This is an optimization exercise on Yosys and OpenROAD, whose aim is small area, not a production implementation.
RTL that was checked went through simulation tests only; none was proved equivalent to the original.
Not every run is shown, and edits may drop behaviour that the tests do not exercise.
For runs 16 to 18, only the layout was checked, not whether the RTL still works.
The clock cells of runs 6 to 13 and 16 come from the design's own scripts or RTL, not from TritonCTS.
The flow treats the clock pin as an ideal source. Dropping or thinning the clock tree relies on that and would not hold on a real chip.
No activity file was given, so power comes from the tool's default toggle rates.

==> design/flow/design.v <==
module shuzizhong(
    input wire clk1,         
    input wire reset,        
    input wire ah1,          
    input wire am1,          
    input wire alarm1,       
    input wire en,           
    input wire naozhong,     
    output wire [0:6] shi,       
    output wire [0:6] ge,        
    output wire [0:6] min_shi,   
    output wire [0:6] min_ge,    
    output wire [0:6] sec_shi,   
    output wire [0:6] sec_ge,    
    output wire daodian,     
    output wire audio        
);
    reg [6:0] lf;
    reg       half;
    wire      wrap = (lf[5:0] == 6'b011001);
    wire      tick = wrap & ~half;
    always @(posedge clk1 or posedge reset) begin
        if (reset) begin
            lf <= 7'b0110010;
            half <= 0;
        end else begin
            lf <= {lf[5:0], lf[6] ^ lf[2] ^ wrap};
            half <= half ^ wrap;
        end
    end
    reg [2:0] sub;
    wire sub_c = sub[2];    
    always @(posedge clk1 or posedge reset) begin
        if (reset) sub <= 0;
        else if (tick) sub <= sub_c ? 3'd0 : {sub[1] & sub[0], sub[1] ^ sub[0], ~sub[0]};
    end
    reg ahn_s, ahn, amn_s, amn, alarm_s, alarm, alarm_d;
    always @(posedge clk1 or posedge reset) begin
        if (reset) begin
            ahn_s <= 0; ahn <= 0;
            amn_s <= 0; amn <= 0;
            alarm_s <= 0; alarm <= 0; alarm_d <= 0;
        end else if (tick) begin
            ahn_s <= ~ah1; ahn <= ahn_s;
            amn_s <= ~am1; amn <= amn_s;
            alarm_s <= alarm1; alarm <= alarm_s; alarm_d <= alarm;
        end
    end
    wire ah_fall = tick & ~ahn & ahn_s;
    wire am_fall = tick & ~amn & amn_s;
    wire alarm_rise = tick & ~alarm & alarm_s;
    function [3:0] t10;      
        input [3:0] q;
        input e;
        t10 = {e & q[0] & ((q[2] & q[1]) | q[3]), e & q[0] & q[1], e & q[0] & ~q[3], e};
    endfunction
    function [2:0] t6;       
        input [2:0] q;
        input e;
        t6 = {e & q[0] & (q[1] | q[2]), e & q[0] & ~q[2], e};
    endfunction
    function [4:0] hinc;     
        input [4:0] h;
        input e;
        reg o9;
        begin
            o9 = h[3] & ~h[2] & h[0];
            hinc = {e & o9,
                    e & ((h[0] & h[1] & h[2]) | (o9 & ~h[4])),
                    e & ((h[0] & h[1]) | (o9 & h[4])),
                    e & h[0] & ~o9,
                    e};
        end
    endfunction
    reg [3:0] s_o; reg [2:0] s_t;
    wire s_e = tick & sub_c;
    wire s_o9 = s_o[3] & s_o[0];
    always @(posedge clk1 or posedge reset) begin
        if (reset) begin s_o <= 0; s_t <= 0; end
        else begin
            s_o <= s_o ^ t10(s_o, s_e);
            s_t <= s_t ^ t6(s_t, s_e & s_o9);
        end
    end
    wire cout_miao = s_o9 & s_t[2] & s_t[0] & sub_c;
    reg [3:0] m_o; reg [2:0] m_t;
    wire m_e = tick & ~naozhong & (amn | cout_miao);
    wire m_o9 = m_o[3] & m_o[0];
    always @(posedge clk1 or posedge reset) begin
        if (reset) begin m_o <= 0; m_t <= 0; end
        else begin
            m_o <= m_o ^ t10(m_o, m_e);
            m_t <= m_t ^ t6(m_t, m_e & m_o9);
        end
    end
    wire cout_fen = m_o9 & m_t[2] & m_t[0] & cout_miao;
    reg [4:0] hr;
    wire h_e = tick & ~naozhong & (ahn | cout_fen);
    always @(posedge clk1 or posedge reset) begin
        if (reset) hr <= 0;
        else hr <= hr ^ hinc(hr, h_e);
    end
    reg [3:0] a_mo; reg [2:0] a_mt;
    wire am_e = am_fall & naozhong;
    always @(posedge clk1 or posedge reset) begin
        if (reset) begin a_mo <= 0; a_mt <= 0; end
        else begin
            a_mo <= a_mo ^ t10(a_mo, am_e);
            a_mt <= a_mt ^ t6(a_mt, am_e & a_mo[3] & a_mo[0]);
        end
    end
    reg [4:0] a_hr;
    wire ah_e = ah_fall & naozhong;
    always @(posedge clk1 or posedge reset) begin
        if (reset) a_hr <= 0;
        else a_hr <= a_hr ^ hinc(a_hr, ah_e);
    end
    assign daodian = en & (m_o == 0) & (m_t == 0) & (s_t == 0);
    reg alarm_off, ring;
    always @(posedge clk1 or posedge reset) begin
        if (reset) alarm_off <= 0;
        else if (alarm_rise) alarm_off <= ~alarm_off;
    end
    always @(posedge clk1 or posedge reset) begin
        if (reset) ring <= 0;
        else if (tick)
            ring <= ~alarm_off & alarm_d & (a_hr == hr) & (a_mo == m_o) & (a_mt == m_t);
    end
    reg [7:0] t_cnt;
    reg       tone;
    reg [10:0] d_cnt;
    reg [2:0] note;
    reg       started;    
    reg [7:0] half_p;     
    always @(*) begin
        case (note)
            3'd0: half_p = started ? 8'd101 : 8'd170;
            3'd1: half_p = 8'd170;
            3'd2: half_p = 8'd127;
            3'd3: half_p = 8'd101;
            3'd4: half_p = 8'd127;
            3'd5: half_p = 8'd113;
            3'd6: half_p = 8'd170;
            default: half_p = 8'd151;
        endcase
    end
    wire t_wrap = (t_cnt >= half_p);
    wire short = note[2] & (note[1] ^ note[0]);    
    wire d_wrap = short ? (&{d_cnt[9:5], d_cnt[3]}) : (&{d_cnt[10:6], d_cnt[4]});
    always @(posedge clk1 or posedge reset) begin
        if (reset) begin
            t_cnt <= 0; tone <= 0;
            d_cnt <= 0; note <= 0; started <= 0;
        end else if (ring) begin
            if (t_wrap) begin t_cnt <= 0; tone <= ~tone; end
            else t_cnt <= t_cnt + 1'b1;
            if (d_wrap) begin
                d_cnt <= 0; note <= note + 1'b1; started <= 1;
            end else d_cnt <= d_cnt + 1'b1;
        end
    end
    assign audio = tone;
    wire [4:0] dh = naozhong ? a_hr : hr;
    wire       dh_2 = dh[3] & dh[2];           
    wire [3:0] dm_o = naozhong ? a_mo : m_o;
    wire [2:0] dm_t = naozhong ? a_mt : m_t;
    wire [3:0] ds_o = naozhong ? 4'd0 : s_o;
    wire [2:0] ds_t = naozhong ? 3'd0 : s_t;
    function [0:6] seg;
        input [3:0] d;
        seg = {~d[3] & ~d[1] & (d[2] ^ d[0]),                  
               d[2] & (d[1] ^ d[0]),                           
               ~d[2] & d[1] & ~d[0],                           
               (~d[3] & ~d[1] & (d[2] ^ d[0])) | (d[2] & d[1] & d[0]),    
               d[0] | (d[2] & ~d[1]),                          
               (d[1] & d[0]) | (~d[3] & ~d[2] & (d[1] | d[0])),           
               ~d[3] & ((~d[2] & ~d[1]) | (d[2] & d[1] & d[0]))};         
    endfunction
    assign shi     = {dh[4], 1'b0, dh_2, dh[4], dh[4], dh[4] | dh_2, ~dh_2};
    assign ge      = seg({dh[3] & ~dh[2], dh[2] & ~dh[3], dh[1:0]});
    assign min_shi = seg({1'b0, dm_t});
    assign min_ge  = seg(dm_o);
    assign sec_shi = seg({1'b0, ds_t});
    assign sec_ge  = seg(ds_o);
endmodule
==> design/flow/flow/run.sh <==
#!/bin/bash
# Layout flow: the standard ORFS flow (standard.sh) with three changes.
#  1. Synthesis runs with a copy of the ORFS scripts whose ABC script is flow/abc_area.script
#     (area-oriented mapping) and without the half/full adder extraction, so ABC maps the
#     adders' logic together with the rest. Registers are mapped as in the standard synthesis.
#  2. Ports are buffered with sky130_fd_sc_hd__buf_1.
#  3. Clock tree with small clock buffers and no dummy loads.
# Each step's full log is kept by ORFS under orfs/logs/; make's output goes to *.log here.
set -euo pipefail
HERE=$(pwd)
FLOWDIR=$(cd "$(dirname "${BASH_SOURCE[0]}")" && pwd)

rm -rf "$HERE/scripts_mod"
cp -r "$FLOW_HOME/scripts" "$HERE/scripts_mod"
cp "$FLOWDIR/abc_area.script" "$HERE/scripts_mod/abc_speed.script"

SCRIPTS_DIR="$HERE/scripts_mod" ADDER_MAP_FILE= bash standard.sh synth > "$HERE/synth_make.log" 2>&1

export BUFFER_PORTS_ARGS="-buffer_cell sky130_fd_sc_hd__buf_1"
export CTS_ARGS="-sink_clustering_enable -repair_clock_nets -buf_list \"sky130_fd_sc_hd__clkbuf_4 sky130_fd_sc_hd__clkbuf_8\" -dont_use_dummy_load"
bash standard.sh > "$HERE/layout_make.log" 2>&1
==> design/flow/flow/abc_area.script <==
strash
ifraig
dc2
dch -f
amap
strash
dc2
dch -f
amap
topo
==> design/flow/standard.sh <==
#!/bin/bash
# synth_recipe.tcl (not shown) runs the flow's synth.tcl, then flattens the netlist and writes it again
# the make line also repeats each setting of config.mk as NAME=value (left out here)
make -C /OpenROAD-flow-scripts/flow DESIGN_CONFIG=/design/flow/config.mk WORK_HOME=/design/flow/orfs CLKGATE_MAP_FILE= SYNTH_SCRIPT=/design/flow/synth_recipe.tcl "${@:-finish}"
==> design/flow/config.mk <==
export PLATFORM = sky130hd
export DESIGN_NAME = shuzizhong
export DESIGN_NICKNAME = shuzizhong
export VERILOG_FILES = /design/flow/design.v
export SDC_FILE = /design/flow/constraint.sdc
export NUM_CORES = 4
export LEC_CHECK = 0
export CAP_MARGIN = 20
export CORE_MARGIN = 2
export CORE_UTILIZATION = 60
export SLEW_MARGIN = 20
==> design/flow/constraint.sdc <==
create_clock -name core_clock -period 25.0 [get_ports {clk1}]
set_input_delay 5.0000 -clock core_clock [delete_from_list [all_inputs] [get_ports {clk1}]]
set_output_delay 5.0000 -clock core_clock [all_outputs]
set_load 0.01 [all_outputs]
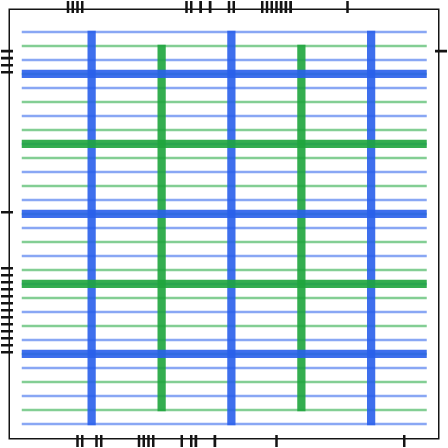
run_1/floorplan.png
Pins as bars on the die edge.
- green: VDD
- blue: VSS
- rows: 28
- met4 straps: 5
- signal pins: 51
- met5 straps: 5
Die Ht: 83.14 um
Core ar.: 5991 sq um
Max rail drop VDD: 27.93 uV
Die W: 83.14 um

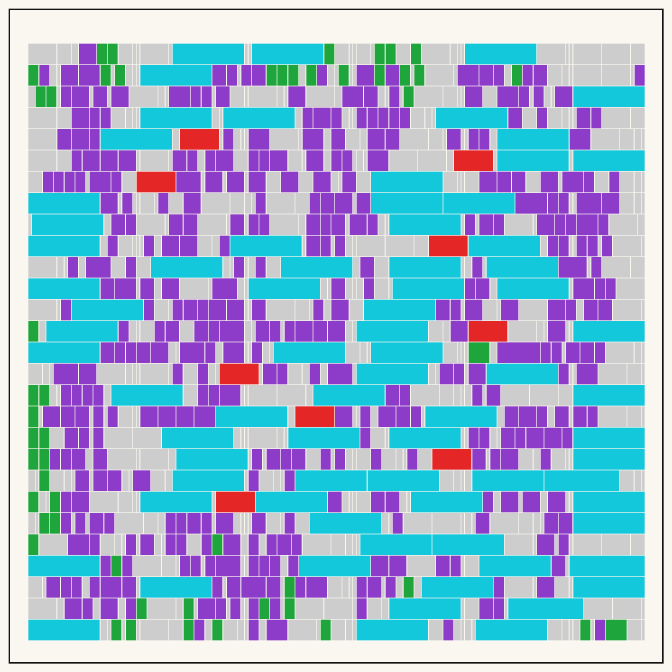
run_1/class_map.png
Fill, decap, tap and diode cells in gray.
- cyan: registers (cells 75; share of their area 46%)
- red: clock-net drivers (cells 9; share of their area 3.1%)
- purple: remaining logic cells (cells 376; share of their area 46%)
- green: remaining buffers and delay cells (cells 51; share of their area 4.9%)
Rows: 28
Finished Core Util: 0.6928
Seq/total area: 0.4531

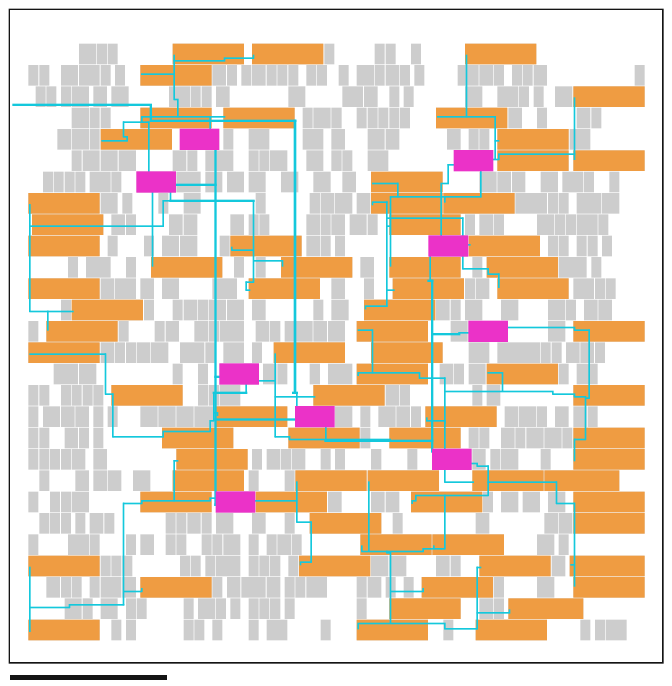
run_1/clock_wires.png
Bar = 20 um.
- cyan: clock wires (length 843 um)
- orange: flip-flops (count 75)
- magenta: clock-net drivers (count 9)
- routed clock nets: 10
Clock Latency Late Sink: 0.35 ns
skew final: 0.03287 ns

==> flow_summary_export.csv, run 1 <==
group,metric,value,unit
sta,post-route-period-util,0.5217,
sta,drv_slew,0,
global_routing,top_usage_layer,"met2",
detailed_routing,dr.max_layer_used,"met4",
sta,tns,0,ns
worst_setup_path,timing.rr.start,"lf[4]",
layout,inv_count,63,
clocking,cts-buffers-inserted,9,
clocking,clock-sinks,75,
sta,hold_violations,0,
synthesis,synthCells,455,
worst_setup_path,start_kind,"input pin",
flow_run,maxCapViolations,0,
worst_setup_path,crit_chain,"buf_1 > clkinv_1 > o22ai_1 > clkinv_1 > a2111oi_0 > or2_0 > buf_1",
sta,relSlewSlack,0.3032,
place,place_inst,577,
synthesis,synth_xor_area_frac,0,
hold_path,min_path_type,"flop to flop",
synthesis,yosysMostFrequentCell,"nor2_1",
global_routing,grt_pass1_wl,13600,um
detailed_routing,wl_met3,337,um
die,tapCellCount,75,
worst_setup_path,worstReg2RegEnd,"a_mt[1]",
clocking,post_cts_buffers,0,
layout,nets,520,
synthesis,ys_async_sr_fraction,1.000,
power,internal-power,156.8,uW
synthesis,yosysTopAreaCell,"dfrtp_1",
place,port_buffers,49,
global_routing,met1_usage,0.3017,
clocking,cts-root-buf,"clkbuf_8",
synthesis,ys_seq_elements,75,
layout,multi_input_gates,313,
synthesis,synth_top_family_by_area,"simple AND/OR/NAND/NOR gates",
layout,register_area,1881,sq um
synthesis,synth_edf_count,0,
layout,final_cell_mix,"nor2_1 (86), dfrtp_1 (72), clkinv_1 (62)",
worst_setup_path,path_depth,7,
layout,syn2layout_area_growth,10.46,%
synthesis,synthSimpleGateAreaFrac,0.2324,
sta,setup_ws,11.96,ns
synthesis,synth_nets,462,
global_routing,grt.met2_usage,0.4069,
clocking,cts_hold_buf,0,
hold_path,worstHoldPathCells,0,
sta,setup_violations,0,
clocking,cts_tree,"built",
hold_path,hold_end,"lf[5]",
synthesis,synth_compound_gate_area_share,0.1951,
place,gp_congestion,0.9042,
synthesis,synth_top_cells_by_count,"nor2_1 (86), dfrtp_1 (72), clkinv_1 (63)",
die,initial_core_util,0.6272,
detailed_routing,totalWireLength,7739,um
worst_setup_path,cp_top_family,"buffers and inverters",
detailed_routing,detail_route.wirelength.met1,3518,um
synthesis,synth_top_area_share,0.4795,
detailed_routing,ant_nets,0,
status,outcome,"complete, no violations",
detailed_routing,vias,3292,
sta,fmax,76.67,MHz
power,p_total,202.0,uW
layout,nClkBuffers,9,
die,io_pins,51,
clocking,cts_max_path_buffers,2,
synthesis,yosys_warnings,1,
power,largestPowerGroup,"sequential cells",
power,pwr-share-seq,0.603,
detailed_routing,post_drt_wl_per_cell,13.21,um
layout,fillers,490,
global_routing,grt_remaining_overflow,0,
clocking,clk_pin_slew,0.09,ns
synthesis,synthFlopType,"dfrtp_1",
die,dieArea,6911,sq um
sta,worst_pin_slew,1.037,ns
worst_setup_path,end_kind,"output pin",
clocking,cts_resized,0,
sta,hold_slack,0.3727,ns
layout,final_common_cell,"nor2_1",
power,p_clk,69.0,uW
power,pg_comb,11.3,uW
place,dp_slack,12.05,ns
detailed_routing,met2_length,3742,um
worst_setup_path,rrSetupSlack,21.86,ns
synthesis,synthAdderAreaFrac,0,
place,dp_hpwl,5677,um
global_routing,grt_max_degree,76,
## Run 2: what changed since run 1
--- a/design/flow/flow/run.sh
+++ b/design/flow/flow/run.sh
@@ -19,3 +19,3 @@
 export BUFFER_PORTS_ARGS="-buffer_cell sky130_fd_sc_hd__buf_1"
-export CTS_ARGS="-sink_clustering_enable -repair_clock_nets -buf_list \"sky130_fd_sc_hd__clkbuf_4 sky130_fd_sc_hd__clkbuf_8\" -dont_use_dummy_load"
+export CTS_ARGS="-sink_clustering_enable -repair_clock_nets -buf_list ${CTS_BUFS:-sky130_fd_sc_hd__clkbuf_4} -dont_use_dummy_load"
 bash standard.sh > "$HERE/layout_make.log" 2>&1
--- a/design/flow/config.mk
+++ b/design/flow/config.mk
@@ -9,3 +9,3 @@
 export CORE_MARGIN = 2
-export CORE_UTILIZATION = 60
+export CORE_UTILIZATION = 75
 export SLEW_MARGIN = 20
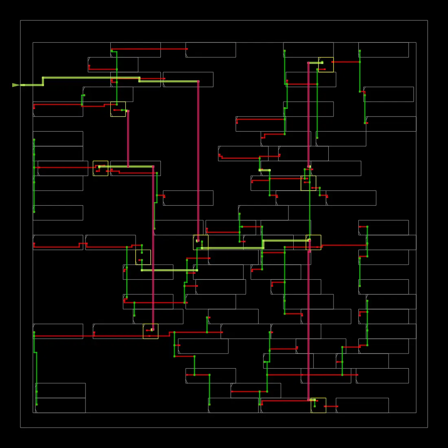
run_2/clock_nets.png
Num CTS Buffers: 9
Clock net power: 51.6 uW
clkbuf count: 9

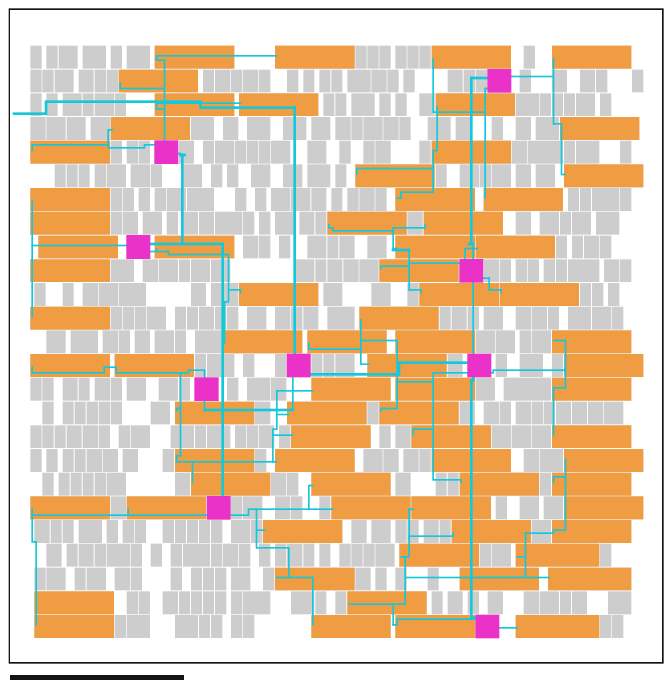
run_2/clock_wires.png
Bar = 20 um.
- orange: flip-flops (count 75)
- magenta: clock-net drivers (count 9)
- cyan: clock wires (length 747 um)
- flops lie: widely spread
clock group share of total power: 0.279
Clock Latency Late Sink: 0.42 ns
skew final: 0.03618 ns

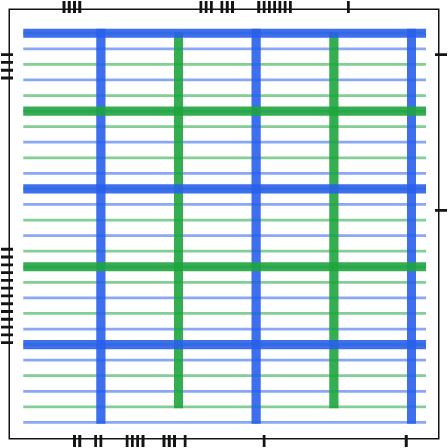
run_2/floorplan.png
Pins as bars on the die edge.
Die Ht: 74.78 um
Max rail drop VDD: 35.24 uV

==> flow_summary_export.csv, run 2 <==
group,metric,value,unit
clocking,cts_hold_buf,0,
synthesis,synthSimpleGateAreaFrac,0.2324,
synthesis,yosysMostFrequentCell,"nor2_1",
hold_path,hold_end,"lf[5]",
synthesis,synth.area.mux_share,0,
synthesis,synth_edf_count,0,
power,p_switching,43.23,uW
detailed_routing,totalWireLength,8126,um
synthesis,synth_nets,462,
detailed_routing,vias,3432,
die,dieArea,5592,sq um
layout,seq_share,0.4596,
place,gp_congestion,0.9517,
layout,final_core_util,0.8549,
power,pg_comb,11.4,uW
status,outcome,"complete, no violations",
sta,worst_pin_slew,0.9835,ns
power,internal-power,141.5,uW
global_routing,use_met3,0.05355,
place,port_buffers,49,
sta,hold_violations,0,
layout,fillers,293,
hold_path,worstHoldPathCells,0,
power,p_total,184.7,uW
place,dp_slack,12.77,ns
synthesis,synth_xor_area_frac,0,
clocking,cts_max_path_buffers,2,
synthesis,synth_top_area_share,0.4795,
die,core_area,4786,sq um
sta,drv_slew,0,
layout,final_common_cell,"nor2_1",
worst_setup_path,path_depth,8,
clocking,clock-sinks,75,
layout,syn2layout_area_growth,8.891,%
global_routing,grt_max_degree,76,
synthesis,synthFlopType,"dfrtp_1",
flow_run,maxCapViolations,0,
global_routing,met1_usage,0.3757,
global_routing,grt_remaining_overflow,0,
synthesis,synth_compound_gate_area_share,0.1951,
layout,final_cell_mix,"nor2_1 (86), dfrtp_1 (72), clkinv_1 (62)",
detailed_routing,ant_nets,0,
worst_setup_path,cp_top_family,"buffers and inverters",
sta,setup_ws,12.76,ns
synthesis,synthAdderAreaFrac,0,
sta,relSlewSlack,0.3393,
detailed_routing,dr.max_layer_used,"met4",
synthesis,seq_area_frac_synth,0.5005,
layout,diodes,0,
synthesis,yosysTopAreaCell,"dfrtp_1",
worst_setup_path,timing.rr.start,"lf[4]",
sta,tns,0,ns
sta,setup_violations,0,
detailed_routing,wl_met3,438,um
sta,hold_slack,0.3780,ns
hold_path,min_path_type,"flop to flop",
sta,fmax,81.67,MHz
worst_setup_path,crit_chain,"buf_1 > buf_4 > clkinv_1 > o22ai_1 > clkinv_1 > a2111oi_0 > or2_0 > buf_1",
synthesis,synthCells,455,
die,num_rows,25,
detailed_routing,met2_length,4043,um
global_routing,top_usage_layer,"met2",
synthesis,synth_top_cells_by_count,"nor2_1 (86), dfrtp_1 (72), clkinv_1 (63)",
synthesis,ys_async_sr_fraction,1.000,
clocking,cts_resized,0,
die,tapCellCount,67,
layout,multi_input_gates,313,
clocking,clk_pin_slew,0.12,ns
synthesis,yosys_warnings,1,
detailed_routing,detail_route.wirelength.met1,3461,um
detailed_routing,post_drt_wl_per_cell,14.03,um
clocking,cts_tree,"built",
layout,nets,521,
worst_setup_path,worstReg2RegEnd,"a_mt[1]",
clocking,cts-root-buf,"clkbuf_4",
place,dp_hpwl,5974,um
worst_setup_path,crit_required,20.00,ns
clocking,post_cts_buffers,0,
worst_setup_path,rrSetupSlack,21.87,ns
global_routing,grt_pass1_wl,13280,um
layout,register_area,1881,sq um
power,largestPowerGroup,"sequential cells",
sta,post-route-period-util,0.4898,
power,pwr-share-seq,0.659,
worst_setup_path,start_kind,"input pin",
## Run 3: what changed since run 2
--- a/design/flow/config.mk
+++ b/design/flow/config.mk
@@ -9,3 +9,3 @@
 export CORE_MARGIN = 2
-export CORE_UTILIZATION = 75
+export CORE_UTILIZATION = 88
 export SLEW_MARGIN = 20
==> flow_summary_export.csv, run 3 <==
group,metric,value,unit
status,outcome,"stopped before the end",
status,lastStage,"3_1_place_gp_skip_io",
status,tool.error,"[ERROR GPL-0301] Utilization 105.617 % exceeds 100%.",
synthesis,synth_area_leaders,"dfrtp_1 (48%), nor2_1 (8.6%), clkinv_1 (6.3%)",
synthesis,yosys_warnings,1,
die,die_w,69.35,um
synthesis,synth_area,3757,sq um
die,num_rows,23,
synthesis,synthCells,455,
synthesis,synthAdderAreaFrac,0,
synthesis,synth_top_cells_by_count,"nor2_1 (86), dfrtp_1 (72), clkinv_1 (63)",
die,die_h,69.35,um
synthesis,synth_xor_area_frac,0,
synthesis,seq_area_frac_synth,0.5005,
synthesis,yosysTopAreaCell,"dfrtp_1",
synthesis,synthSimpleGateAreaFrac,0.2324,
synthesis,synth_compound_gate_area_share,0.1951,
synthesis,synth_top_area_share,0.4795,
synthesis,ys_async_sr_fraction,1.000,
synthesis,synthFlopType,"dfrtp_1",
synthesis,yosysMostFrequentCell,"nor2_1",
synthesis,synth_nets,462,
synthesis,ys_types,33,
synthesis,synth_top_family_by_area,"simple AND/OR/NAND/NOR gates",
die,initial_core_util,0.9260,
synthesis,synth.area.mux_share,0,
synthesis,ys_seq_elements,75,
synthesis,syn_area_per_cell,8.258,sq um
synthesis,synth_edf_count,0,
## Run 4: what changed since run 3
--- a/design/flow/design.v
+++ b/design/flow/design.v
@@ -51,11 +51,39 @@
     wire alarm_rise = tick & ~alarm & alarm_s;
-    function [3:0] t10;      
+    function [3:0] d10_t;    
         input [3:0] q;
         input e;
-        t10 = {e & q[0] & ((q[2] & q[1]) | q[3]), e & q[0] & q[1], e & q[0] & ~q[3], e};
-    endfunction
-    function [2:0] t6;       
+        d10_t = {e & ((q[0] & ~q[1] & q[2]) | (q[0] & q[3])), e & ((q[0] & ~q[1] & q[2]) | (q[0] & q[1] & ~q[2])), e & ((q[0] & ~q[1] & ~q[2] & ~q[3]) | (q[0] & q[1] & q[2])), e & (1'b1)};
+    endfunction
+    function d10_l;    
+        input [3:0] q;
+        d10_l = (q[0] & q[3]);
+    endfunction
+    function [0:6] d10_seg;
+        input [3:0] q;
+        d10_seg = {(q[0] & ~q[1] & ~q[2] & ~q[3]) | (~q[0] & q[1] & q[2]),
+                  (~q[0] & ~q[1] & q[2]) | (q[0] & q[1] & q[2]),
+                  (~q[0] & q[1] & ~q[2]),
+                  (q[0] & ~q[1] & ~q[3]) | (~q[0] & q[1] & q[2]),
+                  (q[1] & q[2]) | (q[0]),
+                  (q[0] & ~q[1] & ~q[3]) | (q[1] & ~q[2]),
+                  (q[0] & ~q[1] & q[2]) | (~q[1] & ~q[2] & ~q[3])};
+    endfunction
+    function [2:0] d6_t;    
         input [2:0] q;
         input e;
-        t6 = {e & q[0] & (q[1] | q[2]), e & q[0] & ~q[2], e};
+        d6_t = {e & ((q[0]) | (~q[2])), e & ((~q[0] & q[1] & q[2]) | (~q[1] & ~q[2])), e & ((q[0]) | (~q[1]))};
+    endfunction
+    function d6_l;    
+        input [2:0] q;
+        d6_l = (q[0] & ~q[1]);
+    endfunction
+    function [0:6] d6_seg;
+        input [2:0] q;
+        d6_seg = {(~q[0] & ~q[1] & q[2]) | (q[0] & q[1]),
+                  (q[0] & ~q[1]),
+                  (q[1] & ~q[2]),
+                  (~q[0] & ~q[1] & q[2]) | (q[0] & q[1]),
+                  (q[2]),
+                  (q[1]),
+                  (q[0] & q[1]) | (~q[1] & ~q[2])};
     endfunction
@@ -76,3 +104,3 @@
     wire s_e = tick & sub_c;
-    wire s_o9 = s_o[3] & s_o[0];
+    wire s_o9 = d10_l(s_o);
     always @(posedge clk1 or posedge reset) begin
@@ -80,10 +108,10 @@
         else begin
-            s_o <= s_o ^ t10(s_o, s_e);
-            s_t <= s_t ^ t6(s_t, s_e & s_o9);
-        end
-    end
-    wire cout_miao = s_o9 & s_t[2] & s_t[0] & sub_c;
+            s_o <= s_o ^ d10_t(s_o, s_e);
+            s_t <= s_t ^ d6_t(s_t, s_e & s_o9);
+        end
+    end
+    wire cout_miao = s_o9 & d6_l(s_t) & sub_c;
     reg [3:0] m_o; reg [2:0] m_t;
     wire m_e = tick & ~naozhong & (amn | cout_miao);
-    wire m_o9 = m_o[3] & m_o[0];
+    wire m_o9 = d10_l(m_o);
     always @(posedge clk1 or posedge reset) begin
@@ -91,7 +119,7 @@
         else begin
-            m_o <= m_o ^ t10(m_o, m_e);
-            m_t <= m_t ^ t6(m_t, m_e & m_o9);
-        end
-    end
-    wire cout_fen = m_o9 & m_t[2] & m_t[0] & cout_miao;
+            m_o <= m_o ^ d10_t(m_o, m_e);
+            m_t <= m_t ^ d6_t(m_t, m_e & m_o9);
+        end
+    end
+    wire cout_fen = m_o9 & d6_l(m_t) & cout_miao;
     reg [4:0] hr;
@@ -107,4 +135,4 @@
         else begin
-            a_mo <= a_mo ^ t10(a_mo, am_e);
-            a_mt <= a_mt ^ t6(a_mt, am_e & a_mo[3] & a_mo[0]);
+            a_mo <= a_mo ^ d10_t(a_mo, am_e);
+            a_mt <= a_mt ^ d6_t(a_mt, am_e & d10_l(a_mo));
         end
@@ -180,6 +208,6 @@
     assign ge      = seg({dh[3] & ~dh[2], dh[2] & ~dh[3], dh[1:0]});
-    assign min_shi = seg({1'b0, dm_t});
-    assign min_ge  = seg(dm_o);
-    assign sec_shi = seg({1'b0, ds_t});
-    assign sec_ge  = seg(ds_o);
+    assign min_shi = d6_seg(dm_t);
+    assign min_ge  = d10_seg(dm_o);
+    assign sec_shi = d6_seg(ds_t);
+    assign sec_ge  = d10_seg(ds_o);
 endmodule
--- a/design/flow/flow/run.sh
+++ b/design/flow/flow/run.sh
@@ -6,3 +6,4 @@
 #  2. Ports are buffered with sky130_fd_sc_hd__buf_1.
-#  3. Clock tree with small clock buffers and no dummy loads.
+#  3. Clock tree of sky130_fd_sc_hd__clkbuf_4 without dummy loads; flow/post_cts.tcl swaps
+#     the buffers that drive more than 10 sinks for sky130_fd_sc_hd__clkbuf_8.
 # Each step's full log is kept by ORFS under orfs/logs/; make's output goes to *.log here.
@@ -19,2 +20,3 @@
 export BUFFER_PORTS_ARGS="-buffer_cell sky130_fd_sc_hd__buf_1"
+export POST_CTS_TCL="$FLOWDIR/post_cts.tcl"
 export CTS_ARGS="-sink_clustering_enable -repair_clock_nets -buf_list ${CTS_BUFS:-sky130_fd_sc_hd__clkbuf_4} -dont_use_dummy_load"
==> design/flow/flow/post_cts.tcl (new file) <==
# Sourced by ORFS's cts.tcl after clock tree synthesis (POST_CTS_TCL). The tree is built
# from sky130_fd_sc_hd__clkbuf_4; a buffer that drives more than 10 clock sinks is swapped
# for sky130_fd_sc_hd__clkbuf_8 so that every flip-flop clock pin keeps a sharp edge.
set upsized 0
foreach inst [[ord::get_db_block] getInsts] {
  if { [[$inst getMaster] getName] ne "sky130_fd_sc_hd__clkbuf_4" } { continue }
  set net [[$inst findITerm X] getNet]
  if { $net eq "NULL" } { continue }
  set sinks [expr { [llength [$net getITerms]] - 1 }]
  if { $sinks > 10 } {
    replace_cell [$inst getName] sky130_fd_sc_hd__clkbuf_8
    incr upsized
    puts "post_cts: [$inst getName] drives $sinks sinks, now sky130_fd_sc_hd__clkbuf_8"
  }
}
if { $upsized > 0 } {
  detailed_placement
  check_placement -verbose
}
--- a/design/flow/config.mk
+++ b/design/flow/config.mk
@@ -7,5 +7,6 @@
 export LEC_CHECK = 0
-export CAP_MARGIN = 20
+export CAP_MARGIN = 0
 export CORE_MARGIN = 2
-export CORE_UTILIZATION = 88
-export SLEW_MARGIN = 20
+export CORE_UTILIZATION = 70
+export GPL_TIMING_DRIVEN = 0
+export SLEW_MARGIN = 0
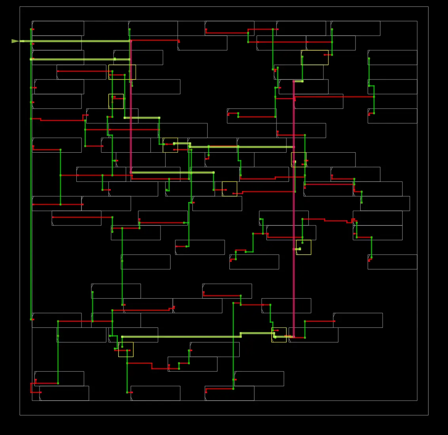
run_4/clock_nets.png
Clock net power: 57.2 uW
Clock Latency Late Sink: 0.41 ns
clock tree sinks: 75
seq_cells: 75
skew final: 0.02815 ns

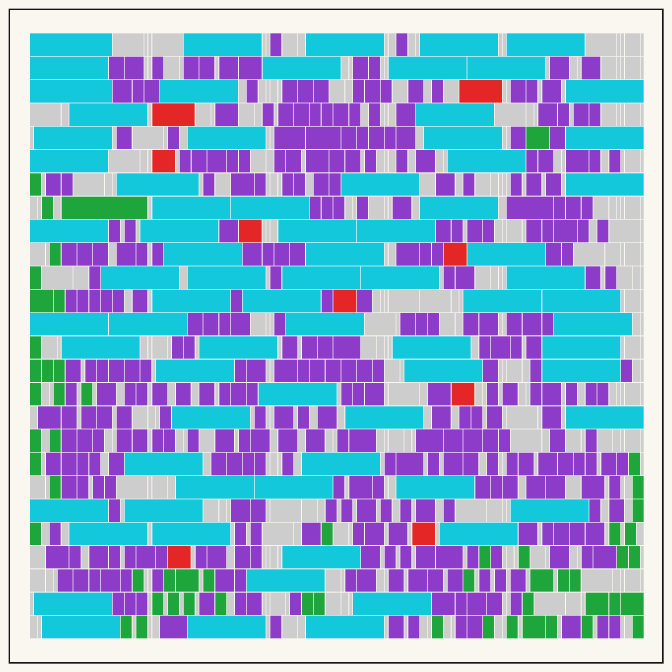
run_4/class_map.png
Fill, decap, tap and diode cells in gray.
- red: clock-net drivers (cells 9; share of their area 2.0%)
- cyan: registers (cells 75; share of their area 48%)
- purple: remaining logic cells (cells 356; share of their area 44%)
- green: remaining buffers and delay cells (cells 57; share of their area 6.7%)
Seq/total area: 0.4659
Rows: 26
Finished Core Util: 0.7954

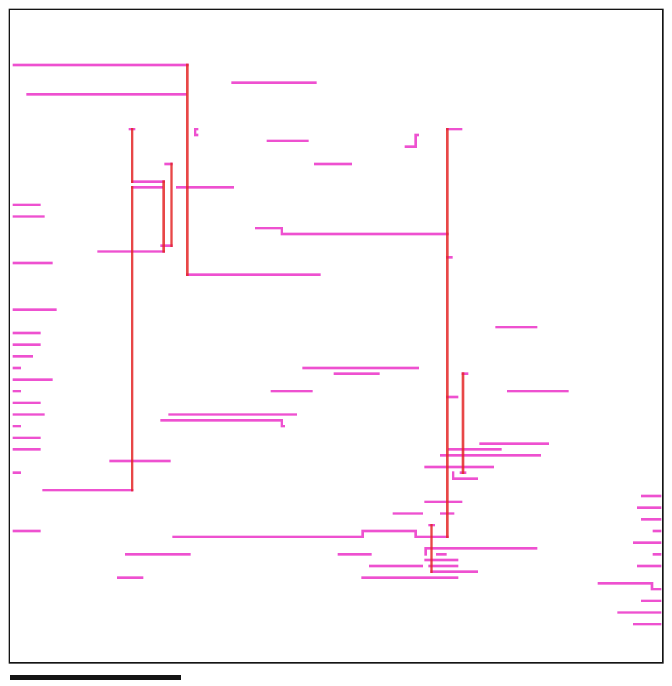
run_4/layers.png
Bar = 20 um. Two of the layers only.
- magenta: M3 (wire length 421 um)
- red: M4 (wire length 148 um)
Via Count: 3287
Routed Wire Length: 7801 um

==> flow_summary_export.csv, run 4 <==
group,metric,value,unit
layout,stdcell_count,567,
synthesis,synth_top_family_by_area,"compound AO/OA/AOI/OAI gates",
die,die_h,76.14,um
synthesis,ys_async_sr_fraction,1.000,
synthesis,yosysTopAreaCell,"dfrtp_1",
layout,buffers,57,
die,die_w,76.14,um
synthesis,ys_types,31,
synthesis,synth.area.mux_share,0,
die,initial_core_util,0.7177,
synthesis,synth_compound_gate_area_share,0.2099,
sta,post-route-period-util,0.5063,
hold_path,min_from,"lf[4]",
worst_setup_path,timing.rr.start,"lf[4]",
status,outcome,"complete, no violations",
detailed_routing,wl_met3,421,um
detailed_routing,detail_route.wirelength.met1,3412,um
worst_setup_path,cpPeakStageDelay,0.68,ns
layout,final_cell_mix,"dfrtp_1 (72), clkinv_1 (67), nor2_1 (67)",
synthesis,yosys_warnings,1,
power,p_per_area,47.11,nW/um^2
global_routing,use_met3,0.07346,
synthesis,synth_top_area_share,0.4947,
worst_setup_path,crit_required,20.00,ns
sta,drv_slew,0,
detailed_routing,drc_errors,0,
worst_setup_path,rrSetupSlack,21.93,ns
power,p_total,190.2,uW
sta,fmax,79.01,MHz
place,dp_hpwl,5517,um
synthesis,synthCells,437,
synthesis,synth_area,3642,sq um
worst_setup_path,crit_fanout,21,
synthesis,yosysMostFrequentCell,"dfrtp_1",
sta,tns,0,ns
worst_setup_path,path_depth,7,
synthesis,synth_edf_count,0,
synthesis,synthSimpleGateAreaFrac,0.1903,
power,p_leak,0.001637,uW
synthesis,synth_area_leaders,"dfrtp_1 (49%), clkinv_1 (7.0%), nor2_1 (6.9%)",
global_routing,grt_remaining_overflow,0,
sta,rsz0062_at_grt,"false",
place,gp_congestion,0.8711,
hold_path,worstHoldPathCells,0,
clocking,cts_tree,"built",
synthesis,syn_area_per_cell,8.335,sq um
layout,final_common_cell,"dfrtp_1",
synthesis,synth_top_cells_by_count,"dfrtp_1 (72), clkinv_1 (68), nor2_1 (67)",
die,dieArea,5797,sq um
synthesis,synth_xor_area_frac,0,
synthesis,synth_nets,444,
global_routing,grt_pass1_vias,3127,
place,dp_slack,12.36,ns
synthesis,seq_area_frac_synth,0.5163,
layout,clkCellAreaFrac,0.01984,
global_routing,top_usage_layer,"met2",
synthesis,synthFlopType,"dfrtp_1",
worst_setup_path,end_kind,"output pin",
synthesis,ys_seq_elements,75,
synthesis,synthAdderAreaFrac,0,
## Run 5: what changed since run 4
--- a/design/flow/config.mk
+++ b/design/flow/config.mk
@@ -7,6 +7,5 @@
 export LEC_CHECK = 0
-export CAP_MARGIN = 0
+export CAP_MARGIN = 20
 export CORE_MARGIN = 2
 export CORE_UTILIZATION = 70
-export GPL_TIMING_DRIVEN = 0
-export SLEW_MARGIN = 0
+export SLEW_MARGIN = 20
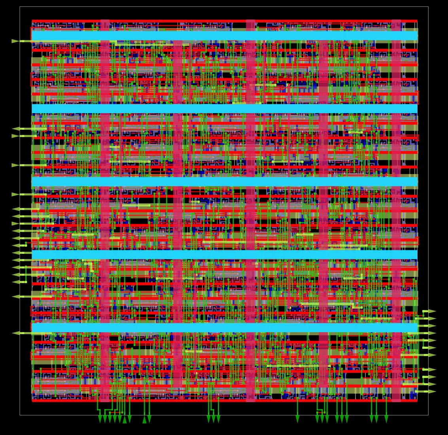
run_5/top_view.png
num ports: 51
post-route design area: 3975 sq um
Routed Wire Length: 7640 um

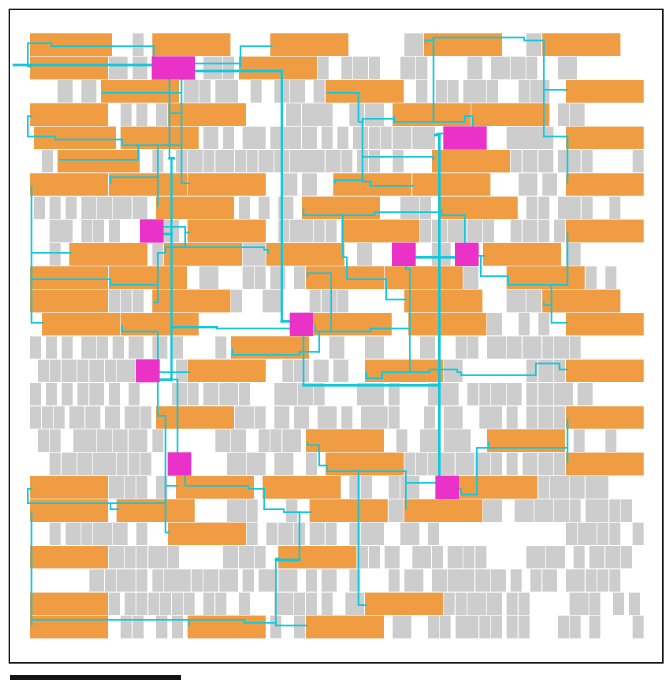
run_5/clock_wires.png
Bar = 20 um.
- magenta: clock-net drivers (count 9)
- orange: flip-flops (count 75)
- cyan: clock wires (length 831 um)
- flops lie: widely spread
Clock Latency Late Sink: 0.40 ns
Clock net power: 56.5 uW
clock group share of total power: 0.300

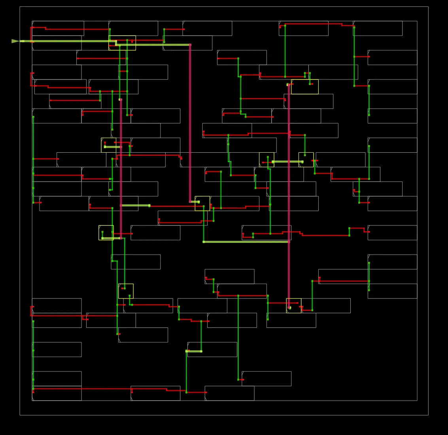
run_5/clock_nets.png
skew final: 0.02577 ns

==> flow_summary_export.csv, run 5 <==
group,metric,value,unit
synthesis,ys_seq_elements,75,
sta,drv_slew,0,
layout,stdcell_count,561,
worst_setup_path,cpPeakStageDelay,0.64,ns
hold_path,min_from,"lf[4]",
layout,clkCellAreaFrac,0.02014,
detailed_routing,wl_met3,267,um
synthesis,seq_area_frac_synth,0.5163,
layout,buffers,51,
global_routing,use_met3,0.03791,
synthesis,syn_area_per_cell,8.335,sq um
detailed_routing,vias,3249,
detailed_routing,detail_route.wirelength.met1,3623,um
worst_setup_path,rrSetupSlack,21.92,ns
sta,hold_violations,0,
hold_path,worstHoldPathCells,0,
sta,post-route-period-util,0.5033,
sta,rsz0062_at_grt,"false",
place,place_inst,552,
layout,final_cell_mix,"dfrtp_1 (72), clkinv_1 (67), nor2_1 (67)",
place,dp_hpwl,5600,um
layout,seq_share,0.4731,
global_routing,grt_remaining_overflow,0,
power,p_total,188.3,uW
sta,tns,0,ns
synthesis,synth_area,3642,sq um
layout,final_core_util,0.7833,
clocking,clock-sinks,75,
synthesis,synth_top_cells_by_count,"dfrtp_1 (72), clkinv_1 (68), nor2_1 (67)",
synthesis,synthCells,437,
die,num_rows,26,
synthesis,synth_area_leaders,"dfrtp_1 (49%), clkinv_1 (7.0%), nor2_1 (6.9%)",
die,dieArea,5797,sq um
layout,seq_cells,75,
worst_setup_path,end_kind,"output pin",
synthesis,yosysTopAreaCell,"dfrtp_1",
power,p_leak,0.001600,uW
detailed_routing,dr.pass1.iters,4,
detailed_routing,drc_errors,0,
global_routing,grt_pass1_vias,2958,
synthesis,synth.area.mux_share,0,
die,die_w,76.14,um
sta,fmax,79.48,MHz
worst_setup_path,r2r_cells,12,
detailed_routing,met2_length,3590,um
worst_setup_path,crit_required,20.00,ns
synthesis,synth_edf_count,0,
worst_setup_path,crit_fanout,21,
synthesis,synth_compound_gate_area_share,0.2099,
die,initial_core_util,0.7177,
synthesis,synthFlopType,"dfrtp_1",
place,gp_congestion,0.8923,
synthesis,ys_async_sr_fraction,1.000,
clocking,cts_tree,"built",
worst_setup_path,path_depth,9,
power,p_per_area,47.37,nW/um^2
synthesis,synth_nets,444,
die,die_h,76.14,um
worst_setup_path,timing.rr.start,"lf[4]",
synthesis,synthAdderAreaFrac,0,
synthesis,yosys_warnings,1,
synthesis,yosysMostFrequentCell,"dfrtp_1",
synthesis,synth_top_family_by_area,"compound AO/OA/AOI/OAI gates",
global_routing,top_usage_layer,"met2",
synthesis,ys_types,31,
status,outcome,"complete, no violations",
layout,final_common_cell,"dfrtp_1",
sta,post-route-min-period,12.58,ns
## Run 6: what changed since run 5
--- a/design/flow/flow/run.sh
+++ b/design/flow/flow/run.sh
@@ -6,4 +6,5 @@
 #  2. Ports are buffered with sky130_fd_sc_hd__buf_1.
-#  3. Clock tree of sky130_fd_sc_hd__clkbuf_4 without dummy loads; flow/post_cts.tcl swaps
-#     the buffers that drive more than 10 sinks for sky130_fd_sc_hd__clkbuf_8.
+#  3. A two-level clock tree built by flow/pre_cts.tcl (a root and eight leaf
+#     sky130_fd_sc_hd__clkbuf_4, each leaf
+#     driving the flip-flops of one placement cluster) in place of TritonCTS.
 # Each step's full log is kept by ORFS under orfs/logs/; make's output goes to *.log here.
@@ -20,4 +21,3 @@
 export BUFFER_PORTS_ARGS="-buffer_cell sky130_fd_sc_hd__buf_1"
-export POST_CTS_TCL="$FLOWDIR/post_cts.tcl"
-export CTS_ARGS="-sink_clustering_enable -repair_clock_nets -buf_list ${CTS_BUFS:-sky130_fd_sc_hd__clkbuf_4} -dont_use_dummy_load"
+export PRE_CTS_TCL="$FLOWDIR/pre_cts.tcl"
 bash standard.sh > "$HERE/layout_make.log" 2>&1
==> design/flow/flow/pre_cts.tcl (new file) <==
# Sourced by ORFS's cts.tcl before clock tree synthesis (PRE_CTS_TCL). Builds a two-level
# clock tree: the flip-flops are split into $ngroups groups of at most $cap by placement
# (k-means with a size cap), each group's clock pins are driven by one
# sky130_fd_sc_hd__clkbuf_4 at the group's centre, and those buffers are driven by one root
# sky130_fd_sc_hd__clkbuf_4, the only load of the clock port. TritonCTS is then skipped.
set ngroups 7
set cap 11
set bufmaster [[ord::get_db] findMaster sky130_fd_sc_hd__clkbuf_4]
set block [ord::get_db_block]
set clknet [[$block findBTerm clk1] getNet]

set sinks {}
foreach it [$clknet getITerms] {
  set inst [$it getInst]
  set box [$inst getBBox]
  set x [expr { ([$box xMin] + [$box xMax]) / 2 }]
  set y [expr { ([$box yMin] + [$box yMax]) / 2 }]
  lappend sinks [list $it $x $y]
}
set sinks [lsort -integer -index 1 $sinks]
set n [llength $sinks]

# k-means, started from the groups of an even split by x
set centres {}
for { set g 0 } { $g < $ngroups } { incr g } {
  set part [lrange $sinks [expr { $g * $n / $ngroups }] [expr { ($g + 1) * $n / $ngroups - 1 }]]
  set sx 0; set sy 0
  foreach s $part { set sx [expr { $sx + [lindex $s 1] }]; set sy [expr { $sy + [lindex $s 2] }] }
  lappend centres [list [expr { $sx / [llength $part] }] [expr { $sy / [llength $part] }]]
}
for { set iter 0 } { $iter < 20 } { incr iter } {
  # each sink goes to the nearest centre with room, sinks with the largest regret first
  set order {}
  set idx 0
  foreach s $sinks {
    set ds {}
    for { set g 0 } { $g < $ngroups } { incr g } {
      set c [lindex $centres $g]
      lappend ds [list $g [expr { abs([lindex $s 1] - [lindex $c 0]) + abs([lindex $s 2] - [lindex $c 1]) }]]
    }
    set ds [lsort -integer -index 1 $ds]
    lappend order [list $idx [expr { [lindex $ds 1 1] - [lindex $ds 0 1] }] $ds]
    incr idx
  }
  set order [lsort -integer -decreasing -index 1 $order]
  set count [lrepeat $ngroups 0]
  set assign [lrepeat $n 0]
  foreach o $order {
    foreach gd [lindex $o 2] {
      set g [lindex $gd 0]
      if { [lindex $count $g] < $cap } {
        lset assign [lindex $o 0] $g
        lset count $g [expr { [lindex $count $g] + 1 }]
        break
      }
    }
  }
  set newc {}
  for { set g 0 } { $g < $ngroups } { incr g } {
    set sx 0; set sy 0; set k 0
    foreach s $sinks a $assign {
      if { $a == $g } { set sx [expr { $sx + [lindex $s 1] }]; set sy [expr { $sy + [lindex $s 2] }]; incr k }
    }
    if { $k > 0 } { lappend newc [list [expr { $sx / $k }] [expr { $sy / $k }]] } else { lappend newc [lindex $centres $g] }
  }
  set centres $newc
}

set root [odb::dbInst_create $block $bufmaster "clkbuf_root"]
set rootnet [odb::dbNet_create $block "clknet_root"]
$rootnet setSigType CLOCK
[$root findITerm A] connect $clknet
[$root findITerm X] connect $rootnet
set rx 0; set ry 0
foreach c $centres { set rx [expr { $rx + [lindex $c 0] }]; set ry [expr { $ry + [lindex $c 1] }] }
$root setLocation [expr { $rx / $ngroups }] [expr { $ry / $ngroups }]
$root setPlacementStatus PLACED

for { set g 0 } { $g < $ngroups } { incr g } {
  set buf [odb::dbInst_create $block $bufmaster "clkbuf_leaf_$g"]
  set net [odb::dbNet_create $block "clknet_leaf_$g"]
  $net setSigType CLOCK
  [$buf findITerm A] connect $rootnet
  [$buf findITerm X] connect $net
  set k 0
  foreach s $sinks a $assign {
    if { $a == $g } {
      set it [lindex $s 0]
      $it disconnect
      $it connect $net
      incr k
    }
  }
  set c [lindex $centres $g]
  $buf setLocation [lindex $c 0] [lindex $c 1]
  $buf setPlacementStatus PLACED
  puts "pre_cts: clkbuf_leaf_$g drives $k clock pins, at $c"
}
global_connect
detailed_placement
set_propagated_clock [all_clocks]

proc clock_tree_synthesis { args } {
  puts "clock_tree_synthesis skipped: the clock tree was built by pre_cts.tcl"
}
removed: design/flow/flow/post_cts.tcl
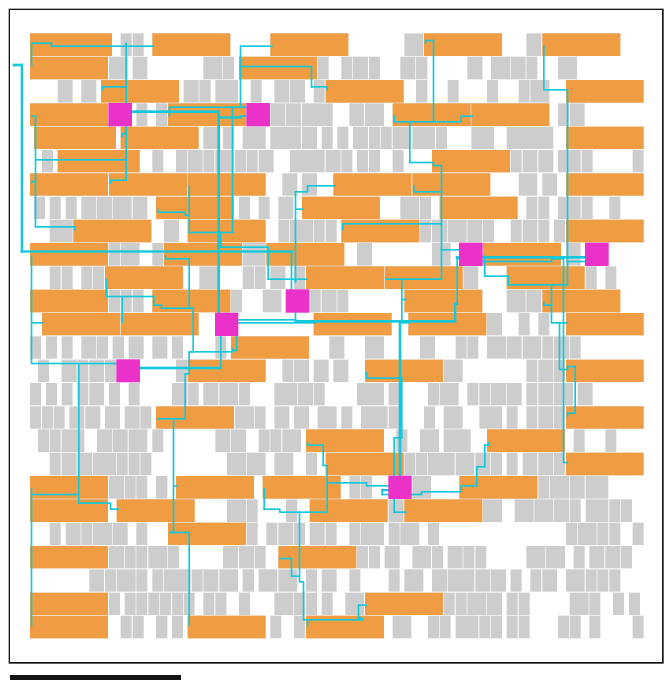
run_6/clock_wires.png
Bar = 20 um.
clock group share of total power: 0.275
skew final: 0.02248 ns

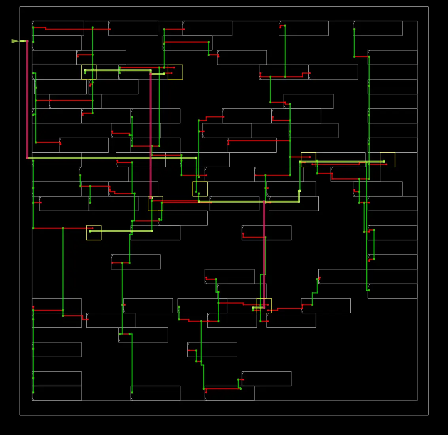
run_6/clock_nets.png
Clock net power: 50.1 uW

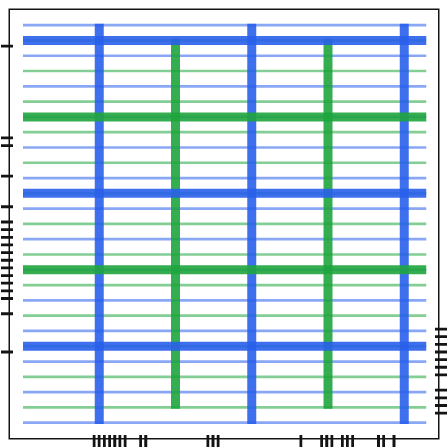
run_6/floorplan.png
Pins as bars on the die edge.
- blue: VSS
- green: VDD
- rows: 26
- met1 rails: 27
- met4 straps: 5

==> flow_summary_export.csv, run 6 <==
group,metric,value,unit
status,outcome,"complete, no violations",
synthesis,synth_top_cells_by_count,"dfrtp_1 (72), clkinv_1 (68), nor2_1 (67)",
layout,final_core_util,0.7793,
place,gp_congestion,0.8923,
die,dieArea,5797,sq um
worst_setup_path,timing.rr.start,"lf[4]",
synthesis,synth_nets,444,
synthesis,ys_async_sr_fraction,1.000,
synthesis,synthAdderAreaFrac,0,
power,p_leak,0.001590,uW
synthesis,yosys_warnings,1,
worst_setup_path,end_kind,"output pin",
hold_path,min_from,"lf[4]",
worst_setup_path,rrSetupSlack,21.89,ns
clocking,insertion_delay,0.40,ns
detailed_routing,vias,3283,
synthesis,synthCells,437,
power,p_total,181.9,uW
detailed_routing,detail_route.wirelength.met1,3475,um
layout,final_common_cell,"dfrtp_1",
sta,rsz0062_at_grt,"false",
synthesis,synth_area,3642,sq um
synthesis,synth_compound_gate_area_share,0.2099,
sta,tns,0,ns
layout,final_cell_mix,"dfrtp_1 (72), clkinv_1 (67), nor2_1 (67)",
synthesis,synthFlopType,"dfrtp_1",
worst_setup_path,r2r_cells,12,
die,io_pins,51,
worst_setup_path,crit_fanout,21,
detailed_routing,totalWireLength,7614,um
synthesis,yosysMostFrequentCell,"dfrtp_1",
die,die_w,76.14,um
layout,seq_cells,75,
synthesis,synth_top_family_by_area,"compound AO/OA/AOI/OAI gates",
detailed_routing,wl_met3,343,um
synthesis,yosysTopAreaCell,"dfrtp_1",
layout,stdcell_count,560,
die,initial_core_util,0.7177,
synthesis,synth_edf_count,0,
die,die_h,76.14,um
place,place_inst,552,
synthesis,ys_seq_elements,75,
detailed_routing,drc_errors,0,
synthesis,synth_area_leaders,"dfrtp_1 (49%), clkinv_1 (7.0%), nor2_1 (6.9%)",
synthesis,ys_types,31,
global_routing,grt_pass1_vias,3004,
layout,stdcell_area,3955,sq um
worst_setup_path,cpPeakStageDelay,0.64,ns
## Run 7: what changed since run 6
--- a/design/flow/flow/pre_cts.tcl
+++ b/design/flow/flow/pre_cts.tcl
@@ -5,4 +5,4 @@
 # sky130_fd_sc_hd__clkbuf_4, the only load of the clock port. TritonCTS is then skipped.
-set ngroups 7
-set cap 11
+set ngroups 8
+set cap 10
 set bufmaster [[ord::get_db] findMaster sky130_fd_sc_hd__clkbuf_4]
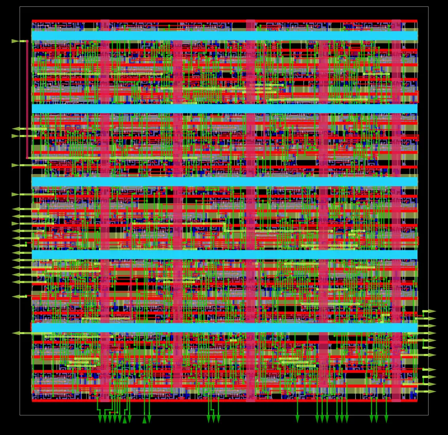
run_7/top_view.png
Finished Core Util: 0.7808
Die W: 76.14 um
DIE AREA: 5797 sq um
fin cells: 561
Die Ht: 76.14 um

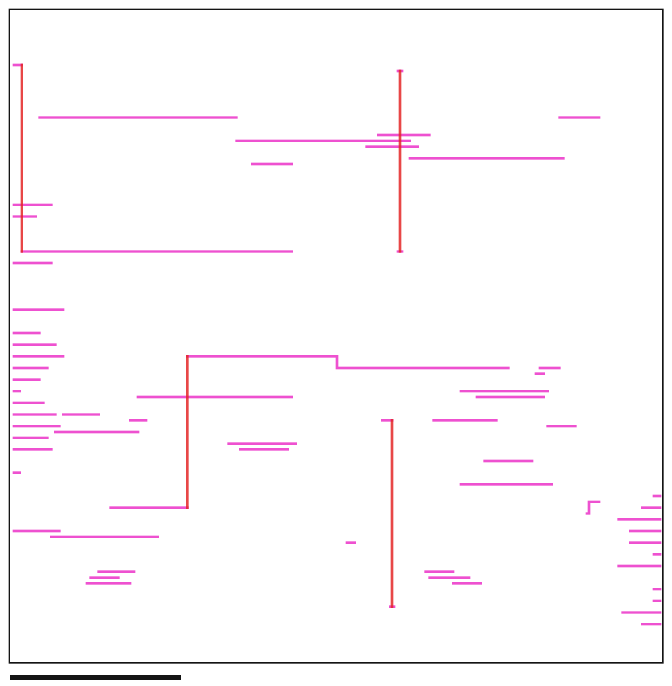
run_7/layers.png
Bar = 20 um. Two of the layers only.
- magenta: M3 (wire length 393 um)
- red: M4 (wire length 82.3 um)

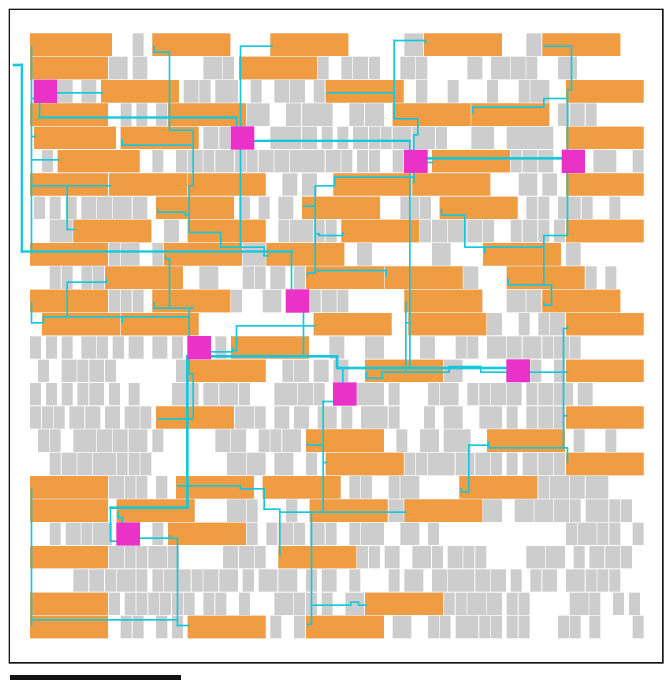
run_7/clock_wires.png
Bar = 20 um.
- cyan: clock wires (length 788 um)
- orange: flip-flops (count 75)
- magenta: clock-net drivers (count 9)
- routed clock nets: 10
skew final: 0.01458 ns
clock group share of total power: 0.283
Clock net power: 52.0 uW

==> flow_summary_export.csv, run 7 <==
group,metric,value,unit
layout,fillers,392,
synthesis,seq_area_frac_synth,0.5163,
power,p_per_area,46.37,nW/um^2
global_routing,grt_pass1_vias,2988,
detailed_routing,detail_route.wirelength.met1,3422,um
sta,tns,0,ns
detailed_routing,post_drt_wl_per_cell,13.62,um
synthesis,synth_area_leaders,"dfrtp_1 (49%), clkinv_1 (7.0%), nor2_1 (6.9%)",
layout,nets,500,
sta,hold_violations,0,
power,largestPowerGroup,"sequential cells",
worst_setup_path,crit_required,20.00,ns
worst_setup_path,worstSetupStartpoint,"naozhong",
worst_setup_path,crit_fanout,21,
die,initial_core_util,0.7177,
layout,multi_input_area_share,0.3716,
synthesis,synth_compound_gate_area_share,0.2099,
place,gp_congestion,0.8923,
synthesis,ys_types,31,
worst_setup_path,path_depth,9,
power,p_switching,43.04,uW
worst_setup_path,end_kind,"output pin",
die,tapCellCount,70,
flow_run,maxCapViolations,0,
power,pwr-share-seq,0.661,
worst_setup_path,cp-endpoint,"ge[3]",
die,io_pins,51,
place,port_buffers,49,
layout,largest_class,"sequential cells",
place,place_inst,552,
detailed_routing,vias,3294,
synthesis,synthAdderAreaFrac,0,
synthesis,synth_xor_area_frac,0,
synthesis,synthCells,437,
worst_setup_path,crit_type,"input pin to output pin",
synthesis,synth_top_cells_by_count,"dfrtp_1 (72), clkinv_1 (68), nor2_1 (67)",
detailed_routing,totalWireLength,7641,um
die,core_area,5075,sq um
synthesis,yosysTopAreaCell,"dfrtp_1",
clocking,insertion_delay,0.41,ns
global_routing,grt.met2_usage,0.4411,
die,num_rows,26,
sta,hold_slack,0.3723,ns
layout,final_cell_mix,"dfrtp_1 (72), clkinv_1 (67), nor2_1 (67)",
power,peakVddDrop,44.21,uV
layout,inv_count,68,
global_routing,top_usage_layer,"met2",
synthesis,synth_nets,444,
power,swShare,0.2342,
detailed_routing,wl_met3,392,um
clocking,cts_resized,0,
synthesis,synthFlopType,"dfrtp_1",
power,p_leak,0.001594,uW
worst_setup_path,timing.rr.start,"lf[4]",
layout,layout-drive-gt1-share,0.03462,
power,combPwrFrac,0.056,
detailed_routing,drc_errors,0,
worst_setup_path,rrSetupSlack,21.90,ns
synthesis,yosys_warnings,1,
layout,seq_share,0.4746,
synthesis,synth.area.mux_share,0,
clocking,clk_pin_slew,0.09,ns
power,p_total,183.7,uW
sta,fmax,79.54,MHz
sta,post-route-min-period,12.57,ns
synthesis,synth_area,3642,sq um
sta,rsz0062_at_grt,"false",
layout,seq_cells,75,
worst_setup_path,path_buf_inv,3,
synthesis,synth_top_family_by_area,"compound AO/OA/AOI/OAI gates",
worst_setup_path,cp_top_family,"buffers and inverters",
synthesis,synth_edf_count,0,
worst_setup_path,cpPeakStageDelay,0.64,ns
hold_path,min_from,"lf[4]",
layout,stdcell_area,3963,sq um
layout,syn2layout_area_growth,8.794,%
sta,post-route-period-util,0.5029,
worst_setup_path,r2r_cells,11,
hold_path,worstHoldPathCells,0,
global_routing,grt_use_total,0.2625,
synthesis,yosysMostFrequentCell,"dfrtp_1",
place,dp_hpwl,5600,um
worst_setup_path,crit_slowest_cell,"clkinv_1",
status,outcome,"complete, no violations",
detailed_routing,first_iter_violations,184,
synthesis,ys_async_sr_fraction,1.000,
synthesis,ys_seq_elements,75,
layout,register_area,1881,sq um
layout,final_common_cell,"dfrtp_1",
## Run 8: what changed since run 7
--- a/design/flow/design.v
+++ b/design/flow/design.v
@@ -176,2 +176,3 @@
     wire short = note[2] & (note[1] ^ note[0]);    
+    wire [10:0] d_inc = d_cnt + 1'b1;
     wire d_wrap = short ? (&{d_cnt[9:5], d_cnt[3]}) : (&{d_cnt[10:6], d_cnt[4]});
@@ -184,5 +185,6 @@
             else t_cnt <= t_cnt + 1'b1;
+            d_cnt <= d_wrap ? {8'd0, d_inc[2:1], 1'b0} : d_inc;
             if (d_wrap) begin
-                d_cnt <= 0; note <= note + 1'b1; started <= 1;
-            end else d_cnt <= d_cnt + 1'b1;
+                note <= note + 1'b1; started <= 1;
+            end
         end
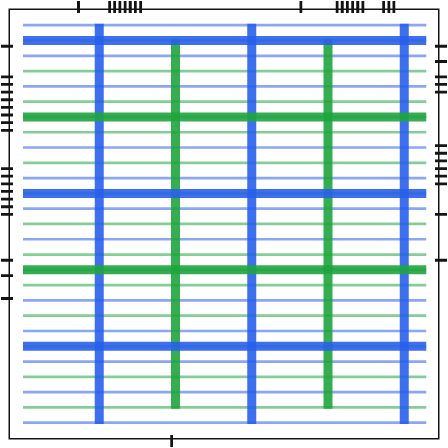
run_8/floorplan.png
Pins as bars on the die edge.
Die W: 76.15 um
Core ar.: 5075 sq um
Max rail drop VDD: 39.56 uV
Die Ht: 76.15 um

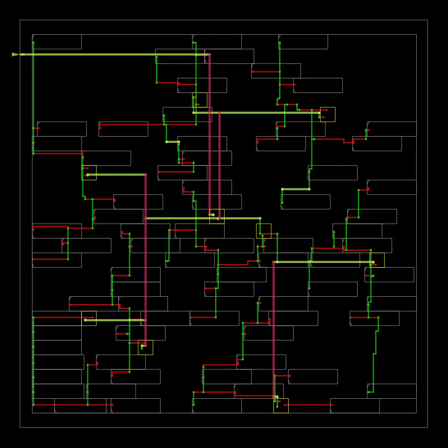
run_8/clock_nets.png
Clock net power: 52.2 uW
skew final: 0.01344 ns
Clock Latency Late Sink: 0.42 ns

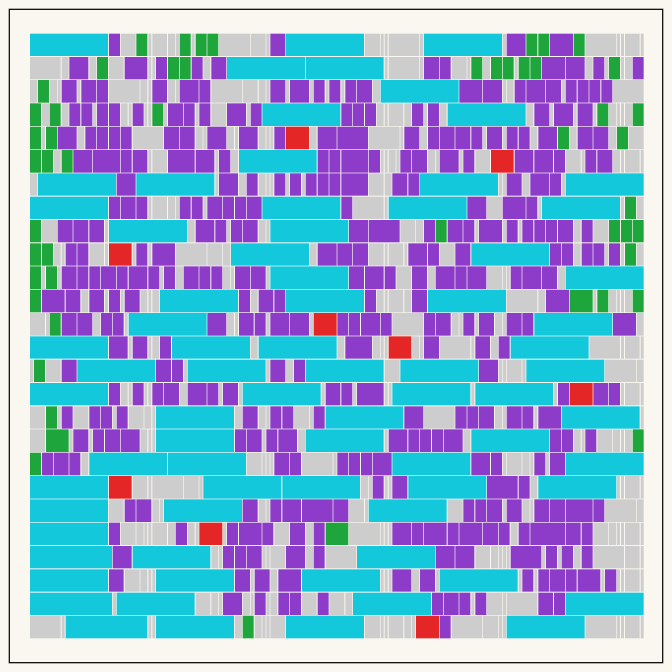
run_8/class_map.png
Fill, decap, tap and diode cells in gray.
Seq/total area: 0.4747
Finished Core Util: 0.7806
post-route design area: 3961 sq um

==> flow_summary_export.csv, run 8 <==
group,metric,value,unit
power,swShare,0.2359,
power,p_leak,0.001585,uW
synthesis,synthCells,436,
worst_setup_path,cpPeakStageDelay,0.42,ns
synthesis,synth_area,3643,sq um
synthesis,synth_compound_gate_area_share,0.2122,
detailed_routing,totalWireLength,7721,um
clocking,cts_resized,0,
hold_path,worstHoldPathCells,0,
worst_setup_path,worstSetupStartpoint,"naozhong",
synthesis,ys_types,31,
die,dieArea,5798,sq um
synthesis,synth_top_family_by_area,"compound AO/OA/AOI/OAI gates",
synthesis,synth.area.mux_share,0,
layout,multi_input_area_share,0.3667,
power,p_per_area,46.57,nW/um^2
global_routing,grt_use_total,0.2774,
status,outcome,"complete, no violations",
worst_setup_path,rrSetupSlack,21.86,ns
global_routing,top_usage_layer,"met2",
layout,fillers,371,
layout,largest_class,"sequential cells",
detailed_routing,first_iter_violations,253,
worst_setup_path,crit_slowest_cell,"clkinv_1",
detailed_routing,met2_length,3741,um
worst_setup_path,path_buf_inv,4,
die,initial_core_util,0.7179,
place,place_inst,552,
hold_path,min_from,"lf[4]",
detailed_routing,wl_met3,488,um
layout,nets,500,
die,io_pins,51,
detailed_routing,drc_errors,0,
worst_setup_path,r2r_cells,11,
sta,hold_slack,0.3699,ns
worst_setup_path,crit_type,"input pin to output pin",
detailed_routing,post_drt_wl_per_cell,13.76,um
synthesis,synth_edf_count,0,
place,dp_slack,13.01,ns
detailed_routing,via_per_inst,5.957,
synthesis,seq_area_frac_synth,0.5161,
layout,final_cell_mix,"dfrtp_1 (72), clkinv_1 (70), nor2_1 (68)",
die,tapCellCount,70,
worst_setup_path,cp_top_family,"compound AO/OA/AOI/OAI gates",
sta,tns,0,ns
synthesis,yosysMostFrequentCell,"dfrtp_1",
layout,inv_count,71,
layout,diodes,0,
sta,rsz0062_at_grt,"false",
synthesis,synth_top_cells_by_count,"dfrtp_1 (72), clkinv_1 (71), nor2_1 (68)",
clocking,clk_pin_slew,0.09,ns
synthesis,ys_seq_elements,75,
synthesis,synth_nets,443,
detailed_routing,detail_route.wirelength.met1,3301,um
place,gp_congestion,0.9705,
place,port_buffers,49,
power,combPwrFrac,0.058,
synthesis,synthAdderAreaFrac,0,
synthesis,synthFlopType,"dfrtp_1",
synthesis,synth_area_leaders,"dfrtp_1 (49%), clkinv_1 (7.3%), nor2_1 (7.0%)",
synthesis,ys_async_sr_fraction,1.000,
power,p_total,184.5,uW
sta,fmax,82.96,MHz
synthesis,yosysTopAreaCell,"dfrtp_1",
detailed_routing,vias,3342,
global_routing,grt_pass1_vias,3176,
layout,final_common_cell,"dfrtp_1",
layout,syn2layout_area_growth,8.723,%
die,num_rows,26,
power,pwr-share-seq,0.659,
worst_setup_path,crit_required,20.00,ns
worst_setup_path,timing.rr.start,"note[0]",
worst_setup_path,end_kind,"output pin",
sta,post-route-period-util,0.4822,
flow_run,maxCapViolations,0,
worst_setup_path,path_depth,10,
synthesis,synth_xor_area_frac,0,
sta,hold_violations,0,
worst_setup_path,crit_fanout,20,
global_routing,grt.met2_usage,0.4884,
layout,layout-drive-gt1-share,0.03259,
sta,post-route-min-period,12.05,ns
layout,stdcell_count,561,
layout,register_area,1881,sq um
layout,seq_cells,75,
worst_setup_path,cp-endpoint,"ge[3]",
synthesis,yosys_warnings,1,
power,largestPowerGroup,"sequential cells",
place,dp_hpwl,5718,um
power,p_switching,43.52,uW
clocking,cts_hold_buf,0,
power,power_frac_clock,0.283,
## Run 9: what changed since run 8
--- a/design/flow/flow/run.sh
+++ b/design/flow/flow/run.sh
@@ -6,3 +6,3 @@
 #  2. Ports are buffered with sky130_fd_sc_hd__buf_1.
-#  3. A two-level clock tree built by flow/pre_cts.tcl (a root and eight leaf
+#  3. A two-level clock tree built by flow/pre_cts.tcl (a clkbuf_2 root and eight leaf
 #     sky130_fd_sc_hd__clkbuf_4, each leaf
--- a/design/flow/flow/pre_cts.tcl
+++ b/design/flow/flow/pre_cts.tcl
@@ -4,3 +4,3 @@
 # sky130_fd_sc_hd__clkbuf_4 at the group's centre, and those buffers are driven by one root
-# sky130_fd_sc_hd__clkbuf_4, the only load of the clock port. TritonCTS is then skipped.
+# sky130_fd_sc_hd__clkbuf_2, the only load of the clock port. TritonCTS is then skipped.
 set ngroups 8
@@ -8,2 +8,3 @@
 set bufmaster [[ord::get_db] findMaster sky130_fd_sc_hd__clkbuf_4]
+set rootmaster [[ord::get_db] findMaster sky130_fd_sc_hd__clkbuf_2]
 set block [ord::get_db_block]
@@ -68,3 +69,3 @@
 
-set root [odb::dbInst_create $block $bufmaster "clkbuf_root"]
+set root [odb::dbInst_create $block $rootmaster "clkbuf_root"]
 set rootnet [odb::dbNet_create $block "clknet_root"]
--- a/design/flow/config.mk
+++ b/design/flow/config.mk
@@ -9,3 +9,3 @@
 export CORE_MARGIN = 2
-export CORE_UTILIZATION = 70
+export CORE_UTILIZATION = 55
 export SLEW_MARGIN = 20
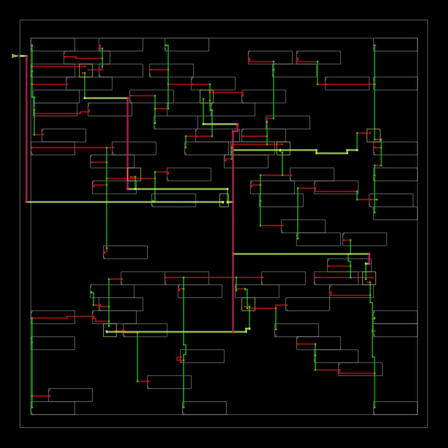
run_9/clock_nets.png
skew final: 0.01599 ns
Clock Latency Late Sink: 0.54 ns

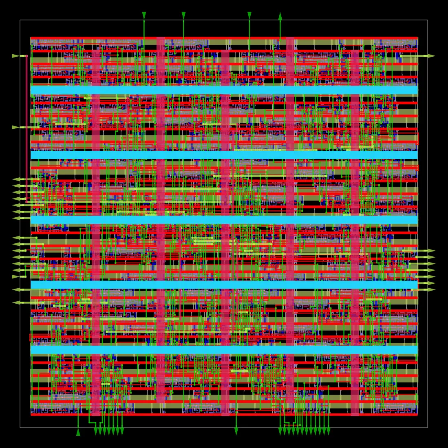
run_9/top_view.png
fin cells: 568
Die W: 85.39 um
Finished Core Util: 0.6209
post-route design area: 3965 sq um

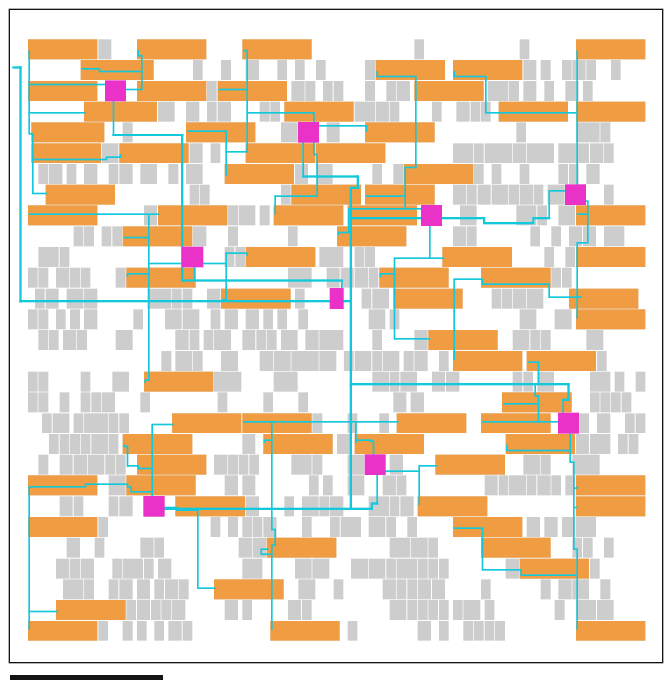
run_9/clock_wires.png
Bar = 20 um.
- orange: flip-flops (count 75)
- magenta: clock-net drivers (count 9)
- cyan: clock wires (length 899 um)
- routed clock nets: 10

==> flow_summary_export.csv, run 9 <==
group,metric,value,unit
status,outcome,"complete, no violations",
power,p_switching,44.59,uW
synthesis,synth_xor_area_frac,0,
sta,rsz0062_at_grt,"false",
place,gp_congestion,0.8719,
layout,layout-drive-gt1-share,0.03259,
sta,tns,0,ns
die,initial_core_util,0.5705,
synthesis,yosys_warnings,1,
worst_setup_path,path_depth,8,
detailed_routing,via_per_inst,5.641,
detailed_routing,post_drt_wl_per_cell,13.88,um
place,place_inst,558,
detailed_routing,met2_length,3691,um
synthesis,synthFlopType,"dfrtp_1",
synthesis,synthAdderAreaFrac,0,
detailed_routing,vias,3204,
power,p_leak,0.001586,uW
die,tapCellCount,77,
synthesis,synth_top_cells_by_count,"dfrtp_1 (72), clkinv_1 (71), nor2_1 (68)",
layout,syn2layout_area_growth,8.825,%
power,largestPowerGroup,"sequential cells",
synthesis,synth_area,3643,sq um
sta,hold_slack,0.3735,ns
worst_setup_path,rrSetupSlack,21.98,ns
worst_setup_path,cp-endpoint,"ge[6]",
layout,fillers,588,
synthesis,ys_types,31,
worst_setup_path,crit_slowest_cell,"clkinv_1",
clocking,cts_resized,0,
sta,hold_violations,0,
layout,final_cell_mix,"dfrtp_1 (72), clkinv_1 (70), nor2_1 (68)",
hold_path,worstHoldPathCells,0,
detailed_routing,totalWireLength,7885,um
worst_setup_path,cp_top_family,"buffers and inverters",
synthesis,yosysTopAreaCell,"dfrtp_1",
detailed_routing,first_iter_violations,158,
layout,seq_cells,75,
layout,diodes,0,
worst_setup_path,cpPeakStageDelay,0.69,ns
die,num_rows,29,
synthesis,synth.area.mux_share,0,
power,swShare,0.2419,
synthesis,yosysMostFrequentCell,"dfrtp_1",
power,combPwrFrac,0.057,
layout,multi_input_area_share,0.3664,
power,p_total,184.3,uW
global_routing,top_usage_layer,"met2",
power,power_frac_clock,0.283,
die,dieArea,7291,sq um
sta,fmax,78.65,MHz
worst_setup_path,crit_type,"input pin to output pin",
sta,post-route-min-period,12.71,ns
layout,inv_count,71,
place,dp_slack,12.36,ns
clocking,cts_hold_buf,0,
worst_setup_path,worstSetupStartpoint,"naozhong",
clocking,clk_pin_slew,0.10,ns
layout,seq_share,0.4743,
synthesis,ys_async_sr_fraction,1.000,
worst_setup_path,crit_required,20.00,ns
synthesis,ys_seq_elements,75,
layout,register_area,1881,sq um
## Run 10: what changed since run 9
--- a/design/flow/config.mk
+++ b/design/flow/config.mk
@@ -9,3 +9,3 @@
 export CORE_MARGIN = 2
-export CORE_UTILIZATION = 55
+export CORE_UTILIZATION = 70
 export SLEW_MARGIN = 20
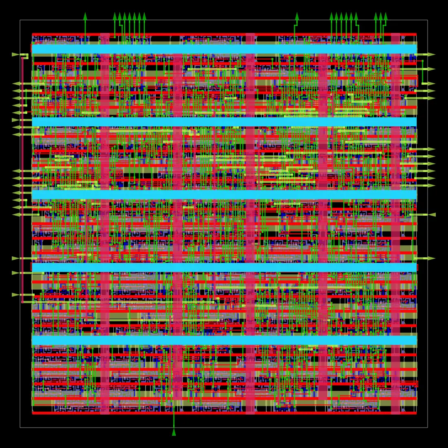
run_10/top_view.png
DIE AREA: 5798 sq um
fin cells: 561
Finished Core Util: 0.7801
Routed Wire Length: 7770 um

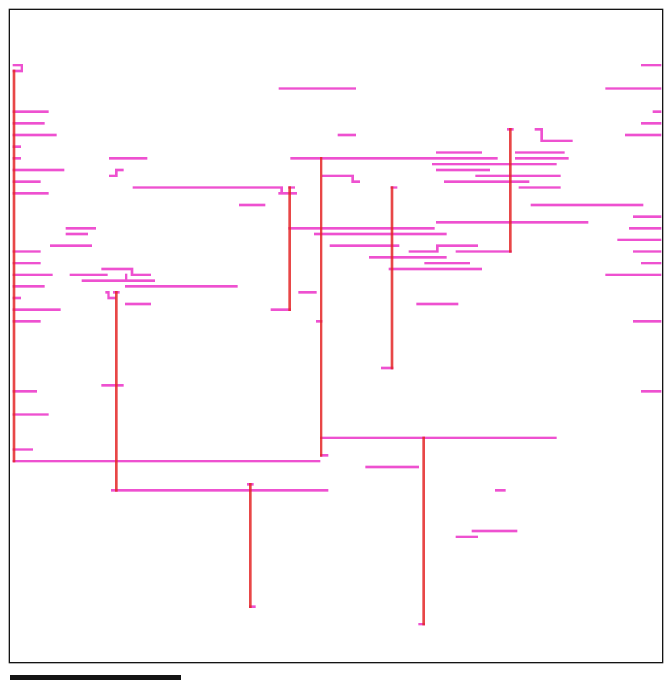
run_10/layers.png
Bar = 20 um. Two of the layers only.
WL per Instance: 13.85 um
total track usage: 0.2776

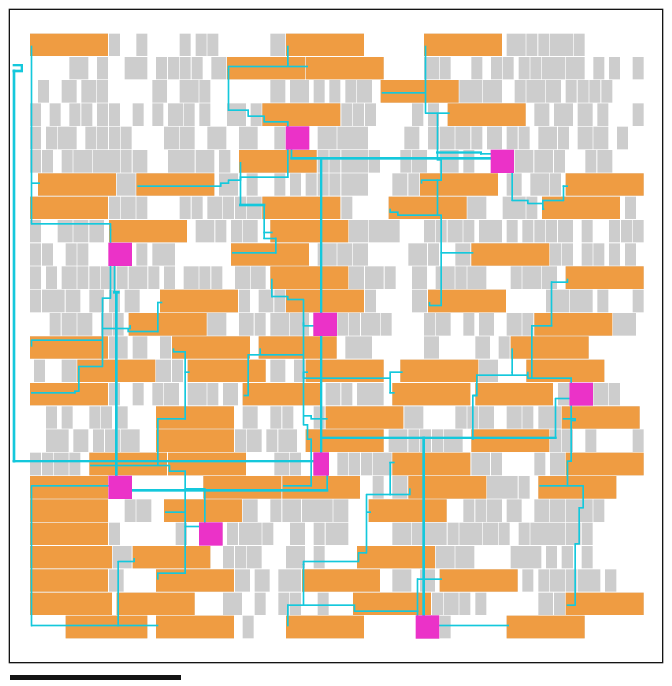
run_10/clock_wires.png
Bar = 20 um.
- orange: flip-flops (count 75)
- magenta: clock-net drivers (count 9)
- cyan: clock wires (length 806 um)
- routed clock nets: 10

==> flow_summary_export.csv, run 10 <==
group,metric,value,unit
synthesis,yosysMostFrequentCell,"dfrtp_1",
power,largestPowerGroup,"sequential cells",
layout,seq_cells,75,
synthesis,synth.area.mux_share,0,
die,die_w,76.15,um
synthesis,ys_types,31,
die,num_rows,26,
worst_setup_path,rrSetupSlack,21.85,ns
synthesis,synthAdderAreaFrac,0,
die,tapCellCount,70,
worst_setup_path,crit_required,20.00,ns
power,p_total,183.1,uW
sta,rsz0062_at_grt,"false",
worst_setup_path,crit_slowest_cell,"clkinv_1",
sta,post-route-min-period,12.09,ns
synthesis,ys_async_sr_fraction,1.000,
layout,seq_share,0.4750,
place,gp_congestion,0.9705,
worst_setup_path,cp_top_family,"compound AO/OA/AOI/OAI gates",
synthesis,synth_top_cells_by_count,"dfrtp_1 (72), clkinv_1 (71), nor2_1 (68)",
layout,fillers,372,
layout,layout-drive-gt1-share,0.03259,
sta,fmax,82.73,MHz
layout,register_area,1881,sq um
sta,skew,0.01322,ns
power,combPwrFrac,0.058,
worst_setup_path,cpPeakStageDelay,0.43,ns
detailed_routing,met2_length,3754,um
detailed_routing,via_per_inst,5.973,
layout,diodes,0,
status,outcome,"complete, no violations",
place,dp_slack,13.01,ns
layout,multi_input_area_share,0.3669,
worst_setup_path,crit_type,"input pin to output pin",
detailed_routing,vias,3351,
layout,final_cell_mix,"dfrtp_1 (72), clkinv_1 (70), nor2_1 (68)",
global_routing,top_usage_layer,"met2",
synthesis,ys_seq_elements,75,
die,initial_core_util,0.7179,
detailed_routing,first_iter_violations,232,
synthesis,yosysTopAreaCell,"dfrtp_1",
place,place_inst,552,
worst_setup_path,worstSetupStartpoint,"naozhong",
layout,inv_count,71,
synthesis,synth_xor_area_frac,0,
power,p_leak,0.001585,uW
synthesis,yosys_warnings,1,
layout,stdcell_area,3959,sq um
sta,tns,0,ns
worst_setup_path,cp-endpoint,"ge[3]",
## Run 11: what changed since run 10
--- a/design/flow/config.mk
+++ b/design/flow/config.mk
@@ -9,3 +9,3 @@
 export CORE_MARGIN = 2
-export CORE_UTILIZATION = 70
+export CORE_UTILIZATION = 80
 export SLEW_MARGIN = 20
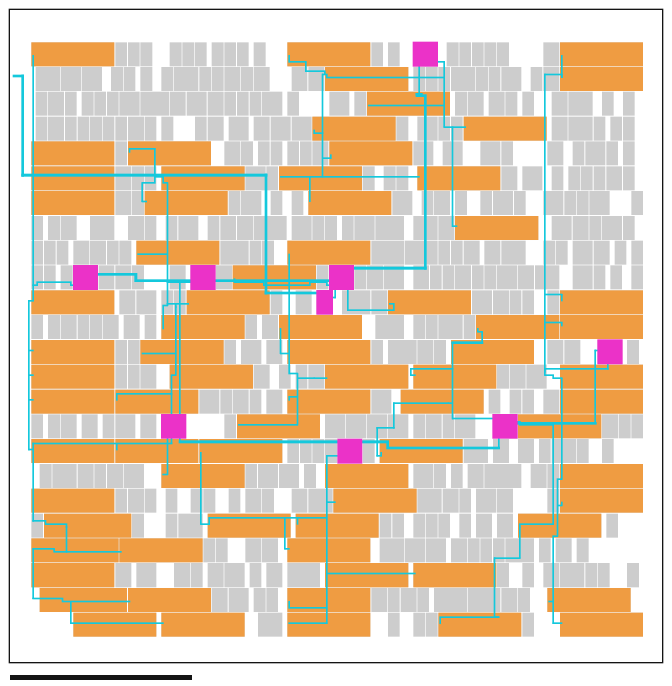
run_11/clock_wires.png
Bar = 20 um.
- magenta: clock-net drivers (count 9)
- orange: flip-flops (count 75)
- cyan: clock wires (length 764 um)
- routed clock nets: 10
Clock Latency Late Sink: 0.48 ns
skew final: 0.01781 ns

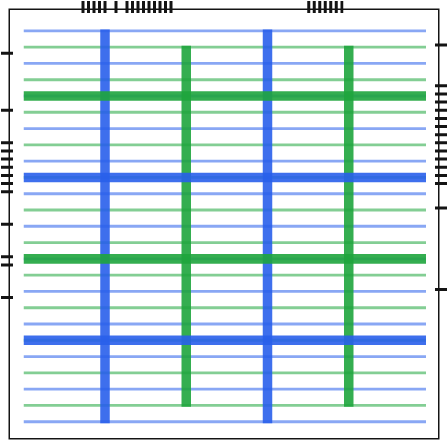
run_11/floorplan.png
Pins as bars on the die edge.
- green: VDD
- blue: VSS
- met1 rails: 25
- signal pins: 51
- met5 straps: 4
- rows: 24
- met4 straps: 4

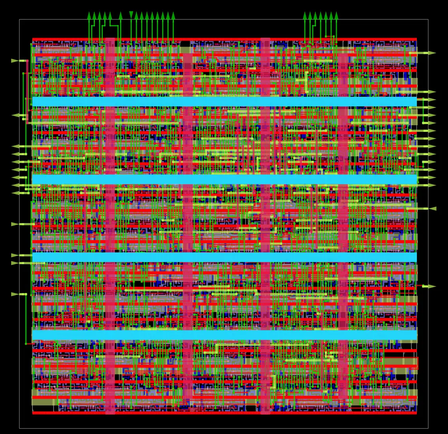
run_11/top_view.png
fin cells: 542
DIE AREA: 5110 sq um

==> flow_summary_export.csv, run 11 <==
group,metric,value,unit
layout,layout-drive-gt1-share,0.03061,
power,p_switching,43.23,uW
layout,final_cell_mix,"dfrtp_1 (72), clkinv_1 (70), nor2_1 (68)",
detailed_routing,post_drt_wl_per_cell,15.48,um
worst_setup_path,crit_fanout,20,
sta,post-route-min-period,12.69,ns
place,place_inst,533,
detailed_routing,first_iter_violations,414,
sta,hold_slack,0.3748,ns
layout,top_register,"d_cnt",
power,p_total,183.1,uW
worst_setup_path,cp-endpoint,"ge[3]",
synthesis,synth_top_cells_by_count,"dfrtp_1 (72), clkinv_1 (71), nor2_1 (68)",
layout,seq_cells,75,
global_routing,top_usage_layer,"met2",
synthesis,synth_xor_area_frac,0,
power,p_leak,0.001580,uW
detailed_routing,dr.pass1.iters,8,
layout,multi_input_gates,284,
power,power_frac_clock,0.278,
layout,final_core_util,0.8961,
layout,reg_top3,"d_cnt (11), t_cnt (8), lf (7)",
power,peakVddDrop,45.68,uV
power,internal-power,139.8,uW
synthesis,yosysMostFrequentCell,"dfrtp_1",
synthesis,yosys_warnings,1,
place,port_buffers,49,
die,initial_core_util,0.8311,
layout,multi_input_area_share,0.3697,
layout,register_area,1881,sq um
worst_setup_path,path_buf_inv,3,
clocking,clk_pin_slew,0.10,ns
detailed_routing,wl_met3,668,um
power,largestPowerGroup,"sequential cells",
global_routing,antenna_found_initial,0,
worst_setup_path,worstSetupStartpoint,"naozhong",
clocking,cts_hold_buf,0,
sta,tns,0,ns
synthesis,yosysTopAreaCell,"dfrtp_1",
global_routing,grt_use_total,0.3452,
layout,syn2layout_area_growth,7.830,%
synthesis,synth_edf_count,0,
status,outcome,"complete, no violations",
synthesis,synth_nets,443,
die,die_h,71.49,um
global_routing,grt_remaining_overflow,0,
layout,inv_count,71,
sta,worst_pin_slew,0.9782,ns
layout,nets,499,
synthesis,synth_top_area_share,0.4945,
power,combPwrFrac,0.057,
sta,fmax,78.80,MHz
detailed_routing,met2_length,4215,um
power,pg_comb,10.5,uW
layout,stdcell_area,3929,sq um
synthesis,synthAdderAreaFrac,0,
worst_setup_path,arrival,7.69,ns
die,tapCellCount,52,
detailed_routing,vias,3441,
place,gp_congestion,0.9312,
global_routing,grt_max_degree,76,
worst_setup_path,path_depth,9,
synthesis,ys_async_sr_fraction,1.000,
layout,seq_share,0.4787,
clocking,post_cts_buffers,0,
detailed_routing,via_per_inst,6.349,
sta,rsz0062_at_grt,"false",
worst_setup_path,crit_slowest_cell,"clkinv_1",
synthesis,synth.area.mux_share,0,
layout,diodes,0,
layout,final_common_cell,"dfrtp_1",
die,num_rows,24,
synthesis,ys_seq_elements,75,
synthesis,ys_types,31,
worst_setup_path,cpPeakStageDelay,0.71,ns
die,core_area,4384,sq um
worst_setup_path,cp_top_family,"buffers and inverters",
layout,fillers,219,
worst_setup_path,crit_type,"input pin to output pin",
layout,largest_class,"sequential cells",
worst_setup_path,crit_required,20.00,ns
worst_setup_path,crit_top_cell,"buf_1",
power,sequentialPower,122,uW
detailed_routing,totalWireLength,8391,um
place,dp_slack,12.42,ns
die,die_w,71.49,um
worst_setup_path,rrSetupSlack,21.75,ns
## Run 12: what changed since run 11
--- a/design/flow/flow/pre_cts.tcl
+++ b/design/flow/flow/pre_cts.tcl
@@ -5,4 +5,4 @@
 # sky130_fd_sc_hd__clkbuf_2, the only load of the clock port. TritonCTS is then skipped.
-set ngroups 8
-set cap 10
+set ngroups 7
+set cap 11
 set bufmaster [[ord::get_db] findMaster sky130_fd_sc_hd__clkbuf_4]
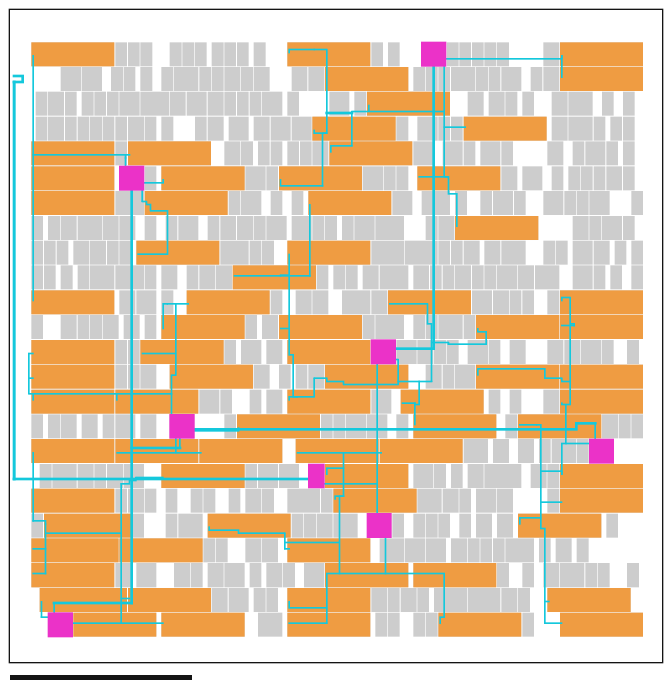
run_12/clock_wires.png
Bar = 20 um.
- magenta: clock-net drivers (count 8)
- cyan: clock wires (length 772 um)
- orange: flip-flops (count 75)
- routed clock nets: 9

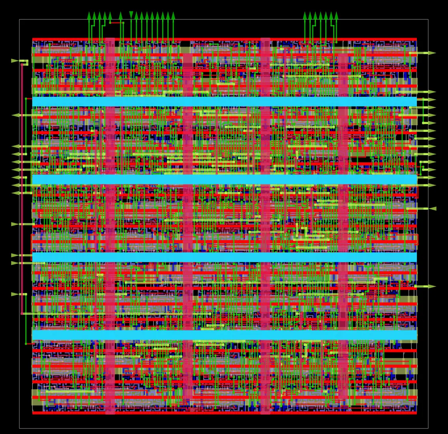
run_12/top_view.png
fin cells: 541
Finished Core Util: 0.8944
Routed Wire Length: 8317 um
post-route design area: 3921 sq um
Die W: 71.49 um

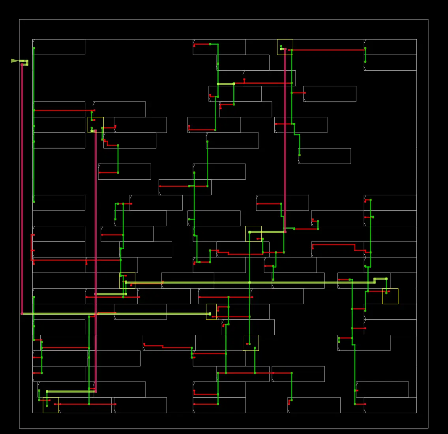
run_12/clock_nets.png
Clock Latency Late Sink: 0.50 ns
skew final: 0.02057 ns
Clock net power: 48.3 uW

==> flow_summary_export.csv, run 12 <==
group,metric,value,unit
synthesis,synth_top_area_share,0.4945,
worst_setup_path,cpPeakStageDelay,0.72,ns
die,tapCellCount,52,
worst_setup_path,cp_top_family,"buffers and inverters",
worst_setup_path,worstSetupStartpoint,"naozhong",
worst_setup_path,rrSetupSlack,21.76,ns
layout,final_common_cell,"dfrtp_1",
synthesis,ys_seq_elements,75,
detailed_routing,met2_length,4174,um
worst_setup_path,crit_required,20.00,ns
sta,hold_slack,0.3761,ns
power,p_total,180.4,uW
synthesis,synth_edf_count,0,
die,initial_core_util,0.8311,
power,largestPowerGroup,"sequential cells",
layout,register_area,1881,sq um
worst_setup_path,cp-endpoint,"ge[3]",
layout,diodes,0,
global_routing,grt_use_total,0.3447,
layout,layout-drive-gt1-share,0.02863,
status,outcome,"complete, no violations",
layout,final_cell_mix,"dfrtp_1 (72), clkinv_1 (70), nor2_1 (68)",
die,num_rows,24,
power,power_frac_clock,0.268,
layout,nets,498,
detailed_routing,first_iter_violations,364,
die,core_area,4384,sq um
worst_setup_path,path_buf_inv,3,
sta,fmax,78.69,MHz
power,p_switching,42.37,uW
synthesis,synthAdderAreaFrac,0,
layout,seq_share,0.4796,
layout,top_register,"d_cnt",
synthesis,ys_async_sr_fraction,1.000,
worst_setup_path,crit_slowest_cell,"clkinv_1",
sta,worst_pin_slew,1.011,ns
sta,post-route-min-period,12.71,ns
synthesis,synth.area.mux_share,0,
layout,reg_top3,"d_cnt (11), t_cnt (8), lf (7)",
place,gp_congestion,0.9312,
power,internal-power,138.0,uW
global_routing,grt_remaining_overflow,0,
power,p_leak,0.001575,uW
synthesis,ys_types,31,
layout,multi_input_area_share,0.3705,
synthesis,synth_top_cells_by_count,"dfrtp_1 (72), clkinv_1 (71), nor2_1 (68)",
clocking,cts_hold_buf,0,
global_routing,antenna_found_initial,0,
detailed_routing,wl_met3,557,um
worst_setup_path,path_depth,9,
worst_setup_path,crit_fanout,20,
layout,multi_input_gates,284,
sta,rsz0062_at_grt,"false",
power,combPwrFrac,0.058,
worst_setup_path,arrival,7.71,ns
sta,tns,0,ns
synthesis,synth_nets,443,
detailed_routing,via_per_inst,6.309,
layout,inv_count,71,
worst_setup_path,crit_type,"input pin to output pin",
power,pg_comb,10.4,uW
clocking,post_cts_buffers,0,
synthesis,synth_xor_area_frac,0,
synthesis,yosysMostFrequentCell,"dfrtp_1",
layout,largest_class,"sequential cells",
layout,fillers,218,
worst_setup_path,crit_top_cell,"buf_1",
place,port_buffers,49,
detailed_routing,post_drt_wl_per_cell,15.37,um
global_routing,grt_max_degree,76,
place,dp_slack,12.42,ns
synthesis,yosysTopAreaCell,"dfrtp_1",
## Run 13: what changed since run 12
--- a/design/flow/flow/run.sh
+++ b/design/flow/flow/run.sh
@@ -6,3 +6,3 @@
 #  2. Ports are buffered with sky130_fd_sc_hd__buf_1.
-#  3. A two-level clock tree built by flow/pre_cts.tcl (a clkbuf_2 root and eight leaf
+#  3. A two-level clock tree built by flow/pre_cts.tcl (a clkbuf_2 root and seven leaf
 #     sky130_fd_sc_hd__clkbuf_4, each leaf
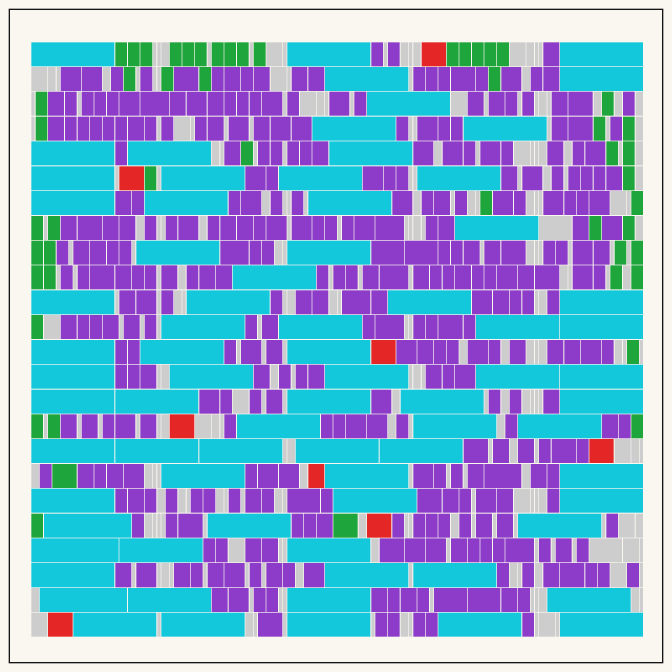
run_13/class_map.png
Fill, decap, tap and diode cells in gray.
Rows: 24
Seq/total area: 0.4796
Core ar.: 4384 sq um

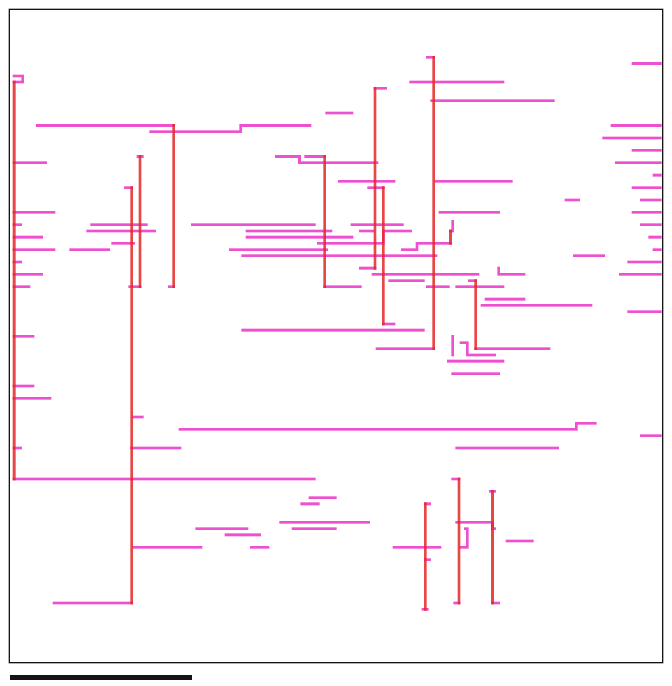
run_13/layers.png
Bar = 20 um. Two of the layers only.
- red: M4 (wire length 248 um)
- magenta: M3 (wire length 558 um)

==> flow_summary_export.csv, run 13 <==
group,metric,value,unit
status,outcome,"complete, no violations",
sta,setup_ws,12.29,ns
layout,reg_top3,"d_cnt (11), t_cnt (8), lf (7)",
worst_setup_path,crit_required,20.00,ns
sta,worst_pin_slew,1.011,ns
worst_setup_path,cp_top_family,"buffers and inverters",
place,place_inst,533,
layout,largest_class,"sequential cells",
sta,hold_slack,0.3761,ns
power,swShare,0.2349,
layout,stdcell_count,541,
worst_setup_path,crit_top_cell,"buf_1",
synthesis,ys_types,31,
power,p_total,180.4,uW
layout,diodes,0,
clocking,cts_hold_buf,0,
synthesis,synth_xor_area_frac,0,
sta,relSlewSlack,0.3209,
detailed_routing,met2_length,4174,um
power,pg_comb,10.4,uW
power,internal-power,138.0,uW
global_routing,grt_max_degree,76,
place,gp_congestion,0.9312,
layout,inv_count,71,
worst_setup_path,crit_type,"input pin to output pin",
synthesis,ys_async_sr_fraction,1.000,
global_routing,antenna_found_initial,0,
power,p_clk,48.3,uW
global_routing,grt.met2_usage,0.5813,
global_routing,grt_use_total,0.3447,
global_routing,grt_pass1_wl,14380,um
detailed_routing,first_iter_violations,364,
layout,register_area,1881,sq um
sta,tns,0,ns
clocking,cts_resized,0,
synthesis,synth_top_area_share,0.4945,
global_routing,grt_remaining_overflow,0,
die,die_w,71.49,um
worst_setup_path,cp-endpoint,"ge[3]",
layout,final_cell_mix,"dfrtp_1 (72), clkinv_1 (70), nor2_1 (68)",
detailed_routing,wl_met3,557,um
clocking,insertion_delay,0.50,ns
synthesis,ys_seq_elements,75,
detailed_routing,via_per_inst,6.309,
worst_setup_path,crit_fanout,20,
worst_setup_path,cpPeakStageDelay,0.72,ns
sta,post-route-min-period,12.71,ns
layout,final_core_util,0.8944,
layout,layout-drive-gt1-share,0.02863,
die,initial_core_util,0.8311,
die,tapCellCount,52,
power,p_switching,42.37,uW
synthesis,yosysTopAreaCell,"dfrtp_1",
sta,rsz0062_at_grt,"false",
synthesis,synth.area.mux_share,0,
power,p_leak,0.001575,uW
clocking,post_cts_buffers,0,
layout,fillers,218,
worst_setup_path,arrival,7.71,ns
place,port_buffers,49,
power,power_frac_clock,0.268,
synthesis,synthAdderAreaFrac,0,
layout,final_common_cell,"dfrtp_1",
synthesis,synth_edf_count,0,
detailed_routing,post_drt_wl_per_cell,15.37,um
synthesis,synth_nets,443,
layout,multi_input_gates,284,
detailed_routing,totalWireLength,8317,um
layout,nets,498,
layout,stdcell_area,3921,sq um
synthesis,yosysMostFrequentCell,"dfrtp_1",
global_routing,top_usage_layer,"met2",
worst_setup_path,path_buf_inv,3,
worst_setup_path,path_depth,9,
sta,fmax,78.69,MHz
die,dieArea,5110,sq um
worst_setup_path,rrSetupSlack,21.76,ns
layout,multi_input_area_share,0.3705,
## Run 14: what changed since run 13
--- a/design/flow/config.mk
+++ b/design/flow/config.mk
@@ -9,3 +9,3 @@
 export CORE_MARGIN = 2
-export CORE_UTILIZATION = 80
+export CORE_UTILIZATION = 85
 export SLEW_MARGIN = 20
==> flow_summary_export.csv, run 14 <==
group,metric,value,unit
synthesis,synth_compound_gate_area_share,0.2122,
synthesis,seq_area_frac_synth,0.5161,
synthesis,yosysMostFrequentCell,"dfrtp_1",
status,outcome,"stopped before the end",
die,num_rows,23,
synthesis,synth.area.mux_share,0,
synthesis,synth_nets,443,
synthesis,synthSimpleGateAreaFrac,0.1851,
synthesis,synthFlopType,"dfrtp_1",
synthesis,synth_xor_area_frac,0,
synthesis,synth_top_cells_by_count,"dfrtp_1 (72), clkinv_1 (71), nor2_1 (68)",
status,tool.error,"[ERROR GPL-0301] Utilization 101.753 % exceeds 100%.",
synthesis,syn_area_per_cell,8.357,sq um
synthesis,synth_top_family_by_area,"compound AO/OA/AOI/OAI gates",
synthesis,synth_top_area_share,0.4945,
synthesis,synth_area,3643,sq um
synthesis,synth_edf_count,0,
die,die_w,69.47,um
synthesis,yosys_warnings,1,
synthesis,yosysTopAreaCell,"dfrtp_1",
synthesis,synthAdderAreaFrac,0,
synthesis,ys_seq_elements,75,
die,initial_core_util,0.8979,
synthesis,synthCells,436,
synthesis,synth_area_leaders,"dfrtp_1 (49%), clkinv_1 (7.3%), nor2_1 (7.0%)",
status,lastStage,"3_1_place_gp_skip_io",
synthesis,ys_async_sr_fraction,1.000,
synthesis,ys_types,31,
die,die_h,69.47,um
## Run 15: what changed since run 14
--- a/design/flow/flow/pre_cts.tcl
+++ b/design/flow/flow/pre_cts.tcl
@@ -5,4 +5,4 @@
 # sky130_fd_sc_hd__clkbuf_2, the only load of the clock port. TritonCTS is then skipped.
-set ngroups 7
-set cap 11
+set ngroups 6
+set cap 13
 set bufmaster [[ord::get_db] findMaster sky130_fd_sc_hd__clkbuf_4]
==> flow_summary_export.csv, run 15 <==
group,metric,value,unit
die,die_h,69.47,um
synthesis,synthCells,436,
status,lastStage,"3_1_place_gp_skip_io",
synthesis,ys_seq_elements,75,
status,tool.error,"[ERROR GPL-0301] Utilization 101.753 % exceeds 100%.",
synthesis,synthFlopType,"dfrtp_1",
synthesis,syn_area_per_cell,8.357,sq um
status,outcome,"stopped before the end",
synthesis,synth.area.mux_share,0,
synthesis,synth_top_area_share,0.4945,
die,num_rows,23,
synthesis,yosysTopAreaCell,"dfrtp_1",
synthesis,synth_nets,443,
synthesis,synth_compound_gate_area_share,0.2122,
synthesis,yosys_warnings,1,
synthesis,synthAdderAreaFrac,0,
die,die_w,69.47,um
synthesis,synth_top_family_by_area,"compound AO/OA/AOI/OAI gates",
synthesis,synth_top_cells_by_count,"dfrtp_1 (72), clkinv_1 (71), nor2_1 (68)",
synthesis,synth_area_leaders,"dfrtp_1 (49%), clkinv_1 (7.3%), nor2_1 (7.0%)",
synthesis,ys_async_sr_fraction,1.000,
synthesis,synthSimpleGateAreaFrac,0.1851,
synthesis,synth_edf_count,0,
synthesis,yosysMostFrequentCell,"dfrtp_1",
synthesis,ys_types,31,
synthesis,synth_xor_area_frac,0,
synthesis,seq_area_frac_synth,0.5161,
die,initial_core_util,0.8979,
synthesis,synth_area,3643,sq um
## Run 16: what changed since run 15
--- a/design/flow/design.v
+++ b/design/flow/design.v
@@ -17,14 +17,7 @@
 );
-    reg [6:0] lf;
-    reg       half;
-    wire      wrap = (lf[5:0] == 6'b011001);
-    wire      tick = wrap & ~half;
-    always @(posedge clk1 or posedge reset) begin
-        if (reset) begin
-            lf <= 7'b0110010;
-            half <= 0;
-        end else begin
-            lf <= {lf[5:0], lf[6] ^ lf[2] ^ wrap};
-            half <= half ^ wrap;
-        end
+    reg [7:0] lf;
+    wire      tick = (lf[6:0] == 7'b0110011);
+    always @(posedge clk1 or posedge reset) begin
+        if (reset) lf <= 8'b10110001;
+        else lf <= {lf[6:0], lf[7] ^ lf[2] ^ tick};
     end
--- a/design/flow/flow/run.sh
+++ b/design/flow/flow/run.sh
@@ -6,3 +6,3 @@
 #  2. Ports are buffered with sky130_fd_sc_hd__buf_1.
-#  3. A two-level clock tree built by flow/pre_cts.tcl (a clkbuf_2 root and seven leaf
+#  3. A two-level clock tree built by flow/pre_cts.tcl (a clkbuf_2 root and eight leaf
 #     sky130_fd_sc_hd__clkbuf_4, each leaf
--- a/design/flow/flow/pre_cts.tcl
+++ b/design/flow/flow/pre_cts.tcl
@@ -5,4 +5,4 @@
 # sky130_fd_sc_hd__clkbuf_2, the only load of the clock port. TritonCTS is then skipped.
-set ngroups 6
-set cap 13
+set ngroups 8
+set cap 10
 set bufmaster [[ord::get_db] findMaster sky130_fd_sc_hd__clkbuf_4]
--- a/design/flow/config.mk
+++ b/design/flow/config.mk
@@ -9,3 +9,3 @@
 export CORE_MARGIN = 2
-export CORE_UTILIZATION = 85
+export CORE_UTILIZATION = 70
 export SLEW_MARGIN = 20
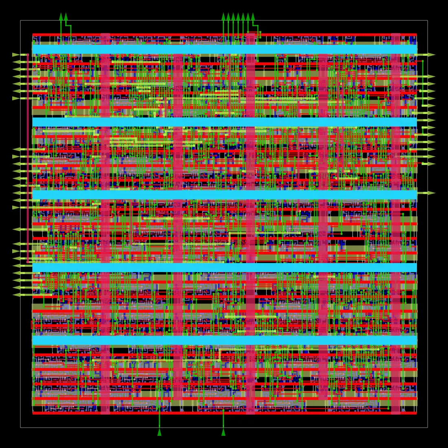
run_16/top_view.png
post-route design area: 3964 sq um
Die W: 76.12 um
Routed Wire Length: 7690 um
Die Ht: 76.12 um

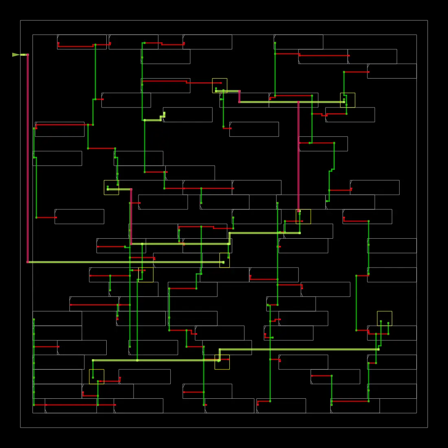
run_16/clock_nets.png
skew final: 0.01565 ns
Clock net power: 51.3 uW

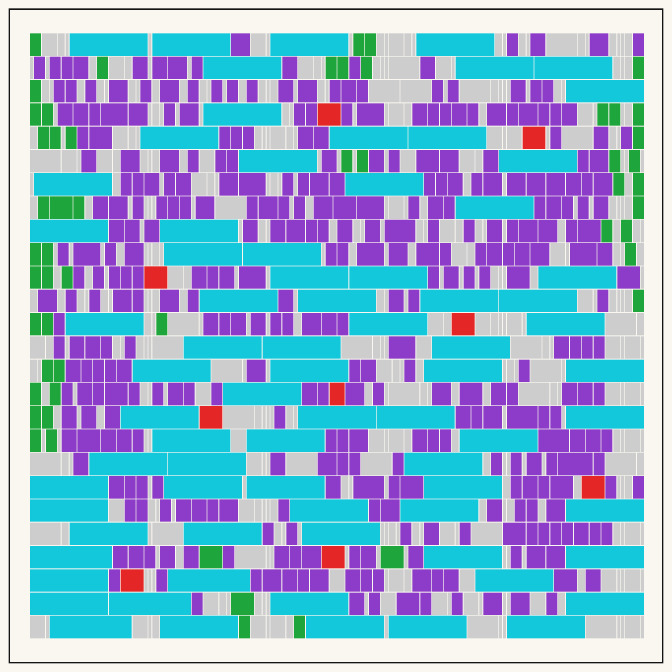
run_16/class_map.png
Fill, decap, tap and diode cells in gray.
- red: clock-net drivers (cells 9; share of their area 1.7%)
- green: remaining buffers and delay cells (cells 53; share of their area 5.5%)
- purple: remaining logic cells (cells 355; share of their area 44%)
- cyan: registers (cells 75; share of their area 49%)
Finished Core Util: 0.7811
Seq/total area: 0.4747
Rows: 26
Core ar.: 5075 sq um

==> flow_summary_export.csv, run 16 <==
group,metric,value,unit
layout,diodes,0,
worst_setup_path,path_depth,10,
clocking,clk_pin_slew,0.09,ns
global_routing,grt_pass1_wl,13530,um
die,initial_core_util,0.7175,
sta,hold_slack,0.3707,ns
worst_setup_path,crit_slowest_cell,"clkinv_1",
detailed_routing,post_drt_wl_per_cell,13.68,um
clocking,post_cts_buffers,0,
worst_setup_path,crit_required,20.00,ns
synthesis,ys_types,33,
layout,multi_input_area_share,0.3693,
global_routing,met1_usage,0.3699,
power,p_switching,42.66,uW
layout,final_cell_mix,"nor2_1 (71), dfrtp_1 (71), clkinv_1 (66)",
hold_path,min_from,"lf[4]",
detailed_routing,ant_nets,0,
layout,register_area,1882,sq um
global_routing,antenna_found_initial,0,
worst_setup_path,cpPeakStageDelay,0.47,ns
layout,largest_reg_flops,11,
synthesis,ys_seq_elements,75,
worst_setup_path,arrival,7.09,ns
synthesis,seq_area_frac_synth,0.5168,
hold_path,worstHoldPathCells,0,
sta,rsz0062_at_grt,"false",
synthesis,synthSimpleGateAreaFrac,0.1876,
layout,fillers,378,
synthesis,synthCells,436,
synthesis,synth_xor_area_frac,0,
global_routing,top_usage_layer,"met2",
synthesis,synthFlopType,"dfrtp_1",
layout,multi_input_gates,288,
power,sequentialPower,122,uW
synthesis,ys_async_sr_fraction,1.000,
layout,stdcell_count,562,
power,internal-power,139.3,uW
layout,nets,501,
power,p_per_area,45.91,nW/um^2
detailed_routing,met2_length,3651,um
synthesis,synth_top_family_by_area,"compound AO/OA/AOI/OAI gates",
worst_setup_path,timing.rr.start,"note[0]",
synthesis,synth.area.mux_share,0,
status,outcome,"complete, no violations",
synthesis,synth_top_area_share,0.4880,
synthesis,syn_area_per_cell,8.351,sq um
synthesis,yosys_warnings,1,
detailed_routing,drc_errors,0,
sta,fmax,82.69,MHz
power,combPwrFrac,0.050,
sta,hold_violations,0,
worst_setup_path,cp_top_family,"buffers and inverters",
power,p_leak,0.001573,uW
synthesis,synth_area,3641,sq um
synthesis,synth_nets,443,
worst_setup_path,worstReg2RegEnd,"tone",
worst_setup_path,rrSetupSlack,21.73,ns
synthesis,synthAdderAreaFrac,0,
layout,largest_class,"sequential cells",
worst_setup_path,r2r_cells,12,
worst_setup_path,cp-endpoint,"ge[3]",
die,dieArea,5794,sq um
die,tapCellCount,70,
hold_path,hold_end,"lf[5]",
synthesis,synth_edf_count,0,
layout,inv_count,67,
clocking,cts_hold_buf,0,
layout,seq_cells,75,
synthesis,synth_top_cells_by_count,"dfrtp_1 (71), nor2_1 (71), clkinv_1 (67)",
sta,tns,0,ns
global_routing,grt_max_degree,76,
detailed_routing,dr.pass1.iters,5,
power,peakVddDrop,41.78,uV
place,port_buffers,49,
synthesis,synth_area_leaders,"dfrtp_1 (49%), nor2_1 (7.3%), clkinv_1 (6.9%)",
sta,worst_pin_slew,1.105,ns
layout,layout-drive-gt1-share,0.03659,
power,pg_comb,9.01,uW
synthesis,synth_compound_gate_area_share,0.2131,
worst_setup_path,crit_fanout,19,
synthesis,yosysTopAreaCell,"dfrtp_1",
sta,relSlewSlack,0.2574,
==> run 17: a larger rewrite; changed files in full <==
removed: design/flow/flow/pre_cts.tcl
==> design/flow/design.v <==
module shuzizhong(
    input wire clk1,         
    input wire reset,        
    input wire ah1,          
    input wire am1,          
    input wire alarm1,       
    input wire en,           
    input wire naozhong,     
    output wire [0:6] shi,       
    output wire [0:6] ge,        
    output wire [0:6] min_shi,   
    output wire [0:6] min_ge,    
    output wire [0:6] sec_shi,   
    output wire [0:6] sec_ge,    
    output wire daodian,     
    output wire audio        
);
    reg [6:0] lf;
    reg       half;
    wire      wrap = (lf[5:0] == 6'b011001);
    wire      tick = wrap & ~half;
    always @(posedge clk1 or posedge reset) begin
        if (reset) begin
            lf <= 7'b0110010;
            half <= 0;
        end else begin
            lf <= {lf[5:0], lf[6] ^ lf[2] ^ wrap};
            half <= half ^ wrap;
        end
    end
    reg [2:0] sub;
    wire sub_c = sub[2];    
    always @(posedge clk1 or posedge reset) begin
        if (reset) sub <= 0;
        else if (tick) sub <= sub_c ? 3'd0 : {sub[1] & sub[0], sub[1] ^ sub[0], ~sub[0]};
    end
    reg ah_s, ah, am_s, am, alarm_s, alarm, alarm_d;
    always @(posedge clk1 or posedge reset) begin
        if (reset) begin
            ah_s <= 1; ah <= 1;
            am_s <= 1; am <= 1;
            alarm_s <= 0; alarm <= 0; alarm_d <= 0;
        end else if (tick) begin
            ah_s <= ah1; ah <= ah_s;
            am_s <= am1; am <= am_s;
            alarm_s <= alarm1; alarm <= alarm_s; alarm_d <= alarm;
        end
    end
    wire ah_fall = tick & ah & ~ah_s;
    wire am_fall = tick & am & ~am_s;
    wire alarm_rise = tick & ~alarm & alarm_s;
    function [3:0] t10;      
        input [3:0] q;
        input e;
        t10 = {e & q[0] & ((q[2] & q[1]) | q[3]), e & q[0] & q[1], e & q[0] & ~q[3], e};
    endfunction
    function [2:0] t6;       
        input [2:0] q;
        input e;
        t6 = {e & q[0] & (q[1] | q[2]), e & q[0] & ~q[2], e};
    endfunction
    reg [3:0] s_o; reg [2:0] s_t;
    wire s_e = tick & sub_c;
    wire s_o9 = s_o[3] & s_o[0];
    always @(posedge clk1 or posedge reset) begin
        if (reset) begin s_o <= 0; s_t <= 0; end
        else begin
            s_o <= s_o ^ t10(s_o, s_e);
            s_t <= s_t ^ t6(s_t, s_e & s_o9);
        end
    end
    wire cout_miao = s_o9 & s_t[2] & s_t[0] & sub_c;
    reg [3:0] m_o; reg [2:0] m_t;
    wire m_e = tick & ~naozhong & (~am | cout_miao);
    wire m_o9 = m_o[3] & m_o[0];
    always @(posedge clk1 or posedge reset) begin
        if (reset) begin m_o <= 0; m_t <= 0; end
        else begin
            m_o <= m_o ^ t10(m_o, m_e);
            m_t <= m_t ^ t6(m_t, m_e & m_o9);
        end
    end
    wire cout_fen = m_o9 & m_t[2] & m_t[0] & cout_miao;
    reg [3:0] h_o; reg [1:0] h_t;
    wire h_e = tick & ~naozhong & (~ah | cout_fen);
    wire h_w = h_t[1] & h_o[1] & h_o[0];       
    always @(posedge clk1 or posedge reset) begin
        if (reset) begin h_o <= 0; h_t <= 0; end
        else begin
            h_o <= h_o ^ {h_e & h_o[0] & ((h_o[2] & h_o[1]) | h_o[3]),
                          h_e & h_o[0] & h_o[1] & ~h_t[1], h_e & h_o[0] & ~h_o[3], h_e};
            h_t <= h_t ^ {h_e & ((h_o[3] & h_o[0] & h_t[0]) | h_w), h_e & h_o[3] & h_o[0]};
        end
    end
    reg [3:0] a_mo; reg [2:0] a_mt;
    wire am_e = am_fall & naozhong;
    always @(posedge clk1 or posedge reset) begin
        if (reset) begin a_mo <= 0; a_mt <= 0; end
        else begin
            a_mo <= a_mo ^ t10(a_mo, am_e);
            a_mt <= a_mt ^ t6(a_mt, am_e & a_mo[3] & a_mo[0]);
        end
    end
    reg [3:0] a_ho; reg [1:0] a_ht;
    wire ah_e = ah_fall & naozhong;
    wire a_hw = a_ht[1] & a_ho[1] & a_ho[0];
    always @(posedge clk1 or posedge reset) begin
        if (reset) begin a_ho <= 0; a_ht <= 0; end
        else begin
            a_ho <= a_ho ^ {ah_e & a_ho[0] & ((a_ho[2] & a_ho[1]) | a_ho[3]),
                            ah_e & a_ho[0] & a_ho[1] & ~a_ht[1], ah_e & a_ho[0] & ~a_ho[3], ah_e};
            a_ht <= a_ht ^ {ah_e & ((a_ho[3] & a_ho[0] & a_ht[0]) | a_hw), ah_e & a_ho[3] & a_ho[0]};
        end
    end
    assign daodian = en & (m_o == 0) & (m_t == 0) & (s_t == 0);
    reg alarm_en, ring;
    always @(posedge clk1 or posedge reset) begin
        if (reset) alarm_en <= 1;
        else if (alarm_rise) alarm_en <= ~alarm_en;
    end
    always @(posedge clk1 or posedge reset) begin
        if (reset) ring <= 0;
        else if (tick)
            ring <= alarm_en & alarm_d & (a_ho == h_o) & (a_ht == h_t)
                    & (a_mo == m_o) & (a_mt == m_t);
    end
    reg [7:0] t_cnt;
    reg       tone;
    reg [10:0] d_cnt;
    reg [2:0] note;
    reg       first;
    reg [7:0] half_p;
    always @(*) begin
        case (note)
            3'd0: half_p = first ? 8'd170 : 8'd101;
            3'd1: half_p = 8'd170;
            3'd2: half_p = 8'd127;
            3'd3: half_p = 8'd101;
            3'd4: half_p = 8'd127;
            3'd5: half_p = 8'd113;
            3'd6: half_p = 8'd170;
            default: half_p = 8'd151;
        endcase
    end
    wire t_wrap = (t_cnt >= half_p);
    wire short = note[2] & (note[1] ^ note[0]);    
    wire d_wrap = short ? (&{d_cnt[9:5], d_cnt[3]}) : (&{d_cnt[10:6], d_cnt[4]});
    wire [7:0] t_c = {&t_cnt[6:0], &t_cnt[5:0], &t_cnt[4:0], &t_cnt[3:0], &t_cnt[2:0], &t_cnt[1:0], t_cnt[0], 1'b1};
    wire [10:0] d_c = {&d_cnt[9:0], &d_cnt[8:0], &d_cnt[7:0], &d_cnt[6:0], &d_cnt[5:0], &d_cnt[4:0],
                       &d_cnt[3:0], &d_cnt[2:0], &d_cnt[1:0], d_cnt[0], 1'b1};
    always @(posedge clk1 or posedge reset) begin
        if (reset) begin
            t_cnt <= 0; tone <= 0;
            d_cnt <= 0; note <= 0; first <= 1;
        end else if (ring) begin
            if (t_wrap) begin t_cnt <= 0; tone <= ~tone; end
            else t_cnt <= t_cnt + 1'b1;
            if (d_wrap) begin
                d_cnt <= 0; note <= note ^ {note[1] & note[0], note[0], 1'b1}; first <= 0;
            end else d_cnt <= d_cnt + 1'b1;
        end
    end
    assign audio = tone;
    wire [3:0] dh_o = naozhong ? a_ho : h_o;
    wire [1:0] dh_t = naozhong ? a_ht : h_t;
    wire [3:0] dm_o = naozhong ? a_mo : m_o;
    wire [2:0] dm_t = naozhong ? a_mt : m_t;
    wire [3:0] ds_o = naozhong ? 4'd0 : s_o;
    wire [2:0] ds_t = naozhong ? 3'd0 : s_t;
    function [0:6] seg;
        input [3:0] d;
        seg = {~d[3] & ~d[1] & (d[2] ^ d[0]),                  
               d[2] & (d[1] ^ d[0]),                           
               ~d[2] & d[1] & ~d[0],                           
               (~d[3] & ~d[1] & (d[2] ^ d[0])) | (d[2] & d[1] & d[0]),    
               d[0] | (d[2] & ~d[1]),                          
               (d[1] & d[0]) | (~d[3] & ~d[2] & (d[1] | d[0])),           
               ~d[3] & ((~d[2] & ~d[1]) | (d[2] & d[1] & d[0]))};         
    endfunction
    assign shi     = seg({2'b0, dh_t});
    assign ge      = seg(dh_o);
    assign min_shi = seg({1'b0, dm_t});
    assign min_ge  = seg(dm_o);
    assign sec_shi = seg({1'b0, ds_t});
    assign sec_ge  = seg(ds_o);
endmodule
==> design/flow/flow/run.sh <==
#!/bin/bash
# Layout flow: the standard ORFS flow (standard.sh) with three changes.
#  1. Synthesis runs with a copy of the ORFS scripts whose ABC script is flow/abc_area.script
#     (area-oriented mapping) and without the half/full adder extraction, so ABC maps the
#     adders' logic together with the rest. Registers are mapped as in the standard synthesis.
#  2. Ports are buffered with sky130_fd_sc_hd__buf_1.
#  3. Clock tree with small clock buffers and no dummy loads.
# Each step's full log is kept by ORFS under orfs/logs/; make's output goes to *.log here.
set -euo pipefail
HERE=$(pwd)
FLOWDIR=$(cd "$(dirname "${BASH_SOURCE[0]}")" && pwd)

rm -rf "$HERE/scripts_mod"
cp -r "$FLOW_HOME/scripts" "$HERE/scripts_mod"
cp "$FLOWDIR/abc_area.script" "$HERE/scripts_mod/abc_speed.script"

SCRIPTS_DIR="$HERE/scripts_mod" ADDER_MAP_FILE= bash standard.sh synth > "$HERE/synth_make.log" 2>&1

export BUFFER_PORTS_ARGS="-buffer_cell sky130_fd_sc_hd__buf_1"
export CTS_ARGS="-sink_clustering_enable -repair_clock_nets -buf_list ${CTS_BUFS:-sky130_fd_sc_hd__clkbuf_8} -dont_use_dummy_load"
bash standard.sh > "$HERE/layout_make.log" 2>&1
==> design/flow/config.mk <==
export PLATFORM = sky130hd
export DESIGN_NAME = shuzizhong
export DESIGN_NICKNAME = shuzizhong
export VERILOG_FILES = /design/flow/design.v
export SDC_FILE = /design/flow/constraint.sdc
export NUM_CORES = 4
export LEC_CHECK = 0
export CAP_MARGIN = 20
export CORE_MARGIN = 2
export CORE_UTILIZATION = 60
export SLEW_MARGIN = 20
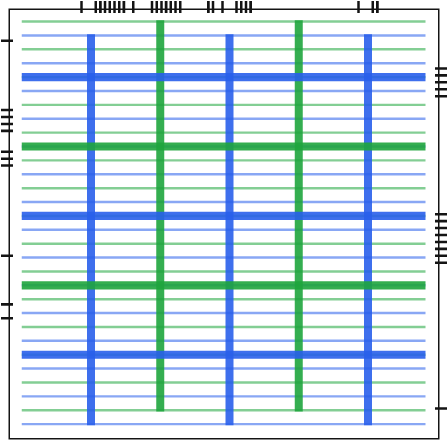
run_17/floorplan.png
Pins as bars on the die edge.
- blue: VSS
- green: VDD
- met1 rails: 30
- rows: 29

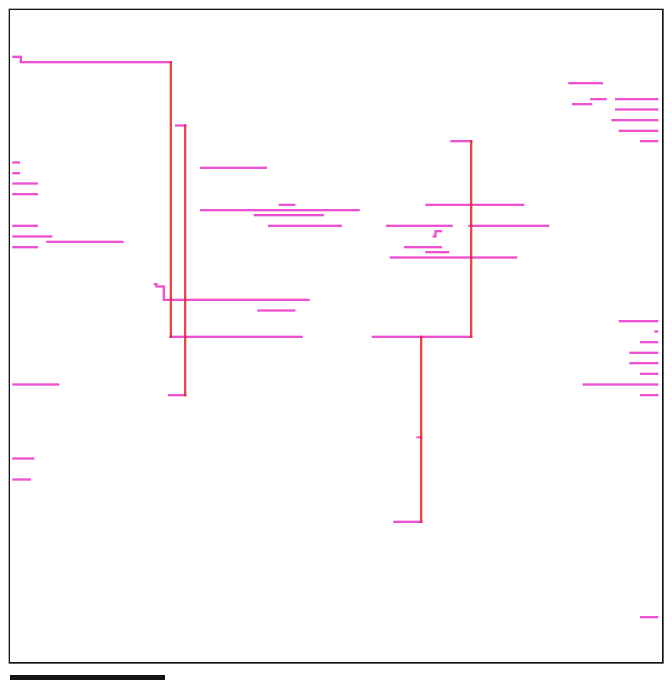
run_17/layers.png
Bar = 20 um. Two of the layers only.
- magenta: M3 (wire length 290 um)
- red: M4 (wire length 119 um)
WL per Instance: 12.92 um
Via Count: 3392
Routed Wire Length: 7711 um

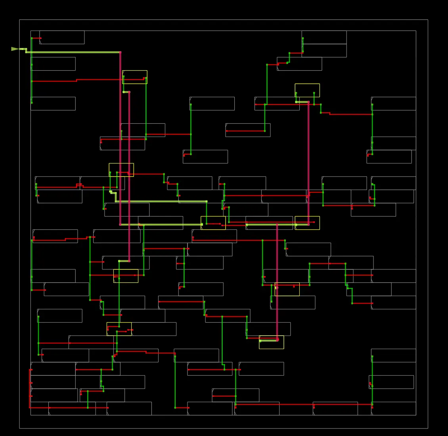
run_17/clock_nets.png
Clock net power: 71.0 uW
seq_cells: 77
Clock Latency Late Sink: 0.35 ns
clock tree sinks: 77
skew final: 0.03085 ns

==> flow_summary_export.csv, run 17 <==
group,metric,value,unit
global_routing,grt_max_degree,78,
sta,relSlewSlack,0.3810,
worst_setup_path,timing.rr.start,"lf[4]",
detailed_routing,ant_nets,0,
synthesis,synth.area.mux_share,0,
layout,layout-drive-gt1-share,0.04423,
worst_setup_path,cpPeakStageDelay,0.54,ns
die,tapCellCount,77,
status,outcome,"complete, no violations",
synthesis,ys_seq_elements,77,
synthesis,ys_async_sr_fraction,1.000,
hold_path,hold_end,"lf[5]",
sta,fmax,80.41,MHz
detailed_routing,met2_length,3640,um
synthesis,synthCells,461,
synthesis,synthFlopType,"dfrtp_1",
layout,multi_input_gates,311,
synthesis,synth_area,3827,sq um
power,p_switching,47.10,uW
die,core_area,6241,sq um
worst_setup_path,cp-endpoint,"ge[3]",
power,internal-power,160.1,uW
hold_path,min_from,"lf[4]",
synthesis,synth_top_area_share,0.4446,
synthesis,synth_top_family_by_area,"simple AND/OR/NAND/NOR gates",
synthesis,yosys_warnings,1,
synthesis,synth_compound_gate_area_share,0.1958,
sta,hold_slack,0.3739,ns
power,p_per_area,48.82,nW/um^2
layout,seq_share,0.4565,
synthesis,synth_xor_area_frac,0,
hold_path,worstHoldPathCells,0,
worst_setup_path,crit_required,20.00,ns
power,sequentialPower,125,uW
die,die_w,83.87,um
worst_setup_path,worstReg2RegEnd,"a_mt[1]",
detailed_routing,dr.pass1.iters,5,
synthesis,synthSimpleGateAreaFrac,0.2233,
sta,worst_pin_slew,0.9285,ns
worst_setup_path,cp_top_family,"compound AO/OA/AOI/OAI gates",
layout,register_area,1938,sq um
layout,nets,529,
global_routing,antenna_found_initial,0,
worst_setup_path,path_depth,8,
layout,final_cell_mix,"nor2_1 (91), clkinv_1 (70), dfrtp_1 (68)",
detailed_routing,drc_errors,0,
worst_setup_path,crit_fanout,22,
power,combPwrFrac,0.053,
clocking,cts_hold_buf,0,
power,peakVddDrop,46.43,uV
layout,largest_class,"sequential cells",
die,num_rows,29,
synthesis,syn_area_per_cell,8.302,sq um
worst_setup_path,r2r_cells,11,
synthesis,synth_edf_count,0,
layout,largest_reg_flops,11,
layout,diodes,0,
synthesis,synth_nets,468,
layout,fillers,540,
global_routing,met1_usage,0.3245,
worst_setup_path,rrSetupSlack,22.03,ns
global_routing,top_usage_layer,"met2",
sta,tns,0,ns
die,dieArea,7034,sq um
sta,rsz0062_at_grt,"false",
worst_setup_path,crit_slowest_cell,"clkinv_1",
synthesis,synth_top_cells_by_count,"nor2_1 (91), clkinv_1 (71), dfrtp_1 (68)",
synthesis,ys_types,34,
clocking,post_cts_buffers,0,
power,p_leak,0.001703,uW
layout,final_core_util,0.6802,
## Run 18: what changed since run 17
--- a/design/flow/flow/run.sh
+++ b/design/flow/flow/run.sh
@@ -19,3 +19,3 @@
 export BUFFER_PORTS_ARGS="-buffer_cell sky130_fd_sc_hd__buf_1"
-export CTS_ARGS="-sink_clustering_enable -repair_clock_nets -buf_list ${CTS_BUFS:-sky130_fd_sc_hd__clkbuf_8} -dont_use_dummy_load"
+export CTS_ARGS="-sink_clustering_enable -repair_clock_nets -buf_list sky130_fd_sc_hd__clkbuf_16 -sink_clustering_size 80 -sink_clustering_max_diameter 300 -dont_use_dummy_load"
 bash standard.sh > "$HERE/layout_make.log" 2>&1
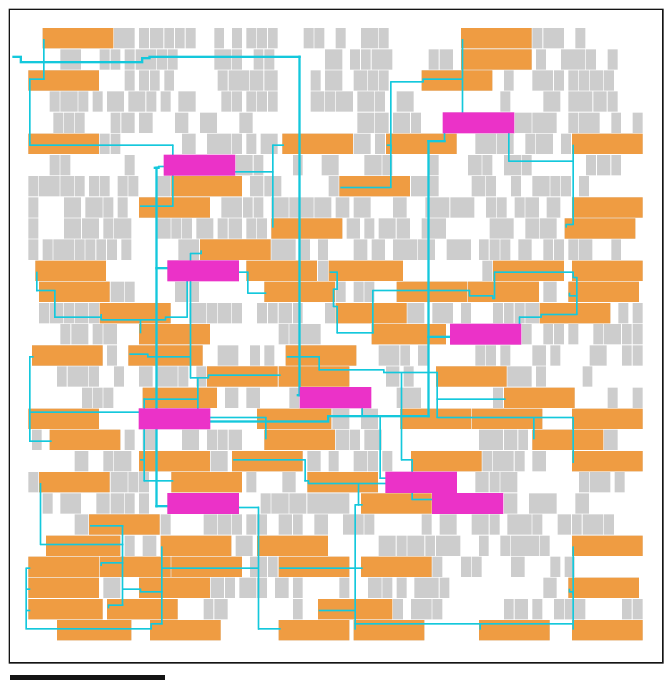
run_18/clock_wires.png
Bar = 20 um.
- orange: flip-flops (count 77)
- magenta: clock-net drivers (count 9)
- cyan: clock wires (length 892 um)
- flops lie: widely spread
- routed clock nets: 10

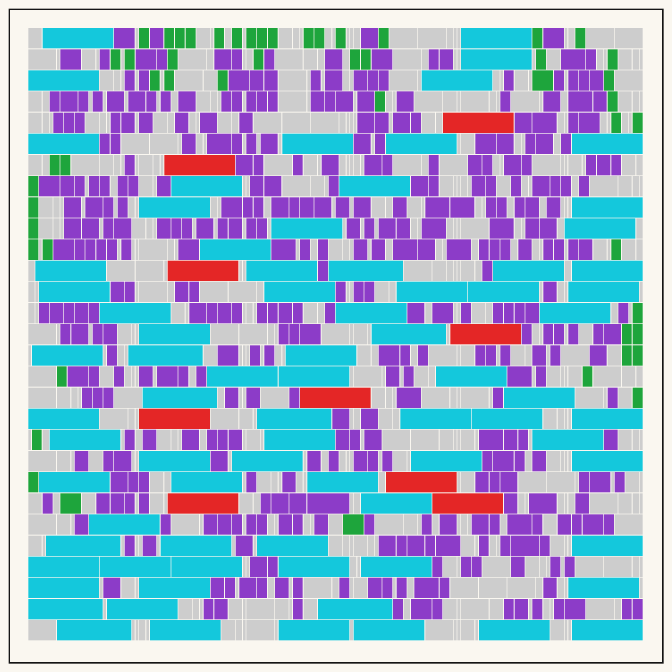
run_18/class_map.png
Fill, decap, tap and diode cells in gray.
- purple: remaining logic cells (cells 382; share of their area 44%)
- green: remaining buffers and delay cells (cells 52; share of their area 4.9%)
- red: clock-net drivers (cells 9; share of their area 5.3%)
- cyan: registers (cells 77; share of their area 46%)
Core ar.: 6241 sq um
Seq/total area: 0.4459
Rows: 29
post-route design area: 4347 sq um
Finished Core Util: 0.6965

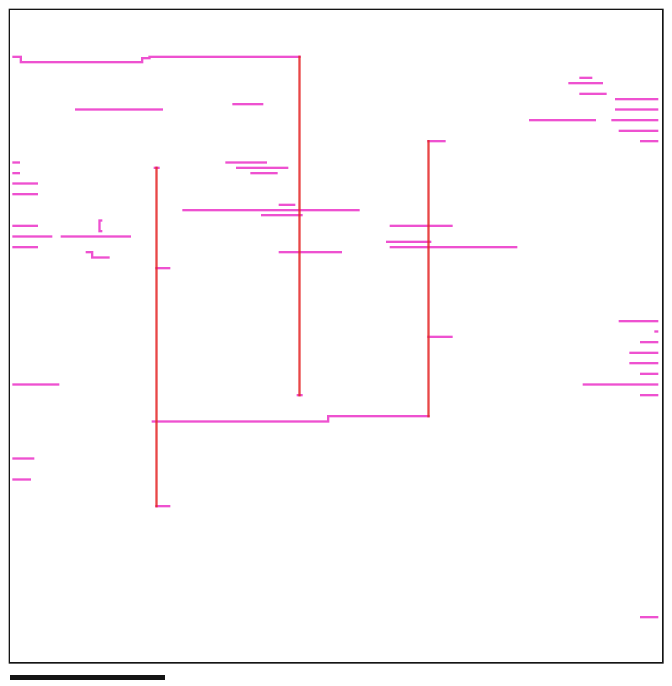
run_18/layers.png
Bar = 20 um. Two of the layers only.
WL per Instance: 13.11 um
total track usage: 0.2433
Routed Wire Length: 7824 um
Via Count: 3396

==> flow_summary_export.csv, run 18 <==
group,metric,value,unit
clocking,cts_hold_buf,0,
layout,layout-drive-gt1-share,0.04423,
die,die_w,83.87,um
power,p_clk,105,uW
clocking,clock-sinks,77,
synthesis,synthCells,461,
hold_path,worstHoldPathCells,0,
power,sequentialPower,125,uW
hold_path,min_from,"lf[4]",
global_routing,top_usage_layer,"met2",
synthesis,ys_seq_elements,77,
synthesis,synth_nets,468,
worst_setup_path,worstReg2RegEnd,"a_mt[1]",
worst_setup_path,path_depth,8,
die,dieArea,7034,sq um
power,p_switching,50.16,uW
synthesis,synth_top_cells_by_count,"nor2_1 (91), clkinv_1 (71), dfrtp_1 (68)",
layout,final_cell_mix,"nor2_1 (91), clkinv_1 (70), dfrtp_1 (68)",
layout,multi_input_gates,311,
global_routing,grt_max_degree,78,
synthesis,yosys_warnings,1,
detailed_routing,dr.pass1.iters,5,
synthesis,synth_edf_count,0,
synthesis,synth_compound_gate_area_share,0.1958,
power,p_leak,0.001749,uW
synthesis,ys_types,34,
sta,tns,0,ns
worst_setup_path,cp_top_family,"compound AO/OA/AOI/OAI gates",
layout,fillers,522,
worst_setup_path,crit_slowest_cell,"clkinv_1",
synthesis,synthFlopType,"dfrtp_1",
synthesis,synth_top_area_share,0.4446,
worst_setup_path,rrSetupSlack,22.05,ns
global_routing,antenna_found_initial,0,
layout,diodes,0,
hold_path,hold_end,"lf[5]",
worst_setup_path,timing.rr.start,"lf[4]",
sta,skew,0.02178,ns
synthesis,synth_top_family_by_area,"simple AND/OR/NAND/NOR gates",
synthesis,synth.area.mux_share,0,
power,combPwrFrac,0.046,
clocking,insertion_delay,0.33,ns
global_routing,met1_usage,0.3276,
status,outcome,"complete, no violations",
sta,fmax,80.16,MHz
power,p_per_area,55.52,nW/um^2

[afterwards: timing with drivers on the ports]
No port has a modelled driver above. Below, the same layouts with a new extraction and two added sets of constraints. Step 1 sets driving cells, clkbuf_16 on the clock port and buf_2 on the other inputs (assumed; they add their load-dependent delay and slew). Step 2 moves the port delays by t, midway between the first and last clock arrival at a register: inputs arrive t later, outputs are due t later. That takes back most of the time a late clock gives input paths. Slacks: ideal ports / drivers / drivers and shift; pairs: ideal ports / drivers.
| run | t (ns) | setup slack, ns | worst slew at a driven data input, ns |
|---|---|---|---|
| run 1 | 0.360 | 11.957 / 11.922 / 11.922 | 0.03 |
| run 2 | 0.427 | 12.755 / 12.734 / 12.734 | 0.05 |
| run 4 | 0.426 | 12.343 / 12.308 / 12.308 | 0.03 |
| run 5 | 0.416 | 12.419 / 12.388 / 12.388 | 0.03 |
| run 6 | 0.414 | 12.427 / 12.397 / 12.397 | 0.03 |
| run 7 | 0.428 | 12.428 / 12.398 / 12.398 | 0.03 |
| run 8 | 0.441 | 12.946 / 12.922 / 12.922 | 0.03 |
| run 9 | 0.560 | 12.285 / 12.258 / 12.258 | 0.03 |
| run 10 | 0.525 | 12.912 / 12.888 / 12.888 | 0.03 |
| run 11 | 0.494 | 12.310 / 12.279 / 12.279 | 0.03 |
| run 12 | 0.513 | 12.292 / 12.261 / 12.261 | 0.03 |
| run 13 | 0.513 | 12.292 / 12.261 / 12.261 | 0.03 |
| run 16 | 0.521 | 12.906 / 12.885 / 12.885 | 0.04 |
| run 17 | 0.363 | 12.563 / 12.539 / 12.539 | 0.03 |
| run 18 | 0.354 | 12.524 / 12.501 / 12.501 | 0.03 |
After both steps every run listed still meets setup and hold.
